Source: an optimization exercise on an open RTL-to-GDS flow (aim: small area and a short achievable clock period). Production flows keep margins and buffers that such runs may drop. At most, simulation tests tie the RTL to the original design; equivalence was not proved. Not every run is shown, and edits may drop behaviour that the tests do not exercise. No functional check of the RTL was part of runs 1 to 4.

## flow/design.v in outline (module list and top-level ports)
// module PWM_duty_cycle: 985 lines
// module PWM_duty_cycle_next: 21 lines
module PWM_duty_cycle (
    input clk,
    input rst,
    input pwm_in,
    output reg [7:0] duty_cycle
);
  // ...
==> flow/run.sh <==
#!/bin/bash
# synth_recipe.tcl (not shown) runs the flow's synth.tcl, then flattens the netlist and writes it again
# the make line also repeats each setting of config.mk as NAME=value (left out here)
make -C /OpenROAD-flow-scripts/flow DESIGN_CONFIG=/design/flow/config.mk WORK_HOME=/design/flow/orfs CLKGATE_MAP_FILE= SYNTH_SCRIPT=/design/flow/synth_recipe.tcl finish
==> flow/config.mk <==
export PLATFORM = sky130hd
export DESIGN_NAME = PWM_duty_cycle
export DESIGN_NICKNAME = PWM_duty_cycle
export VERILOG_FILES = /design/flow/design.v
export SDC_FILE = /design/flow/constraint.sdc
export NUM_CORES = 4
export LEC_CHECK = 0
export CAP_MARGIN = 20
export CORE_MARGIN = 2
export CORE_UTILIZATION = 40
export SLEW_MARGIN = 60
export SYNTH_HIERARCHICAL = 1
==> flow/constraint.sdc <==
create_clock -name core_clock -period 110.0 [get_ports {clk}]
set_input_delay 22.0000 -clock core_clock [delete_from_list [all_inputs] [get_ports {clk}]]
set_output_delay 22.0000 -clock core_clock [all_outputs]
set_load 0.01 [all_outputs]
Fig. 1: run 1, metal layers overlaid
Drawn at 2 px/um.
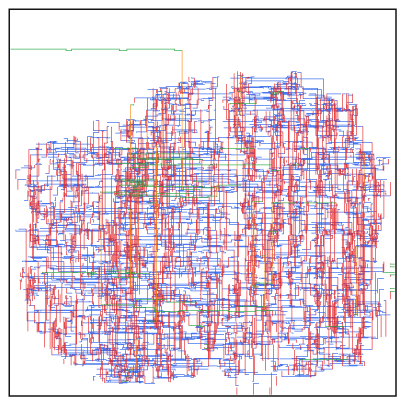
- orange: M4 (wire length 735 um)
- blue: M1 (wire length 14600 um)
- red: M2 (wire length 15800 um)
- green: M3 (wire length 929 um)

Fig. 2: run 1, the whole layout, all layers
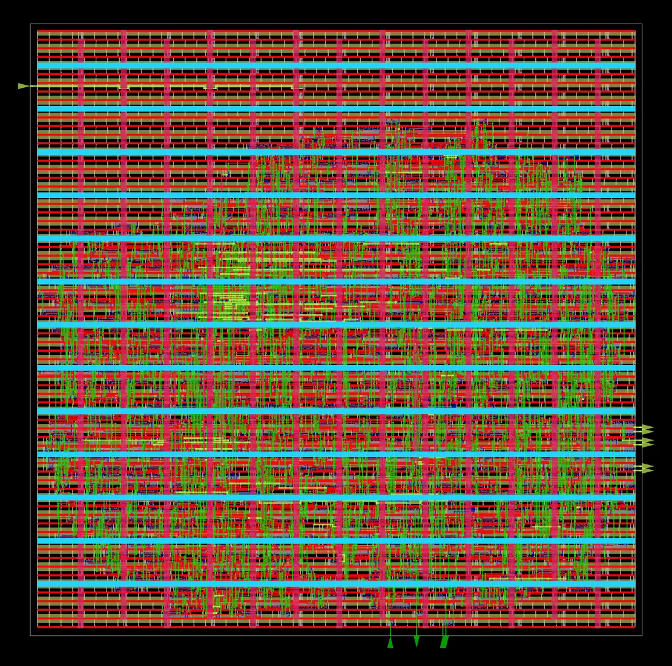
Die Wd: 193 um
DIE AREA: 37100 sq um
final WL: 32.0 mm
final instance area: 15300 sq um

Fig. 3: run 1, cell placement
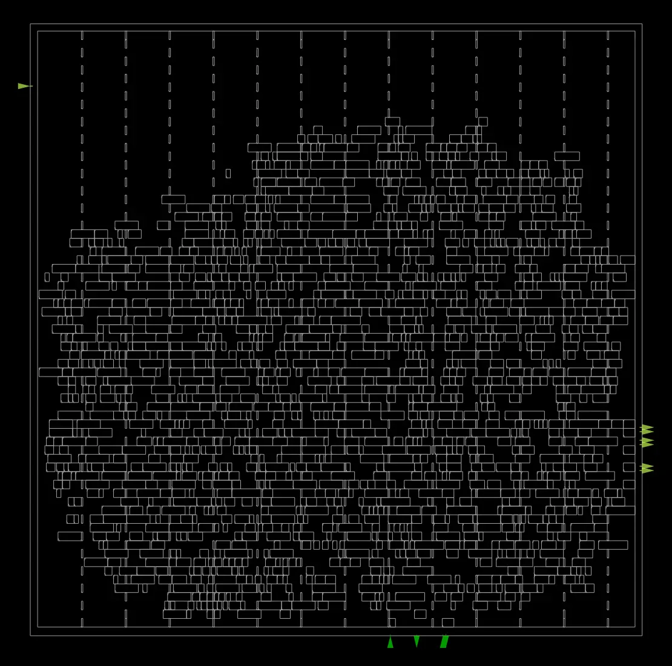
Tapcells: 461
Seq area share: 11.6%
number of fill cells: 3403

==> results.toml, run 1 <==
[setup_path]
required_ns = 88.00
cp-end-kind = "primary output"
crit_family = "buffers and inverters"
arrival_ns = 1.25
max_stage_delay_ns = 0.54
cp_cell_sequence = "clkdlybuf4s50_1"
worst-setup-path-type = "reg2out"
slowest_stage = "clkdlybuf4s50_1"

[logic_synthesis]
synth_xor_area_share_pct = 8.55
synth_edf_count = 0
synth_most_common_cell = "fa_1"
yosysWarnings = 7
synthCells = 1509
syn-mean-instance-area_sq_um = 9.44
synth_area_leaders = "fa_1 (23%), ha_1 (12%), dfxtp_1 (11%)"
yosys-top-cells-count = "fa_1 (167), ha_1 (131), inv_1 (124), mux2i_1 (100), nand2_1 (91)"
synth_flop_cell = "dfxtp_1"
synth_simple_gate_area_share_pct = 14.1
synth_top_family_by_area = "adder cells"

[global_route]
use_met1_pct = 23.4
first_global_vias = 11200
grtUsageMet2_pct = 32.9
use_met3_pct = 2.60
gr-total-overflow = 0

[status]
status = "finished clean"

[timing]
relSlewSlack_pct = 60.6
tightestPinTransition_ns = 0.586
fin_skew_ns = 0.0150
period_share_pct = 21.1
rsz0062_at_grt = "false"

[drt]
detail_route.wl_per_cell_um = 16.2
drt-met1-wl_mm = 14.6

[layout]
final-instance-count-excl-fill = 1973
buffers = 40
multi_input_area_share_pct = 77.6
ff_latch_area_sq_um = 1780
largest_reg_flops = 21
nonClkBufAreaFrac_pct = 2.08
clkCellAreaFrac_pct = 1.84
drive_above_1_share_pct = 12.6
final_common_cell = "fa_1"

[cts]
clock-root-buffer = "clkbuf_16"
clk-insertion-delay-late_ns = 0.37
cts_buffers = 9

[placement]
place_area_sq_um = 14900
dp_slack_ns = 86.74

[min_path]
hold-path-cell-count = 1

[floorplan]
core_sq_um = 35300
==> run 2, diff against run 1 <==
--- a/flow/config.mk
+++ b/flow/config.mk
@@ -9,4 +9,5 @@
 export CORE_MARGIN = 2
 export CORE_UTILIZATION = 40
+export CTS_BUF_LIST = sky130_fd_sc_hd__clkbuf_4 sky130_fd_sc_hd__clkbuf_8
 export SLEW_MARGIN = 60
 export SYNTH_HIERARCHICAL = 1
==> run 2 against run 1 <==
Against the previous run:
- wire length barely moved
- via count increased by 0.29%
- largest cell class unchanged
- clock skew is essentially flat
- non-clock buffer count stayed put
- synthesized area is the same
- sequential cell count unchanged
- first-iteration DRC count is 5.4% higher
- synthesized cell count is the same
- still clean on timing, DRC and antenna
==> results.toml, run 2 <==
[status]
status = "finished clean"

[layout]
nonClkBufAreaFrac_pct = 2.09
buffers = 40
final_area_sq_um = 15200
flops_and_latches = 86
final_common_cell = "fa_1"
drive_above_1_share_pct = 12.7
sh_seq_area_pct = 11.7
multi_input_area_share_pct = 78.1
clkCellAreaFrac_pct = 1.21
multi_input_comb_area_sq_um = 11900
nNetsFinal = 1808
layout_common_cells = "fa_1 (167), ha_1 (131), inv_1 (121)"
largest_reg_flops = 21
dominant_cells = "multi-input gates"
ff_latch_area_sq_um = 1780

[logic_synthesis]
yosys-top-cells-count = "fa_1 (167), ha_1 (131), inv_1 (124), mux2i_1 (100), nand2_1 (91)"
synth_area_leaders = "fa_1 (23%), ha_1 (12%), dfxtp_1 (11%)"
synthCells = 1509
synth_mux_area_share_pct = 14.0
synth_most_common_cell = "fa_1"
synth_edf_count = 0
synth_simple_gate_area_share_pct = 14.1
yosysWarnings = 7
synth_top_area_cell = "fa_1"
syn-mean-instance-area_sq_um = 9.44
synth_xor_area_share_pct = 8.55
synth_flop_cell = "dfxtp_1"
synth_top_family_by_area = "adder cells"

[placement]
place_area_sq_um = 14900
io_buffers = 10
dp_cells = 1957
dp_slack_ns = 86.74

[setup_path]
cp-end-kind = "primary output"
cp_cell_sequence = "clkdlybuf4s50_1"
worst-path-buf-inv = 1
arrival_ns = 1.29
cp.depth = 1
worst-setup-path-type = "reg2out"
slowest_stage = "clkdlybuf4s50_1"
required_ns = 88.00
max_stage_delay_ns = 0.54
startpoint_type = "flip-flop"
crit_family = "buffers and inverters"
reg2reg_depth = 67

[floorplan]
die_area_sq_um = 37100
die-width_um = 193
dieHeight_um = 193
tap_cells = 461
core_sq_um = 35300
ios = 11
fp-row-count = 69

[global_route]
use_met3_pct = 2.25
gr-total-overflow = 0
grt_busiest_layer = "met2"
grt_antenna_before_repair = 0
grtUsageMet2_pct = 32.8
first_global_vias = 11200
grt_max_degree = 29

[cts]
clock-root-buffer = "clkbuf_8"
clk-insertion-delay-late_ns = 0.39
cts_buffers = 9
post_cts_buffers = 0

[timing]
relSlewSlack_pct = 61.4
layout_setup_ws_ns = 86.71
fin_skew_ns = 0.0147
period_share_pct = 21.2
rsz0062_at_grt = "false"
tightestPinTransition_ns = 0.574

[min_path]
hold_path.class = "reg2reg"
hold-path-cell-count = 1

[drt]
first_pass_iters = 5
drt-met1-wl_mm = 14.8
detail_route.wl_per_cell_um = 16.2

[run]
drv_cap = 0
Fig. 4: run 2, cell placement
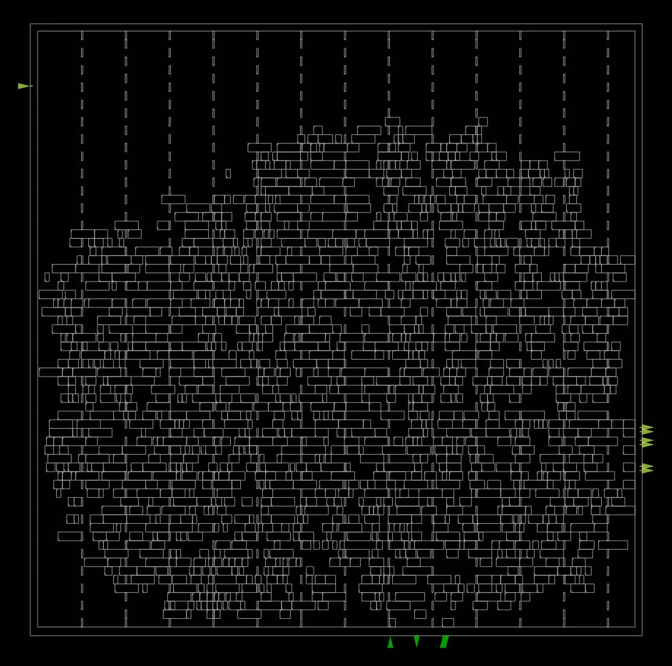
number of fill cells: 3416
Post-Layout Cell Count: 1973
Util after Layout: 43.0%

Fig. 5: run 2, met1 routing
Drawn at 3 px/um.
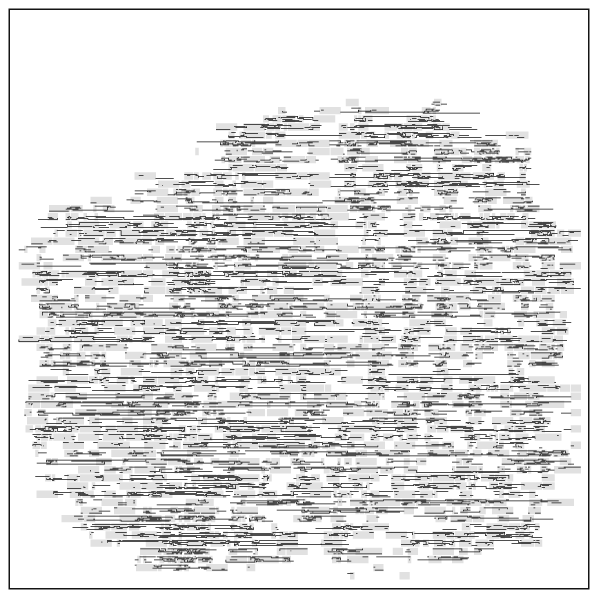
- wire length on this layer: 14800 um
- longest straight run: 45.5 um
- main direction: horizontal
- share of all routed wire: 46%
final WL: 32.0 mm
met1 GRT Util: 23.5%
DR vias: 10600

==> run 3, diff against run 2 <==
--- a/flow/design.v
+++ b/flow/design.v
@@ -5,18 +5,23 @@
     output reg [7:0] duty_cycle
 );
-    reg [20:0] a;                        
+    reg [20:0] a_r;                      
     reg [15:0] t;                        
     reg        p;                        
+    reg        pp;                       
     reg        first;                    
-    wire        fe = p & ~pwm_in;
-    wire        a_top = (a == 21'd1638375);  
-    wire [20:0] a_inc = a_top ? 21'd0 : a + 21'd25;
-    wire [22:0] n = {a, 2'b00};        
-    reg [8:0] pr2;
+    reg  [8:0] pr2;                      
     reg [12:0] pr3;
     reg [15:0] pr4;
-    reg qr7;
+    reg        qr7;                      
+    reg [13:10] nx2;                     
+    wire        fe = p & ~pwm_in;        
+    wire        clr = pp & ~p;           
+    wire [20:0] a_inc = (a_r == 21'd1638375) ? 21'd0 : a_r + 21'd25;
+    wire [20:0] a = clr ? 21'd25 : (p ? a_inc : a_r);    
+    wire [22:0] n1 = {a_r, 2'b00};       
+    wire [22:0] n3 = {a, 2'b00};         
+    wire [22:0] n4 = {a_r, 2'b00};       
     wire [15:0] T1 = t + 16'd3;
-    wire [16:0] tz1;               
+    wire [16:0] tz1;                   
     assign tz1[16] = 1'b1;
     genvar g1;
@@ -25,5 +30,5 @@
     end endgenerate
     wire [15:0] T2 = t + 16'd2;
-    wire [16:0] tz2;               
+    wire [16:0] tz2;                   
     assign tz2[16] = 1'b1;
     genvar g2;
@@ -32,5 +37,5 @@
     end endgenerate
     wire [15:0] T3 = t + 16'd1;
-    wire [16:0] tz3;               
+    wire [16:0] tz3;                   
     assign tz3[16] = 1'b1;
     genvar g3;
@@ -39,5 +44,5 @@
     end endgenerate
     wire [15:0] T4 = t;
-    wire [16:0] tz4;               
+    wire [16:0] tz4;                   
     assign tz4[16] = 1'b1;
     genvar g4;
@@ -45,5 +50,5 @@
         assign tz4[g4] = tz4[g4+1] & ~T4[g4];
     end endgenerate
-    wire [0:0] s1v22 = n[22];
+    wire [0:0] s1v22 = n1[22];
     wire [1:0] s1b22;
     wire [0:0] s1d22;
@@ -53,5 +58,5 @@
     wire s1ge22 = ~s1b22[1] & tz1[1];
     wire [0:0] s1r22 = s1ge22 ? s1d22[0:0] : s1v22[0:0];
-    wire [1:0] s1v21 = {s1r22[0:0], n[21]};
+    wire [1:0] s1v21 = {s1r22[0:0], n1[21]};
     wire [2:0] s1b21;
     wire [1:0] s1d21;
@@ -63,5 +68,5 @@
     wire s1ge21 = ~s1b21[2] & tz1[2];
     wire [1:0] s1r21 = s1ge21 ? s1d21[1:0] : s1v21[1:0];
-    wire [2:0] s1v20 = {s1r21[1:0], n[20]};
+    wire [2:0] s1v20 = {s1r21[1:0], n1[20]};
     wire [3:0] s1b20;
     wire [2:0] s1d20;
@@ -75,5 +80,5 @@
     wire s1ge20 = ~s1b20[3] & tz1[3];
     wire [2:0] s1r20 = s1ge20 ? s1d20[2:0] : s1v20[2:0];
-    wire [3:0] s1v19 = {s1r20[2:0], n[19]};
+    wire [3:0] s1v19 = {s1r20[2:0], n1[19]};
     wire [4:0] s1b19;
     wire [3:0] s1d19;
@@ -89,5 +94,5 @@
     wire s1ge19 = ~s1b19[4] & tz1[4];
     wire [3:0] s1r19 = s1ge19 ? s1d19[3:0] : s1v19[3:0];
-    wire [4:0] s1v18 = {s1r19[3:0], n[18]};
+    wire [4:0] s1v18 = {s1r19[3:0], n1[18]};
     wire [5:0] s1b18;
     wire [4:0] s1d18;
@@ -105,5 +110,5 @@
     wire s1ge18 = ~s1b18[5] & tz1[5];
     wire [4:0] s1r18 = s1ge18 ? s1d18[4:0] : s1v18[4:0];
-    wire [5:0] s1v17 = {s1r18[4:0], n[17]};
+    wire [5:0] s1v17 = {s1r18[4:0], n1[17]};
     wire [6:0] s1b17;
     wire [5:0] s1d17;
@@ -123,5 +128,5 @@
     wire s1ge17 = ~s1b17[6] & tz1[6];
     wire [5:0] s1r17 = s1ge17 ? s1d17[5:0] : s1v17[5:0];
-    wire [6:0] s1v16 = {s1r17[5:0], n[16]};
+    wire [6:0] s1v16 = {s1r17[5:0], n1[16]};
     wire [7:0] s1b16;
     wire [6:0] s1d16;
@@ -143,5 +148,5 @@
     wire s1ge16 = ~s1b16[7] & tz1[7];
     wire [6:0] s1r16 = s1ge16 ? s1d16[6:0] : s1v16[6:0];
-    wire [7:0] s1v15 = {s1r16[6:0], n[15]};
+    wire [7:0] s1v15 = {s1r16[6:0], n1[15]};
     wire [8:0] s1b15;
     wire [7:0] s1d15;
@@ -165,5 +170,5 @@
     wire s1ge15 = ~s1b15[8] & tz1[8];
     wire [7:0] s1r15 = s1ge15 ? s1d15[7:0] : s1v15[7:0];
-    wire [8:0] s1v14 = {s1r15[7:0], n[14]};
+    wire [8:0] s1v14 = {s1r15[7:0], n1[14]};
     wire [9:0] s1b14;
     wire [8:0] s1d14;
@@ -189,10 +194,5 @@
     wire s1ge14 = ~s1b14[9] & tz1[9];
     wire [8:0] s1r14 = s1ge14 ? s1d14[8:0] : s1v14[8:0];
-    wire sm2 = 1'b0;   
-    wire cb2 = p & (a[11:0] < 12'd25);   
-    wire [8:0] pi2 = pr2 + cb2;
-    wire pe2 = ({7'd0, pi2} == T2);
-    wire [8:0] P2 = (sm2 | pe2) ? 9'd0 : pi2;
-    wire [9:0] s2v13 = {P2[8:0], n[13]};
+    wire [9:0] s2v13 = {pr2[8:0], nx2[13]};
     wire [10:0] s2b13;
     wire [9:0] s2d13;
@@ -220,5 +220,5 @@
     wire s2ge13 = ~s2b13[10] & tz2[10];
     wire [9:0] s2r13 = s2ge13 ? s2d13[9:0] : s2v13[9:0];
-    wire [10:0] s2v12 = {s2r13[9:0], n[12]};
+    wire [10:0] s2v12 = {s2r13[9:0], nx2[12]};
     wire [11:0] s2b12;
     wire [10:0] s2d12;
@@ -248,5 +248,5 @@
     wire s2ge12 = ~s2b12[11] & tz2[11];
     wire [10:0] s2r12 = s2ge12 ? s2d12[10:0] : s2v12[10:0];
-    wire [11:0] s2v11 = {s2r12[10:0], n[11]};
+    wire [11:0] s2v11 = {s2r12[10:0], nx2[11]};
     wire [12:0] s2b11;
     wire [11:0] s2d11;
@@ -278,5 +278,5 @@
     wire s2ge11 = ~s2b11[12] & tz2[12];
     wire [11:0] s2r11 = s2ge11 ? s2d11[11:0] : s2v11[11:0];
-    wire [12:0] s2v10 = {s2r11[11:0], n[10]};
+    wire [12:0] s2v10 = {s2r11[11:0], nx2[10]};
     wire [13:0] s2b10;
     wire [12:0] s2d10;
@@ -310,10 +310,10 @@
     wire s2ge10 = ~s2b10[13] & tz2[13];
     wire [12:0] s2r10 = s2ge10 ? s2d10[12:0] : s2v10[12:0];
-    wire sm3 = (a[20:8] == 0);              
-    wire cb3 = p & (a[7:0] < 8'd25);   
+    wire        cb3 = (a[7:0] < 8'd75);
+    wire        sm3 = (a[20:8] == 13'd0);            
     wire [12:0] pi3 = pr3 + cb3;
-    wire pe3 = ({3'd0, pi3} == T3);
+    wire        pe3 = ({3'd0, pi3} == T3);           
     wire [12:0] P3 = (sm3 | pe3) ? 13'd0 : pi3;
-    wire [13:0] s3v9 = {P3[12:0], n[9]};
+    wire [13:0] s3v9 = {P3[12:0], n3[9]};
     wire [14:0] s3b9;
     wire [13:0] s3d9;
@@ -349,5 +349,5 @@
     wire s3ge9 = ~s3b9[14] & tz3[14];
     wire [13:0] s3r9 = s3ge9 ? s3d9[13:0] : s3v9[13:0];
-    wire [14:0] s3v8 = {s3r9[13:0], n[8]};
+    wire [14:0] s3v8 = {s3r9[13:0], n3[8]};
     wire [15:0] s3b8;
     wire [14:0] s3d8;
@@ -385,5 +385,5 @@
     wire s3ge8 = ~s3b8[15] & tz3[15];
     wire [14:0] s3r8 = s3ge8 ? s3d8[14:0] : s3v8[14:0];
-    wire [15:0] s3v7 = {s3r8[14:0], n[7]};
+    wire [15:0] s3v7 = {s3r8[14:0], n3[7]};
     wire [16:0] s3b7;
     wire [15:0] s3d7;
@@ -423,8 +423,5 @@
     wire s3ge7 = ~s3b7[16];
     wire [15:0] s3r7 = s3ge7 ? s3d7[15:0] : s3v7[15:0];
-    wire [4:0] al = a[4:0] - 5'd25;
-    wire [6:0] nd4 = {al, 2'b00};
-    wire [15:0] P4 = pr4;
-    wire [16:0] s4v6 = {P4[15:0], nd4[6]};
+    wire [16:0] s4v6 = {pr4[15:0], n4[6]};
     wire [17:0] s4b6;
     wire [16:0] s4d6;
@@ -501,5 +498,5 @@
     wire s4ge6 = ~s4b6[17];
     wire [15:0] s4r6 = s4ge6 ? s4d6[15:0] : s4v6[15:0];
-    wire [16:0] s4v5 = {s4r6[15:0], nd4[5]};
+    wire [16:0] s4v5 = {s4r6[15:0], n4[5]};
     wire [17:0] s4b5;
     wire [16:0] s4d5;
@@ -576,5 +573,5 @@
     wire s4ge5 = ~s4b5[17];
     wire [15:0] s4r5 = s4ge5 ? s4d5[15:0] : s4v5[15:0];
-    wire [16:0] s4v4 = {s4r5[15:0], nd4[4]};
+    wire [16:0] s4v4 = {s4r5[15:0], n4[4]};
     wire [17:0] s4b4;
     wire [16:0] s4d4;
@@ -651,5 +648,5 @@
     wire s4ge4 = ~s4b4[17];
     wire [15:0] s4r4 = s4ge4 ? s4d4[15:0] : s4v4[15:0];
-    wire [16:0] s4v3 = {s4r4[15:0], nd4[3]};
+    wire [16:0] s4v3 = {s4r4[15:0], n4[3]};
     wire [17:0] s4b3;
     wire [16:0] s4d3;
@@ -726,5 +723,5 @@
     wire s4ge3 = ~s4b3[17];
     wire [15:0] s4r3 = s4ge3 ? s4d3[15:0] : s4v3[15:0];
-    wire [16:0] s4v2 = {s4r3[15:0], nd4[2]};
+    wire [16:0] s4v2 = {s4r3[15:0], n4[2]};
     wire [17:0] s4b2;
     wire [16:0] s4d2;
@@ -801,5 +798,5 @@
     wire s4ge2 = ~s4b2[17];
     wire [15:0] s4r2 = s4ge2 ? s4d2[15:0] : s4v2[15:0];
-    wire [16:0] s4v1 = {s4r2[15:0], nd4[1]};
+    wire [16:0] s4v1 = {s4r2[15:0], n4[1]};
     wire [17:0] s4b1;
     wire [16:0] s4d1;
@@ -876,5 +873,5 @@
     wire s4ge1 = ~s4b1[17];
     wire [15:0] s4r1 = s4ge1 ? s4d1[15:0] : s4v1[15:0];
-    wire [16:0] s4v0 = {s4r1[15:0], nd4[0]};
+    wire [16:0] s4v0 = {s4r1[15:0], n4[0]};
     wire [17:0] s4b0;
     wire [16:0] s4d0;
@@ -954,22 +951,16 @@
     always @(posedge clk) begin
         pr2 <= s1r14;
+        nx2 <= n1[13:10];
         pr3 <= s2r10;
         pr4 <= s3r7;
         qr7 <= s3ge7;
+        a_r <= a;
+        t <= fe ? 16'd0 : T3;
+        pp <= p;
     end
-    wire        ok = ~first & ~tz4[0];    
-    wire [20:0] a_n;
-    wire [15:0] t_n;
-    wire  [7:0] duty_n;
-    wire        first_n;
-    PWM_duty_cycle_next u_next (
-        .pwm_in(pwm_in), .p(p), .ok(ok), .first(first),
-        .a(a), .a_inc(a_inc), .t1(T3), .q(q), .duty(duty_cycle),
-        .a_n(a_n), .t_n(t_n), .duty_n(duty_n), .first_n(first_n)
+    wire [7:0] duty_n;
+    PWM_duty_cycle_out u_out (
+        .sel(fe & ~first & ~tz4[0]), .q(q), .duty(duty_cycle), .duty_n(duty_n)
     );
-    always @(posedge clk) begin
-        a <= a_n;
-        t <= t_n;
-    end
     always @(posedge clk or posedge rst) begin
         if (rst) begin
@@ -979,28 +970,15 @@
         end else begin
             duty_cycle <= duty_n;
-            first <= first_n;
+            if (fe) first <= 1'b0;
             p <= pwm_in;
         end
     end
 endmodule
-module PWM_duty_cycle_next (
-    input         pwm_in,
-    input         p,
-    input         ok,
-    input         first,
-    input  [20:0] a,
-    input  [20:0] a_inc,
-    input  [15:0] t1,
-    input   [7:0] q,
-    input   [7:0] duty,
-    output [20:0] a_n,
-    output [15:0] t_n,
-    output  [7:0] duty_n,
-    output        first_n
+module PWM_duty_cycle_out (
+    input        sel,
+    input  [7:0] q,
+    input  [7:0] duty,
+    output [7:0] duty_n
 );
-    wire fe = p & ~pwm_in;               
-    assign a_n = fe ? 21'd25 : (pwm_in ? a_inc : a);
-    assign t_n = fe ? 16'd0 : t1;
-    assign duty_n = (fe & ok) ? q : duty;
-    assign first_n = first & ~fe;
+    assign duty_n = sel ? q : duty;
 endmodule
--- a/flow/config.mk
+++ b/flow/config.mk
@@ -10,4 +10,4 @@
 export CORE_UTILIZATION = 40
 export CTS_BUF_LIST = sky130_fd_sc_hd__clkbuf_4 sky130_fd_sc_hd__clkbuf_8
-export SLEW_MARGIN = 60
+export SLEW_MARGIN = 20
 export SYNTH_HIERARCHICAL = 1
==> run 3 against run 2 <==
Against the previous run:
- largest cell class unchanged
- synthesized area decreased by 2.3%
- cell count decreased by 0.20%
- register-to-register slack got worse by 0.70 ns
- critical path type is now in2reg
- sequential share of layout area increased by 1.0 points
- still clean
- via count increased by 1.4%
- non-clock buffer count decreased by 9
- die area decreased by 2.3%
- synthesized cell count increased by 0.66%
- wire length increased by 5.8%
- highest routed layer unchanged
==> results.toml, run 3 <==
[setup_path]
required_ns = 110.27
worst-setup-path-type = "in2reg"
reg2reg_depth = 78
cp_cell_sequence = "clkdlybuf4s50_1 > nor2b_1 > buf_4 > nor3b_2 > mux2_4"
crit_family = "simple AND/OR/NAND/NOR gates"
arrival_ns = 24.08
max_stage_delay_ns = 0.91
worst-path-buf-inv = 2
startpoint_type = "primary input"
cp.depth = 5
slowest_stage = "nor3b_2"
cp-end-kind = "flip-flop"

[layout]
multi_input_comb_area_sq_um = 11300
nNetsFinal = 1807
buffers = 31
multi_input_area_share_pct = 76.6
nFillCells = 3446
drive_above_1_share_pct = 9.84
dominant_cells = "multi-input gates"
ff_latch_area_sq_um = 1880
final_common_cell = "fa_1"
largest_reg_flops = 21
sh_seq_area_pct = 12.7
layout_common_cells = "fa_1 (167), inv_1 (139), ha_1 (128)"
flops_and_latches = 91
nonClkBufAreaFrac_pct = 1.75
clkCellAreaFrac_pct = 1.41

[logic_synthesis]
synth_top_area_cell = "fa_1"
synth_edf_count = 0
syn-mean-instance-area_sq_um = 9.15
synth_most_common_cell = "fa_1"
synth_area_leaders = "fa_1 (24%), dfxtp_1 (12%), ha_1 (12%)"
yosys-top-cells-count = "fa_1 (167), inv_1 (139), ha_1 (128), nor2_1 (116), nand2_1 (103)"
synth_xor_area_share_pct = 7.12
yosysWarnings = 7
synth_mux_area_share_pct = 11.2
synth_simple_gate_area_share_pct = 14.6
synth_top_family_by_area = "adder cells"
synth_flop_cell = "dfxtp_1"

[cts]
clock-root-buffer = "clkbuf_8"
post_cts_buffers = 0
cts_buffers = 9
clk-insertion-delay-late_ns = 0.40

[placement]
place_area_sq_um = 14500
dp_cells = 1953
dp_slack_ns = 85.78

[global_route]
grt_busiest_layer = "met2"
first_global_vias = 10800
use_met3_pct = 2.04
grt_max_degree = 37
use_met1_pct = 26.3
grt_antenna_before_repair = 0
grtUsageMet2_pct = 33.4
gr-total-overflow = 0

[timing]
period_share_pct = 21.6
fin_skew_ns = 0.0220
relSlewSlack_pct = 27.1
rsz0062_at_grt = "false"
layout_setup_ws_ns = 86.19

[drt]
vias = 10700
routed_wl_mm = 33.9
detail_route.wl_per_cell_um = 17.2
first_pass_iters = 5

[floorplan]
core_sq_um = 34400
dieHeight_um = 190
tap_cells = 455
fp-row-count = 68
die-width_um = 190

[min_path]
hold-path-cell-count = 0
hold_path.class = "reg2reg"

[status]
status = "finished clean"
Fig. 6: run 3, metal layers overlaid
Drawn at 2 px/um.
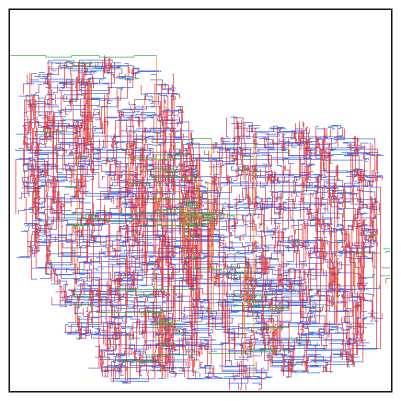
- red: M2 (wire length 16100 um)
- green: M3 (wire length 1170 um)
- blue: M1 (wire length 15800 um)
- orange: M4 (wire length 813 um)

Fig. 7: run 3, the whole layout, all layers
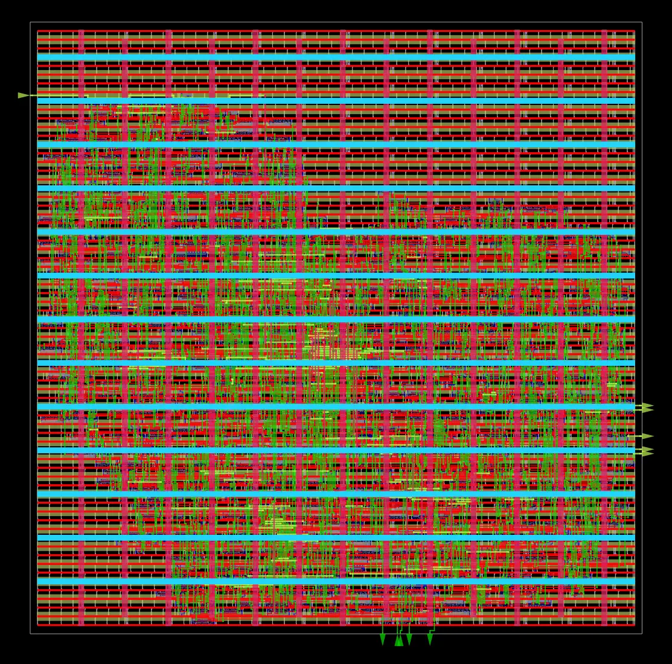
I/O Pins: 11
Util after Layout: 42.8%
DIE AREA: 36300 sq um
final instance area: 14700 sq um

==> run 4, diff against run 3 <==
--- a/flow/design.v
+++ b/flow/design.v
@@ -444,56 +444,21 @@
     assign s4d6[15] = s4v6[15] ^ T4[15] ^ s4b6[15];
     assign s4d6[16] = s4v6[16] ^ 1'b0 ^ s4b6[16];
-    wire [16:0] s4g6, s4p6;
-    assign s4g6[0] = ~s4v6[0] & T4[0];
-    assign s4p6[0] = ~(s4v6[0] ^ T4[0]);
-    assign s4g6[1] = ~s4v6[1] & T4[1];
-    assign s4p6[1] = ~(s4v6[1] ^ T4[1]);
-    assign s4g6[2] = ~s4v6[2] & T4[2];
-    assign s4p6[2] = ~(s4v6[2] ^ T4[2]);
-    assign s4g6[3] = ~s4v6[3] & T4[3];
-    assign s4p6[3] = ~(s4v6[3] ^ T4[3]);
-    assign s4g6[4] = ~s4v6[4] & T4[4];
-    assign s4p6[4] = ~(s4v6[4] ^ T4[4]);
-    assign s4g6[5] = ~s4v6[5] & T4[5];
-    assign s4p6[5] = ~(s4v6[5] ^ T4[5]);
-    assign s4g6[6] = ~s4v6[6] & T4[6];
-    assign s4p6[6] = ~(s4v6[6] ^ T4[6]);
-    assign s4g6[7] = ~s4v6[7] & T4[7];
-    assign s4p6[7] = ~(s4v6[7] ^ T4[7]);
-    assign s4g6[8] = ~s4v6[8] & T4[8];
-    assign s4p6[8] = ~(s4v6[8] ^ T4[8]);
-    assign s4g6[9] = ~s4v6[9] & T4[9];
-    assign s4p6[9] = ~(s4v6[9] ^ T4[9]);
-    assign s4g6[10] = ~s4v6[10] & T4[10];
-    assign s4p6[10] = ~(s4v6[10] ^ T4[10]);
-    assign s4g6[11] = ~s4v6[11] & T4[11];
-    assign s4p6[11] = ~(s4v6[11] ^ T4[11]);
-    assign s4g6[12] = ~s4v6[12] & T4[12];
-    assign s4p6[12] = ~(s4v6[12] ^ T4[12]);
-    assign s4g6[13] = ~s4v6[13] & T4[13];
-    assign s4p6[13] = ~(s4v6[13] ^ T4[13]);
-    assign s4g6[14] = ~s4v6[14] & T4[14];
-    assign s4p6[14] = ~(s4v6[14] ^ T4[14]);
-    assign s4g6[15] = ~s4v6[15] & T4[15];
-    assign s4p6[15] = ~(s4v6[15] ^ T4[15]);
-    assign s4g6[16] = ~s4v6[16] & 1'b0;
-    assign s4p6[16] = ~(s4v6[16] ^ 1'b0);
-    assign s4b6[1] = s4g6[0] | (s4p6[0] & s4b6[0]);
-    assign s4b6[2] = s4g6[1] | (s4p6[1] & s4g6[0]) | (s4p6[1] & s4p6[0] & s4b6[0]);
-    assign s4b6[3] = s4g6[2] | (s4p6[2] & s4b6[2]);
-    assign s4b6[4] = s4g6[3] | (s4p6[3] & s4g6[2]) | (s4p6[3] & s4p6[2] & s4b6[2]);
-    assign s4b6[5] = s4g6[4] | (s4p6[4] & s4b6[4]);
-    assign s4b6[6] = s4g6[5] | (s4p6[5] & s4g6[4]) | (s4p6[5] & s4p6[4] & s4b6[4]);
-    assign s4b6[7] = s4g6[6] | (s4p6[6] & s4b6[6]);
-    assign s4b6[8] = s4g6[7] | (s4p6[7] & s4g6[6]) | (s4p6[7] & s4p6[6] & s4b6[6]);
-    assign s4b6[9] = s4g6[8] | (s4p6[8] & s4b6[8]);
-    assign s4b6[10] = s4g6[9] | (s4p6[9] & s4g6[8]) | (s4p6[9] & s4p6[8] & s4b6[8]);
-    assign s4b6[11] = s4g6[10] | (s4p6[10] & s4b6[10]);
-    assign s4b6[12] = s4g6[11] | (s4p6[11] & s4g6[10]) | (s4p6[11] & s4p6[10] & s4b6[10]);
-    assign s4b6[13] = s4g6[12] | (s4p6[12] & s4b6[12]);
-    assign s4b6[14] = s4g6[13] | (s4p6[13] & s4g6[12]) | (s4p6[13] & s4p6[12] & s4b6[12]);
-    assign s4b6[15] = s4g6[14] | (s4p6[14] & s4b6[14]);
-    assign s4b6[16] = s4g6[15] | (s4p6[15] & s4g6[14]) | (s4p6[15] & s4p6[14] & s4b6[14]);
-    assign s4b6[17] = s4g6[16] | (s4p6[16] & s4b6[16]);
+    assign s4b6[1] = (~s4v6[0] & T4[0]) | (~(s4v6[0] ^ T4[0]) & s4b6[0]);
+    assign s4b6[2] = (~s4v6[1] & T4[1]) | (~(s4v6[1] ^ T4[1]) & s4b6[1]);
+    assign s4b6[3] = (~s4v6[2] & T4[2]) | (~(s4v6[2] ^ T4[2]) & s4b6[2]);
+    assign s4b6[4] = (~s4v6[3] & T4[3]) | (~(s4v6[3] ^ T4[3]) & s4b6[3]);
+    assign s4b6[5] = (~s4v6[4] & T4[4]) | (~(s4v6[4] ^ T4[4]) & s4b6[4]);
+    assign s4b6[6] = (~s4v6[5] & T4[5]) | (~(s4v6[5] ^ T4[5]) & s4b6[5]);
+    assign s4b6[7] = (~s4v6[6] & T4[6]) | (~(s4v6[6] ^ T4[6]) & s4b6[6]);
+    assign s4b6[8] = (~s4v6[7] & T4[7]) | (~(s4v6[7] ^ T4[7]) & s4b6[7]);
+    assign s4b6[9] = (~s4v6[8] & T4[8]) | (~(s4v6[8] ^ T4[8]) & s4b6[8]);
+    assign s4b6[10] = (~s4v6[9] & T4[9]) | (~(s4v6[9] ^ T4[9]) & s4b6[9]);
+    assign s4b6[11] = (~s4v6[10] & T4[10]) | (~(s4v6[10] ^ T4[10]) & s4b6[10]);
+    assign s4b6[12] = (~s4v6[11] & T4[11]) | (~(s4v6[11] ^ T4[11]) & s4b6[11]);
+    assign s4b6[13] = (~s4v6[12] & T4[12]) | (~(s4v6[12] ^ T4[12]) & s4b6[12]);
+    assign s4b6[14] = (~s4v6[13] & T4[13]) | (~(s4v6[13] ^ T4[13]) & s4b6[13]);
+    assign s4b6[15] = (~s4v6[14] & T4[14]) | (~(s4v6[14] ^ T4[14]) & s4b6[14]);
+    assign s4b6[16] = (~s4v6[15] & T4[15]) | (~(s4v6[15] ^ T4[15]) & s4b6[15]);
+    assign s4b6[17] = (~s4v6[16] & 1'b0) | (~(s4v6[16] ^ 1'b0) & s4b6[16]);
     wire s4ge6 = ~s4b6[17];
     wire [15:0] s4r6 = s4ge6 ? s4d6[15:0] : s4v6[15:0];
==> run 4 against run 3 <==
Against the previous run:
- still clean
- core utilization grew 0.19 points
- final area rose by 0.95%
- via count is 2.5% lower
- worst setup slack improved by 0.0035 ns
- first-iteration DRC count down 1.7%
- global-route usage shrank 0.24 points
- wire length down 1.8%
- critical path type is now reg2reg
- critical endpoint is now duty_cycle[0]
- largest cell class unchanged
==> results.toml, run 4 <==
[logic_synthesis]
synth_top_area_cell = "fa_1"
synth_top_family_by_area = "adder cells"
yosys-top-cells-count = "fa_1 (174), inv_1 (134), ha_1 (114), nand2_1 (102), nor2_1 (86)"
yosysWarnings = 7
synth_compound_area_share_pct = 11.3
synth_most_common_cell = "fa_1"
synth_xor_area_share_pct = 6.84
synth_area_leaders = "fa_1 (25%), dfxtp_1 (12%), ha_1 (10%)"
synth_simple_gate_area_share_pct = 13.9
synth_flop_cell = "dfxtp_1"
syn-mean-instance-area_sq_um = 9.58
synth_edf_count = 0
synthCells = 1465
synth_mux_area_share_pct = 14.2

[global_route]
grt_busiest_layer = "met2"
use_met3_pct = 1.82
use_met1_pct = 26.0
first_global_vias = 10700
grtUsageMet2_pct = 32.9
grt_pass1_wl_mm = 56.1
gr-total-overflow = 0
grt_antenna_before_repair = 0
grt_max_degree = 29

[setup_path]
slowest_stage = "a2111oi_0"
max_stage_delay_ns = 0.82
cp.depth = 80
worst-setup-path-type = "reg2reg"
startpoint_type = "flip-flop"
worst-path-buf-inv = 7
required_ns = 110.32
crit_family = "adder cells"
arrival_ns = 24.13
reg2reg_depth = 80
cp-end-kind = "flip-flop"

[run]
drv_cap = 0

[cts]
cts_buffers = 9
cts.sinks = 91
post_cts_buffers = 0
clk-insertion-delay-late_ns = 0.38
cts_tree = "yes"
clock-root-buffer = "clkbuf_8"
cts_resized = 0

[layout]
ff_latch_area_sq_um = 1870
nNetsFinal = 1752
multi_input_comb_area_sq_um = 11400
final_area_sq_um = 14900
final-instance-count-excl-fill = 1920
largest_reg_flops = 21
flops_and_latches = 91
sh_seq_area_pct = 12.6
final_common_cell = "fa_1"
clkCellAreaFrac_pct = 1.61
num-clock-buffers = 9
fin_util_pct = 43.0
drive_above_1_share_pct = 11.9
nonClkBufAreaFrac_pct = 1.68
multi_input_area_share_pct = 76.7
dominant_cells = "multi-input gates"
layout_common_cells = "fa_1 (174), inv_1 (134), ha_1 (114)"
buffers = 30

[timing]
rsz0062_at_grt = "false"
fin_skew_ns = 0.0146
period_share_pct = 21.6
tightestPinTransition_ns = 1.02
setup_viol = 0
relSlewSlack_pct = 32.0
hold_viol_final = 0
layout_setup_ws_ns = 86.19

[floorplan]
ios = 11
die-width_um = 191
start_util_pct = 40.6
dieHeight_um = 191
tap_cells = 455
core_sq_um = 34500
die_area_sq_um = 36600

[placement]
dp_slack_ns = 86.10
place_area_sq_um = 14600
dp_cells = 1905
io_buffers = 10

[drt]
drt-met1-wl_mm = 15.5
drc = 0
vias = 10400
detail_route.wl_per_cell_um = 17.3
first_pass_iters = 5
routed_wl_mm = 33.2

[min_path]
hold_path.class = "reg2reg"
hold-path-cell-count = 0

[status]
status = "finished clean"
Fig. 8: run 4, cell placement
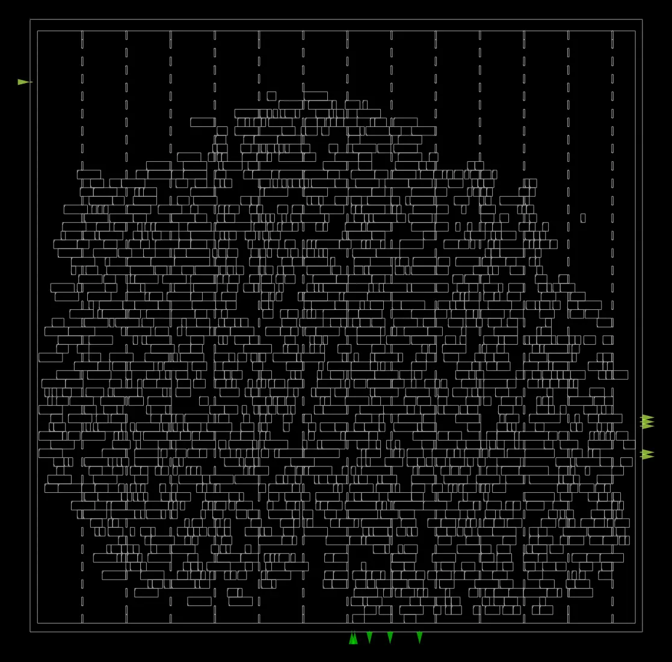
number of fill cells: 3392
cell row count: 68

Fig. 9: run 4, sequential cells grouped by signal name
Drawn at 3 px/um.
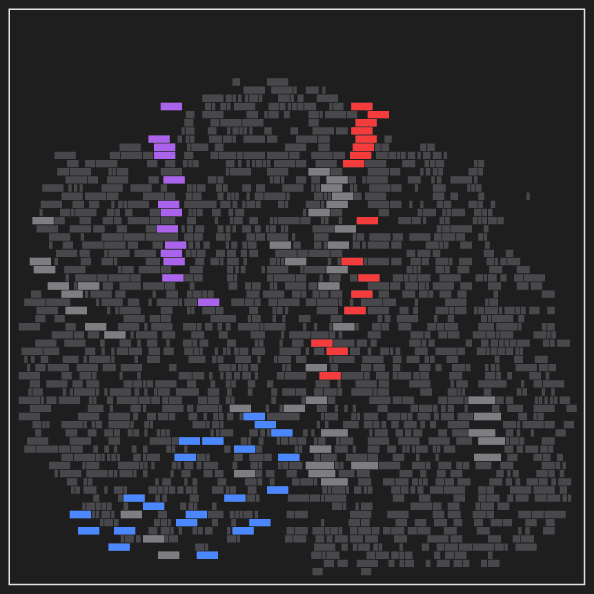
- blue: a_r (flops 21)
- purple: pr3 (flops 13)
- red: pr4 (flops 16)

==> run 5, diff against run 4 <==
--- a/flow/design.v
+++ b/flow/design.v
@@ -5,23 +5,20 @@
     output reg [7:0] duty_cycle
 );
-    reg [20:0] a_r;                      
+    reg [20:0] a;                        
     reg [15:0] t;                        
     reg        p;                        
-    reg        pp;                       
     reg        first;                    
-    reg  [8:0] pr2;                      
+    wire        fe = p & ~pwm_in;
+    wire        a_top = (a == 21'd1638375);  
+    wire [20:0] a_inc = a_top ? 21'd0 : a + 21'd25;
+    wire [22:0] n = {a, 2'b00};        
+    reg        pp;                       
+    reg [8:0] pr2;
+    reg [13:10] nx2;              
     reg [12:0] pr3;
     reg [15:0] pr4;
-    reg        qr7;                      
-    reg [13:10] nx2;                     
-    wire        fe = p & ~pwm_in;        
-    wire        clr = pp & ~p;           
-    wire [20:0] a_inc = (a_r == 21'd1638375) ? 21'd0 : a_r + 21'd25;
-    wire [20:0] a = clr ? 21'd25 : (p ? a_inc : a_r);    
-    wire [22:0] n1 = {a_r, 2'b00};       
-    wire [22:0] n3 = {a, 2'b00};         
-    wire [22:0] n4 = {a_r, 2'b00};       
+    reg qr7;
     wire [15:0] T1 = t + 16'd3;
-    wire [16:0] tz1;                   
+    wire [16:0] tz1;               
     assign tz1[16] = 1'b1;
     genvar g1;
@@ -30,5 +27,5 @@
     end endgenerate
     wire [15:0] T2 = t + 16'd2;
-    wire [16:0] tz2;                   
+    wire [16:0] tz2;               
     assign tz2[16] = 1'b1;
     genvar g2;
@@ -37,5 +34,5 @@
     end endgenerate
     wire [15:0] T3 = t + 16'd1;
-    wire [16:0] tz3;                   
+    wire [16:0] tz3;               
     assign tz3[16] = 1'b1;
     genvar g3;
@@ -44,5 +41,5 @@
     end endgenerate
     wire [15:0] T4 = t;
-    wire [16:0] tz4;                   
+    wire [16:0] tz4;               
     assign tz4[16] = 1'b1;
     genvar g4;
@@ -50,5 +47,5 @@
         assign tz4[g4] = tz4[g4+1] & ~T4[g4];
     end endgenerate
-    wire [0:0] s1v22 = n1[22];
+    wire [0:0] s1v22 = n[22];
     wire [1:0] s1b22;
     wire [0:0] s1d22;
@@ -58,5 +55,5 @@
     wire s1ge22 = ~s1b22[1] & tz1[1];
     wire [0:0] s1r22 = s1ge22 ? s1d22[0:0] : s1v22[0:0];
-    wire [1:0] s1v21 = {s1r22[0:0], n1[21]};
+    wire [1:0] s1v21 = {s1r22[0:0], n[21]};
     wire [2:0] s1b21;
     wire [1:0] s1d21;
@@ -68,5 +65,5 @@
     wire s1ge21 = ~s1b21[2] & tz1[2];
     wire [1:0] s1r21 = s1ge21 ? s1d21[1:0] : s1v21[1:0];
-    wire [2:0] s1v20 = {s1r21[1:0], n1[20]};
+    wire [2:0] s1v20 = {s1r21[1:0], n[20]};
     wire [3:0] s1b20;
     wire [2:0] s1d20;
@@ -80,5 +77,5 @@
     wire s1ge20 = ~s1b20[3] & tz1[3];
     wire [2:0] s1r20 = s1ge20 ? s1d20[2:0] : s1v20[2:0];
-    wire [3:0] s1v19 = {s1r20[2:0], n1[19]};
+    wire [3:0] s1v19 = {s1r20[2:0], n[19]};
     wire [4:0] s1b19;
     wire [3:0] s1d19;
@@ -94,5 +91,5 @@
     wire s1ge19 = ~s1b19[4] & tz1[4];
     wire [3:0] s1r19 = s1ge19 ? s1d19[3:0] : s1v19[3:0];
-    wire [4:0] s1v18 = {s1r19[3:0], n1[18]};
+    wire [4:0] s1v18 = {s1r19[3:0], n[18]};
     wire [5:0] s1b18;
     wire [4:0] s1d18;
@@ -110,5 +107,5 @@
     wire s1ge18 = ~s1b18[5] & tz1[5];
     wire [4:0] s1r18 = s1ge18 ? s1d18[4:0] : s1v18[4:0];
-    wire [5:0] s1v17 = {s1r18[4:0], n1[17]};
+    wire [5:0] s1v17 = {s1r18[4:0], n[17]};
     wire [6:0] s1b17;
     wire [5:0] s1d17;
@@ -128,5 +125,5 @@
     wire s1ge17 = ~s1b17[6] & tz1[6];
     wire [5:0] s1r17 = s1ge17 ? s1d17[5:0] : s1v17[5:0];
-    wire [6:0] s1v16 = {s1r17[5:0], n1[16]};
+    wire [6:0] s1v16 = {s1r17[5:0], n[16]};
     wire [7:0] s1b16;
     wire [6:0] s1d16;
@@ -148,5 +145,5 @@
     wire s1ge16 = ~s1b16[7] & tz1[7];
     wire [6:0] s1r16 = s1ge16 ? s1d16[6:0] : s1v16[6:0];
-    wire [7:0] s1v15 = {s1r16[6:0], n1[15]};
+    wire [7:0] s1v15 = {s1r16[6:0], n[15]};
     wire [8:0] s1b15;
     wire [7:0] s1d15;
@@ -170,5 +167,5 @@
     wire s1ge15 = ~s1b15[8] & tz1[8];
     wire [7:0] s1r15 = s1ge15 ? s1d15[7:0] : s1v15[7:0];
-    wire [8:0] s1v14 = {s1r15[7:0], n1[14]};
+    wire [8:0] s1v14 = {s1r15[7:0], n[14]};
     wire [9:0] s1b14;
     wire [8:0] s1d14;
@@ -194,5 +191,6 @@
     wire s1ge14 = ~s1b14[9] & tz1[9];
     wire [8:0] s1r14 = s1ge14 ? s1d14[8:0] : s1v14[8:0];
-    wire [9:0] s2v13 = {pr2[8:0], nx2[13]};
+    wire [8:0] P2 = pr2;
+    wire [9:0] s2v13 = {P2[8:0], nx2[13]};
     wire [10:0] s2b13;
     wire [9:0] s2d13;
@@ -310,10 +308,10 @@
     wire s2ge10 = ~s2b10[13] & tz2[13];
     wire [12:0] s2r10 = s2ge10 ? s2d10[12:0] : s2v10[12:0];
-    wire        cb3 = (a[7:0] < 8'd75);
-    wire        sm3 = (a[20:8] == 13'd0);            
+    wire sm3 = (a[20:8] == 0);              
+    wire cb3 = (p & pp) ? (a[7:0] < 8'd50) : (p | pp) & (a[7:0] < 8'd25);   
     wire [12:0] pi3 = pr3 + cb3;
-    wire        pe3 = ({3'd0, pi3} == T3);           
+    wire pe3 = ({3'd0, pi3} == T3);
     wire [12:0] P3 = (sm3 | pe3) ? 13'd0 : pi3;
-    wire [13:0] s3v9 = {P3[12:0], n3[9]};
+    wire [13:0] s3v9 = {P3[12:0], n[9]};
     wire [14:0] s3b9;
     wire [13:0] s3d9;
@@ -349,5 +347,5 @@
     wire s3ge9 = ~s3b9[14] & tz3[14];
     wire [13:0] s3r9 = s3ge9 ? s3d9[13:0] : s3v9[13:0];
-    wire [14:0] s3v8 = {s3r9[13:0], n3[8]};
+    wire [14:0] s3v8 = {s3r9[13:0], n[8]};
     wire [15:0] s3b8;
     wire [14:0] s3d8;
@@ -385,5 +383,5 @@
     wire s3ge8 = ~s3b8[15] & tz3[15];
     wire [14:0] s3r8 = s3ge8 ? s3d8[14:0] : s3v8[14:0];
-    wire [15:0] s3v7 = {s3r8[14:0], n3[7]};
+    wire [15:0] s3v7 = {s3r8[14:0], n[7]};
     wire [16:0] s3b7;
     wire [15:0] s3d7;
@@ -423,5 +421,8 @@
     wire s3ge7 = ~s3b7[16];
     wire [15:0] s3r7 = s3ge7 ? s3d7[15:0] : s3v7[15:0];
-    wire [16:0] s4v6 = {pr4[15:0], n4[6]};
+    wire [4:0] al = a[4:0] - 5'd25;
+    wire [6:0] nd4 = {al, 2'b00};
+    wire [15:0] P4 = pr4;
+    wire [16:0] s4v6 = {P4[15:0], nd4[6]};
     wire [17:0] s4b6;
     wire [16:0] s4d6;
@@ -463,5 +464,5 @@
     wire s4ge6 = ~s4b6[17];
     wire [15:0] s4r6 = s4ge6 ? s4d6[15:0] : s4v6[15:0];
-    wire [16:0] s4v5 = {s4r6[15:0], n4[5]};
+    wire [16:0] s4v5 = {s4r6[15:0], nd4[5]};
     wire [17:0] s4b5;
     wire [16:0] s4d5;
@@ -538,5 +539,5 @@
     wire s4ge5 = ~s4b5[17];
     wire [15:0] s4r5 = s4ge5 ? s4d5[15:0] : s4v5[15:0];
-    wire [16:0] s4v4 = {s4r5[15:0], n4[4]};
+    wire [16:0] s4v4 = {s4r5[15:0], nd4[4]};
     wire [17:0] s4b4;
     wire [16:0] s4d4;
@@ -613,5 +614,5 @@
     wire s4ge4 = ~s4b4[17];
     wire [15:0] s4r4 = s4ge4 ? s4d4[15:0] : s4v4[15:0];
-    wire [16:0] s4v3 = {s4r4[15:0], n4[3]};
+    wire [16:0] s4v3 = {s4r4[15:0], nd4[3]};
     wire [17:0] s4b3;
     wire [16:0] s4d3;
@@ -688,5 +689,5 @@
     wire s4ge3 = ~s4b3[17];
     wire [15:0] s4r3 = s4ge3 ? s4d3[15:0] : s4v3[15:0];
-    wire [16:0] s4v2 = {s4r3[15:0], n4[2]};
+    wire [16:0] s4v2 = {s4r3[15:0], nd4[2]};
     wire [17:0] s4b2;
     wire [16:0] s4d2;
@@ -763,5 +764,5 @@
     wire s4ge2 = ~s4b2[17];
     wire [15:0] s4r2 = s4ge2 ? s4d2[15:0] : s4v2[15:0];
-    wire [16:0] s4v1 = {s4r2[15:0], n4[1]};
+    wire [16:0] s4v1 = {s4r2[15:0], nd4[1]};
     wire [17:0] s4b1;
     wire [16:0] s4d1;
@@ -838,5 +839,5 @@
     wire s4ge1 = ~s4b1[17];
     wire [15:0] s4r1 = s4ge1 ? s4d1[15:0] : s4v1[15:0];
-    wire [16:0] s4v0 = {s4r1[15:0], n4[0]};
+    wire [16:0] s4v0 = {s4r1[15:0], nd4[0]};
     wire [17:0] s4b0;
     wire [16:0] s4d0;
@@ -915,17 +916,20 @@
     wire [7:0] q = {qr7, s4ge6, s4ge5, s4ge4, s4ge3, s4ge2, s4ge1, s4ge0};
     always @(posedge clk) begin
+        pp <= p;
         pr2 <= s1r14;
-        nx2 <= n1[13:10];
+        nx2 <= n[13:10];
         pr3 <= s2r10;
         pr4 <= s3r7;
         qr7 <= s3ge7;
-        a_r <= a;
-        t <= fe ? 16'd0 : T3;
-        pp <= p;
     end
-    wire [7:0] duty_n;
-    PWM_duty_cycle_out u_out (
-        .sel(fe & ~first & ~tz4[0]), .q(q), .duty(duty_cycle), .duty_n(duty_n)
-    );
+    always @(posedge clk) begin
+        if (fe) begin
+            a <= 21'd25;
+            t <= 16'd0;
+        end else begin
+            t <= T3;
+            if (pwm_in) a <= a_inc;
+        end
+    end
     always @(posedge clk or posedge rst) begin
         if (rst) begin
@@ -934,16 +938,10 @@
             duty_cycle <= 8'd0;
         end else begin
-            duty_cycle <= duty_n;
-            if (fe) first <= 1'b0;
+            if (fe) begin
+                if (!first && !tz4[0]) duty_cycle <= q;
+                first <= 1'b0;
+            end
             p <= pwm_in;
         end
     end
 endmodule
-module PWM_duty_cycle_out (
-    input        sel,
-    input  [7:0] q,
-    input  [7:0] duty,
-    output [7:0] duty_n
-);
-    assign duty_n = sel ? q : duty;
-endmodule
--- a/flow/config.mk
+++ b/flow/config.mk
@@ -11,3 +11,2 @@
 export CTS_BUF_LIST = sky130_fd_sc_hd__clkbuf_4 sky130_fd_sc_hd__clkbuf_8
 export SLEW_MARGIN = 20
-export SYNTH_HIERARCHICAL = 1
==> run 5 against run 4 <==
Against the previous run:
- core utilization fell by 0.11 points
- worst setup slack worse by 0.18 ns
- first-iteration DRC count increased by 8.4%
- hold slack gained 0.021 ns
- critical endpoint is now duty_cycle[0]
- highest routed layer unchanged
==> results.toml, run 5 <==
[floorplan]
start_util_pct = 40.6
tap_cells = 448
core_sq_um = 33600
ios = 11

[layout]
nFillCells = 3274
num-clock-buffers = 9
final-instance-count-excl-fill = 1840
final_area_sq_um = 14400
dominant_cells = "multi-input gates"
sh_seq_area_pct = 13.0
nNetsFinal = 1679
flops_and_latches = 91
final_common_cell = "fa_1"
layout_common_cells = "fa_1 (174), inv_1 (122), ha_1 (115)"
multi_input_comb_area_sq_um = 11100
largest_reg_flops = 21
ff_latch_area_sq_um = 1870
clkCellAreaFrac_pct = 1.27
nonClkBufAreaFrac_pct = 1.68
drive_above_1_share_pct = 9.70
buffers = 29
multi_input_area_share_pct = 76.9

[logic_synthesis]
synth_mux_area_share_pct = 15.3
synth_xor_area_share_pct = 7.34
syn-mean-instance-area_sq_um = 9.78
synth_edf_count = 0
synth_most_common_cell = "fa_1"
yosys-top-cells-count = "fa_1 (174), inv_1 (122), ha_1 (115), mux2i_1 (112), nor2_1 (85)"
synth_flop_cell = "dfxtp_1"
synth_seq_cells = 91
mappedNetlistArea_sq_um = 13700
synth_fa_ha_area_share_pct = 36.0
synth_top_family_by_area = "adder cells"
synth_area_leaders = "fa_1 (26%), dfxtp_1 (12%), ha_1 (11%)"
synthCells = 1396
yosysWarnings = 1
netlist.area_leader.share_pct = 25.5
synth_compound_area_share_pct = 9.75
synth_top_area_cell = "fa_1"
synth_simple_gate_area_share_pct = 12.7

[setup_path]
slowest_stage = "clkdlybuf4s50_1"
crit_family = "buffers and inverters"
worst-setup-path-type = "in2reg"
cp.depth = 7
required_ns = 110.32
r2r_slack_ns = 86.77
cp-end-kind = "flip-flop"
startpoint_type = "primary input"
cp_cell_sequence = "clkdlybuf4s50_1 > nor2b_1 > buf_4 > nand3b_1 > nor2b_1 > a211o_1 > o21ai_1"
reg2reg_depth = 78
worst-path-buf-inv = 2
arrival_ns = 24.32
max_stage_delay_ns = 0.71

[global_route]
first_global_vias = 10600
use_met3_pct = 2.48
gr-total-overflow = 0
grt_max_degree = 27
grt_antenna_before_repair = 0
grt_busiest_layer = "met2"
grtUsageMet2_pct = 33.2
grt_pass1_wl_mm = 53.6

[drt]
drt-met1-wl_mm = 14.2
detail_route.wl_per_cell_um = 16.8
drc = 0
dr.max_layer_used = "met4"
first_pass_iters = 6

[timing]
tns_ns = 0
tightestPinTransition_ns = 0.998
rsz0062_at_grt = "false"
min_period_ns = 23.99
period_share_pct = 21.8
hold_viol_final = 0
fin_skew_ns = 0.0183
relSlewSlack_pct = 33.0
setup_viol = 0
layout_setup_ws_ns = 86.01

[cts]
clock-root-buffer = "clkbuf_8"
cts.sinks = 91
cts_tree = "yes"
post_cts_buffers = 0
clk-insertion-delay-late_ns = 0.40
cts_buffers = 9
cts_resized = 0

[min_path]
hold_path.class = "reg2reg"
hold-path-cell-count = 0

[placement]
dpl.hpwl_mm = 25.4
dp_slack_ns = 85.62
place_area_sq_um = 14200
io_buffers = 10
dp_cells = 1824

[run]
drv_cap = 0

[status]
status = "finished clean"
Fig. 10: run 5, the whole layout, all layers
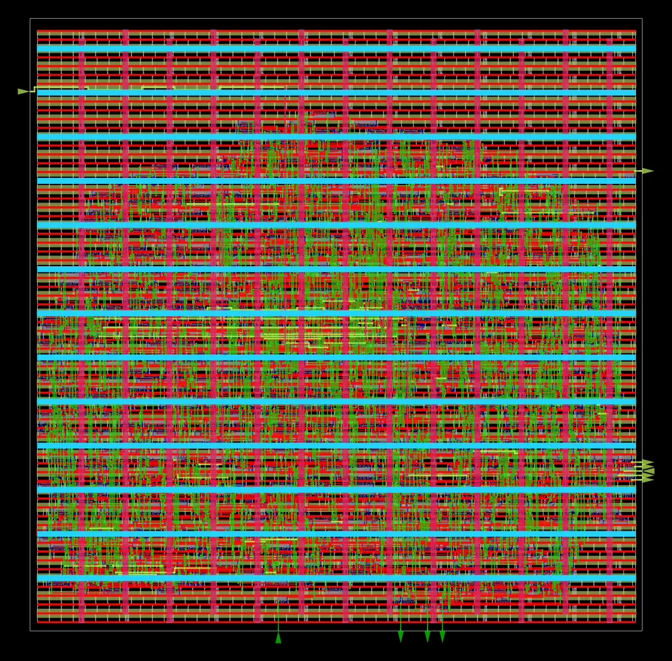
DIE AREA: 35600 sq um
die extent in y: 189 um
cell row count: 67
Util after Layout: 42.9%
Die Wd: 189 um

Fig. 11: run 5, met1 routing
Drawn at 4 px/um.
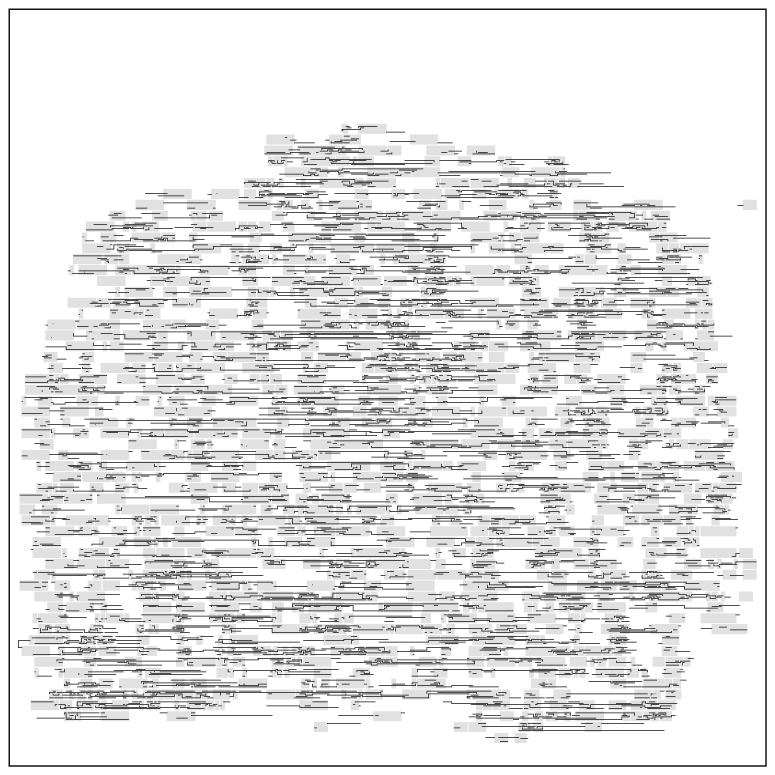
- share of all routed wire: 46%
- main direction: horizontal
- wire length on this layer: 14200 um
final WL: 30.8 mm
met1 GRT Util: 23.7%
DR vias: 9798

## Run 6: large edit since run 5, in outline
flow/design.v: 947 -> 1207 lines; modules unchanged: 0
  PWM_duty_cycle: edited, 947 -> 1207 lines
--- a/flow/config.mk
+++ b/flow/config.mk
@@ -9,4 +9,3 @@
 export CORE_MARGIN = 2
 export CORE_UTILIZATION = 40
-export CTS_BUF_LIST = sky130_fd_sc_hd__clkbuf_4 sky130_fd_sc_hd__clkbuf_8
 export SLEW_MARGIN = 20
==> run 6 against run 5 <==
Against the previous run:
- register-to-register slack got worse by 7.3 ns
- fmax fell by 21%
- via count grew 18%
- sequential cell count down 31
- synthesized area up 4.5%
==> results.toml, run 6 <==
[layout]
ff_latch_area_sq_um = 1450
multi_input_area_share_pct = 79.4
clkCellAreaFrac_pct = 2.25
final_common_cell = "ha_1"
nonClkBufAreaFrac_pct = 1.78
final-instance-count-excl-fill = 2071
buffers = 32
dominant_cells = "multi-input gates"

[logic_synthesis]
netlist.area_leader.share_pct = 19.3
synth_simple_gate_area_share_pct = 13.4
synth_xor_area_share_pct = 6.81
synth_mux_area_share_pct = 11.4
syn-mean-instance-area_sq_um = 8.91
synth_area_leaders = "ha_1 (19%), fa_1 (17%), dfrtp_1 (7.5%)"
mappedNetlistArea_sq_um = 14300

[global_route]
grtUsageMet2_pct = 34.2
use_met3_pct = 1.64

[min_path]
hold-path-cell-count = 1

[setup_path]
arrival_ns = 30.77
cp.depth = 124
reg2reg_depth = 124

[timing]
fin_skew_ns = 0.0201
relSlewSlack_pct = 42.1
period_share_pct = 27.8
tightestPinTransition_ns = 0.867
tns_ns = 0
setup_viol = 0

[placement]
dp_slack_ns = 79.35
dp_cells = 2055

[floorplan]
start_util_pct = 40.4
die-width_um = 193

[status]
status = "finished clean"

[drt]
drc = 0
detail_route.wl_per_cell_um = 16.4

[cts]
cts_resized = 0
Fig. 12: run 6, met1 routing
Drawn at 3 px/um.
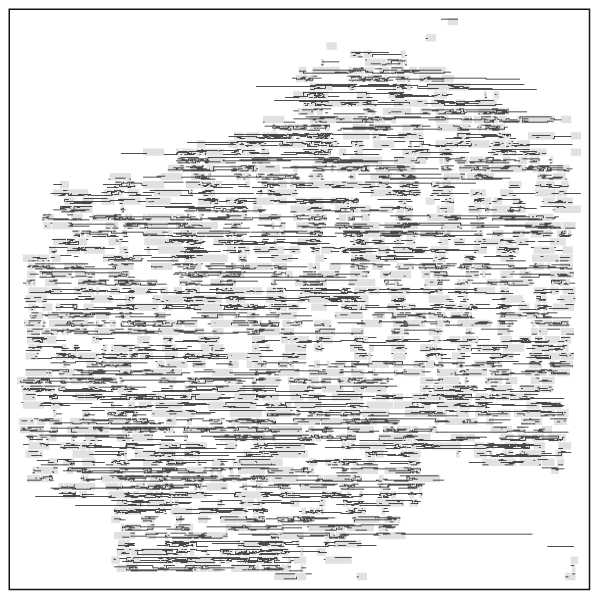
- main direction: horizontal
- nets with wire on the layer: 1870
final WL: 34.0 mm
DR vias: 11500
met1 GRT Util: 25.7%

Fig. 13: run 6, wires at chosen ports, followed through buffers
Drawn at 2 px/um.
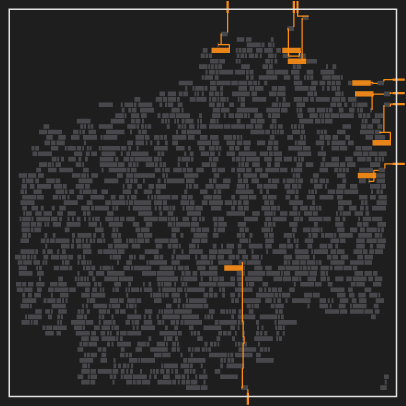
- orange: duty_cycle (direction output; edge 4 right, 3 top, 1 bottom; end cells 8; wire 227 um)
IO Port Bufs: 10


==> notes/layouts.md <==
Pictures saved along the way, in no particular order.

Sequential cells grouped by signal name.
Drawn at 3 px/um.
panel A
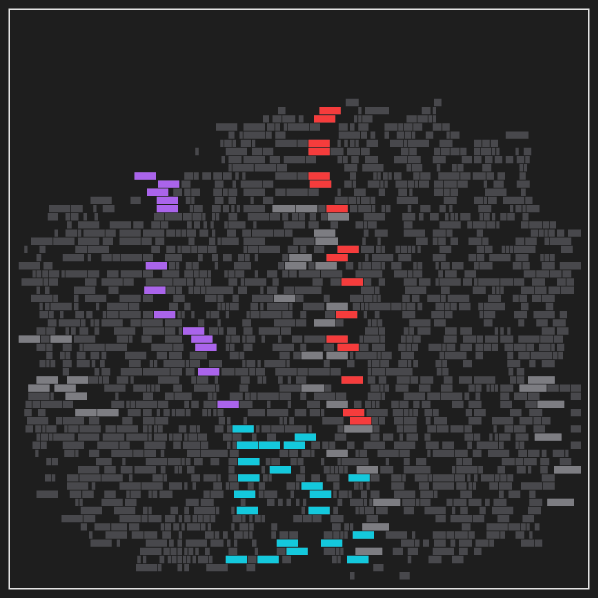
panel B
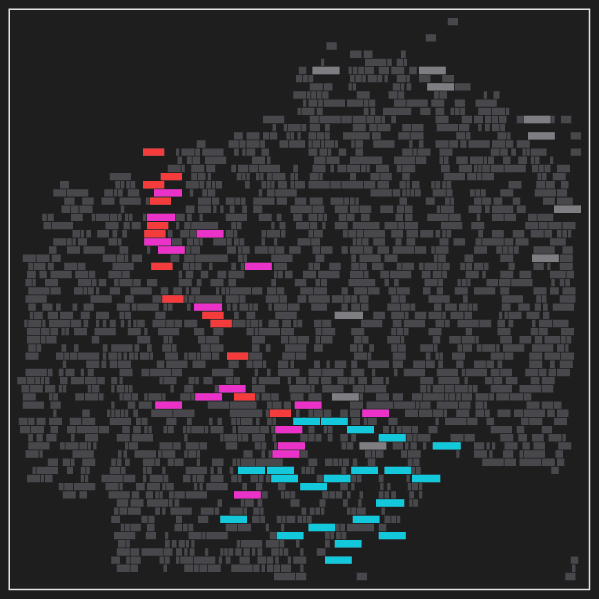
panel C
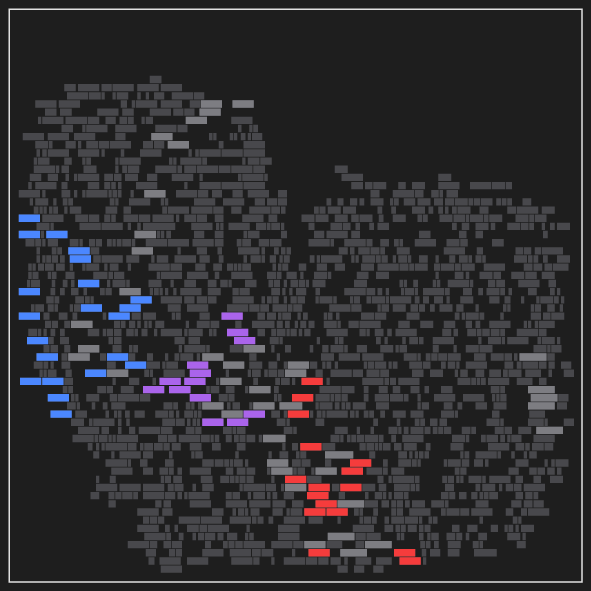
panel B: run 6
panel A: run 1
panel C: run 3
The one with the fewest sequential cells is panel B.


## Gallery

Metal layers overlaid.
Drawn at 2 px/um.
Plate I
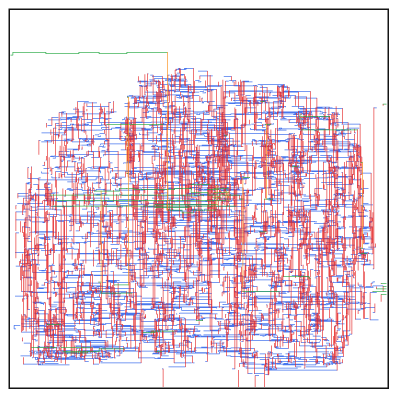
Plate II
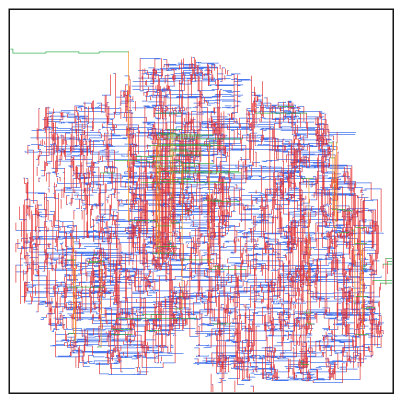
Plate III
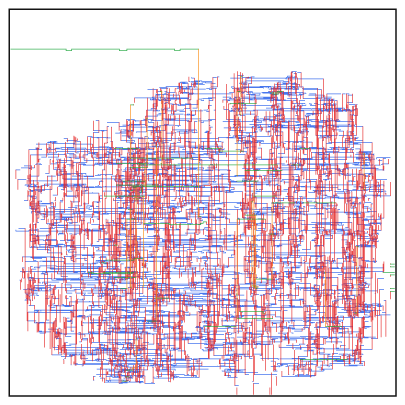
Run 5 is Plate I.
Run 4 is Plate II.
Run 2 is Plate III.

Key to Plate III:
- blue: M1 (wire length 14800 um)
- green: M3 (wire length 720 um)
- orange: M4 (wire length 807 um)
- red: M2 (wire length 15700 um)

## static timing again, ports no longer ideal
No port has a modelled driver above. Below, the same layouts with a new extraction and two added sets of constraints.
Step 1 (the two cells are an assumption about what drives the block):
set clk [get_ports {clk}]
set_driving_cell -lib_cell sky130_fd_sc_hd__clkbuf_16 $clk
set_driving_cell -lib_cell sky130_fd_sc_hd__buf_2 [delete_from_list [all_inputs] $clk]
Step 2 also shifts input and output timing later by t, the mid clock arrival at the registers, as if the neighbouring blocks saw the same clock.
Slacks: ideal ports / drivers / drivers and shift; pairs: ideal ports / drivers.
| run | t (ns) | setup WS [ns] | hold WS [ns] | worst data-port slew with drivers (ns) |
|---|---|---|---|---|
| run 1 | 0.407 | 86.745 / 86.698 / 86.743 | 0.484 / 0.484 / 0.484 | 0.03 |
| run 2 | 0.424 | 86.708 / 86.665 / 86.758 | 0.492 / 0.492 / 0.492 | 0.03 |
| run 3 | 0.432 | 86.186 / 86.205 / 85.773 | 0.395 / 0.395 / 0.395 | 0.03 |
| run 4 | 0.421 | 86.190 / 86.190 / 86.103 | 0.431 / 0.431 / 0.431 | 0.03 |
| run 5 | 0.440 | 86.006 / 86.029 / 85.589 | 0.452 / 0.452 / 0.452 | 0.03 |
| run 6 | 0.406 | 79.471 / 79.471 / 79.471 | 0.482 / 0.482 / 0.482 | 0.03 |
After both steps every run listed still meets setup and hold. The setup slack of run 5, which loses most, moves by +0.023 ns with the drivers and by -0.417 ns with both steps.
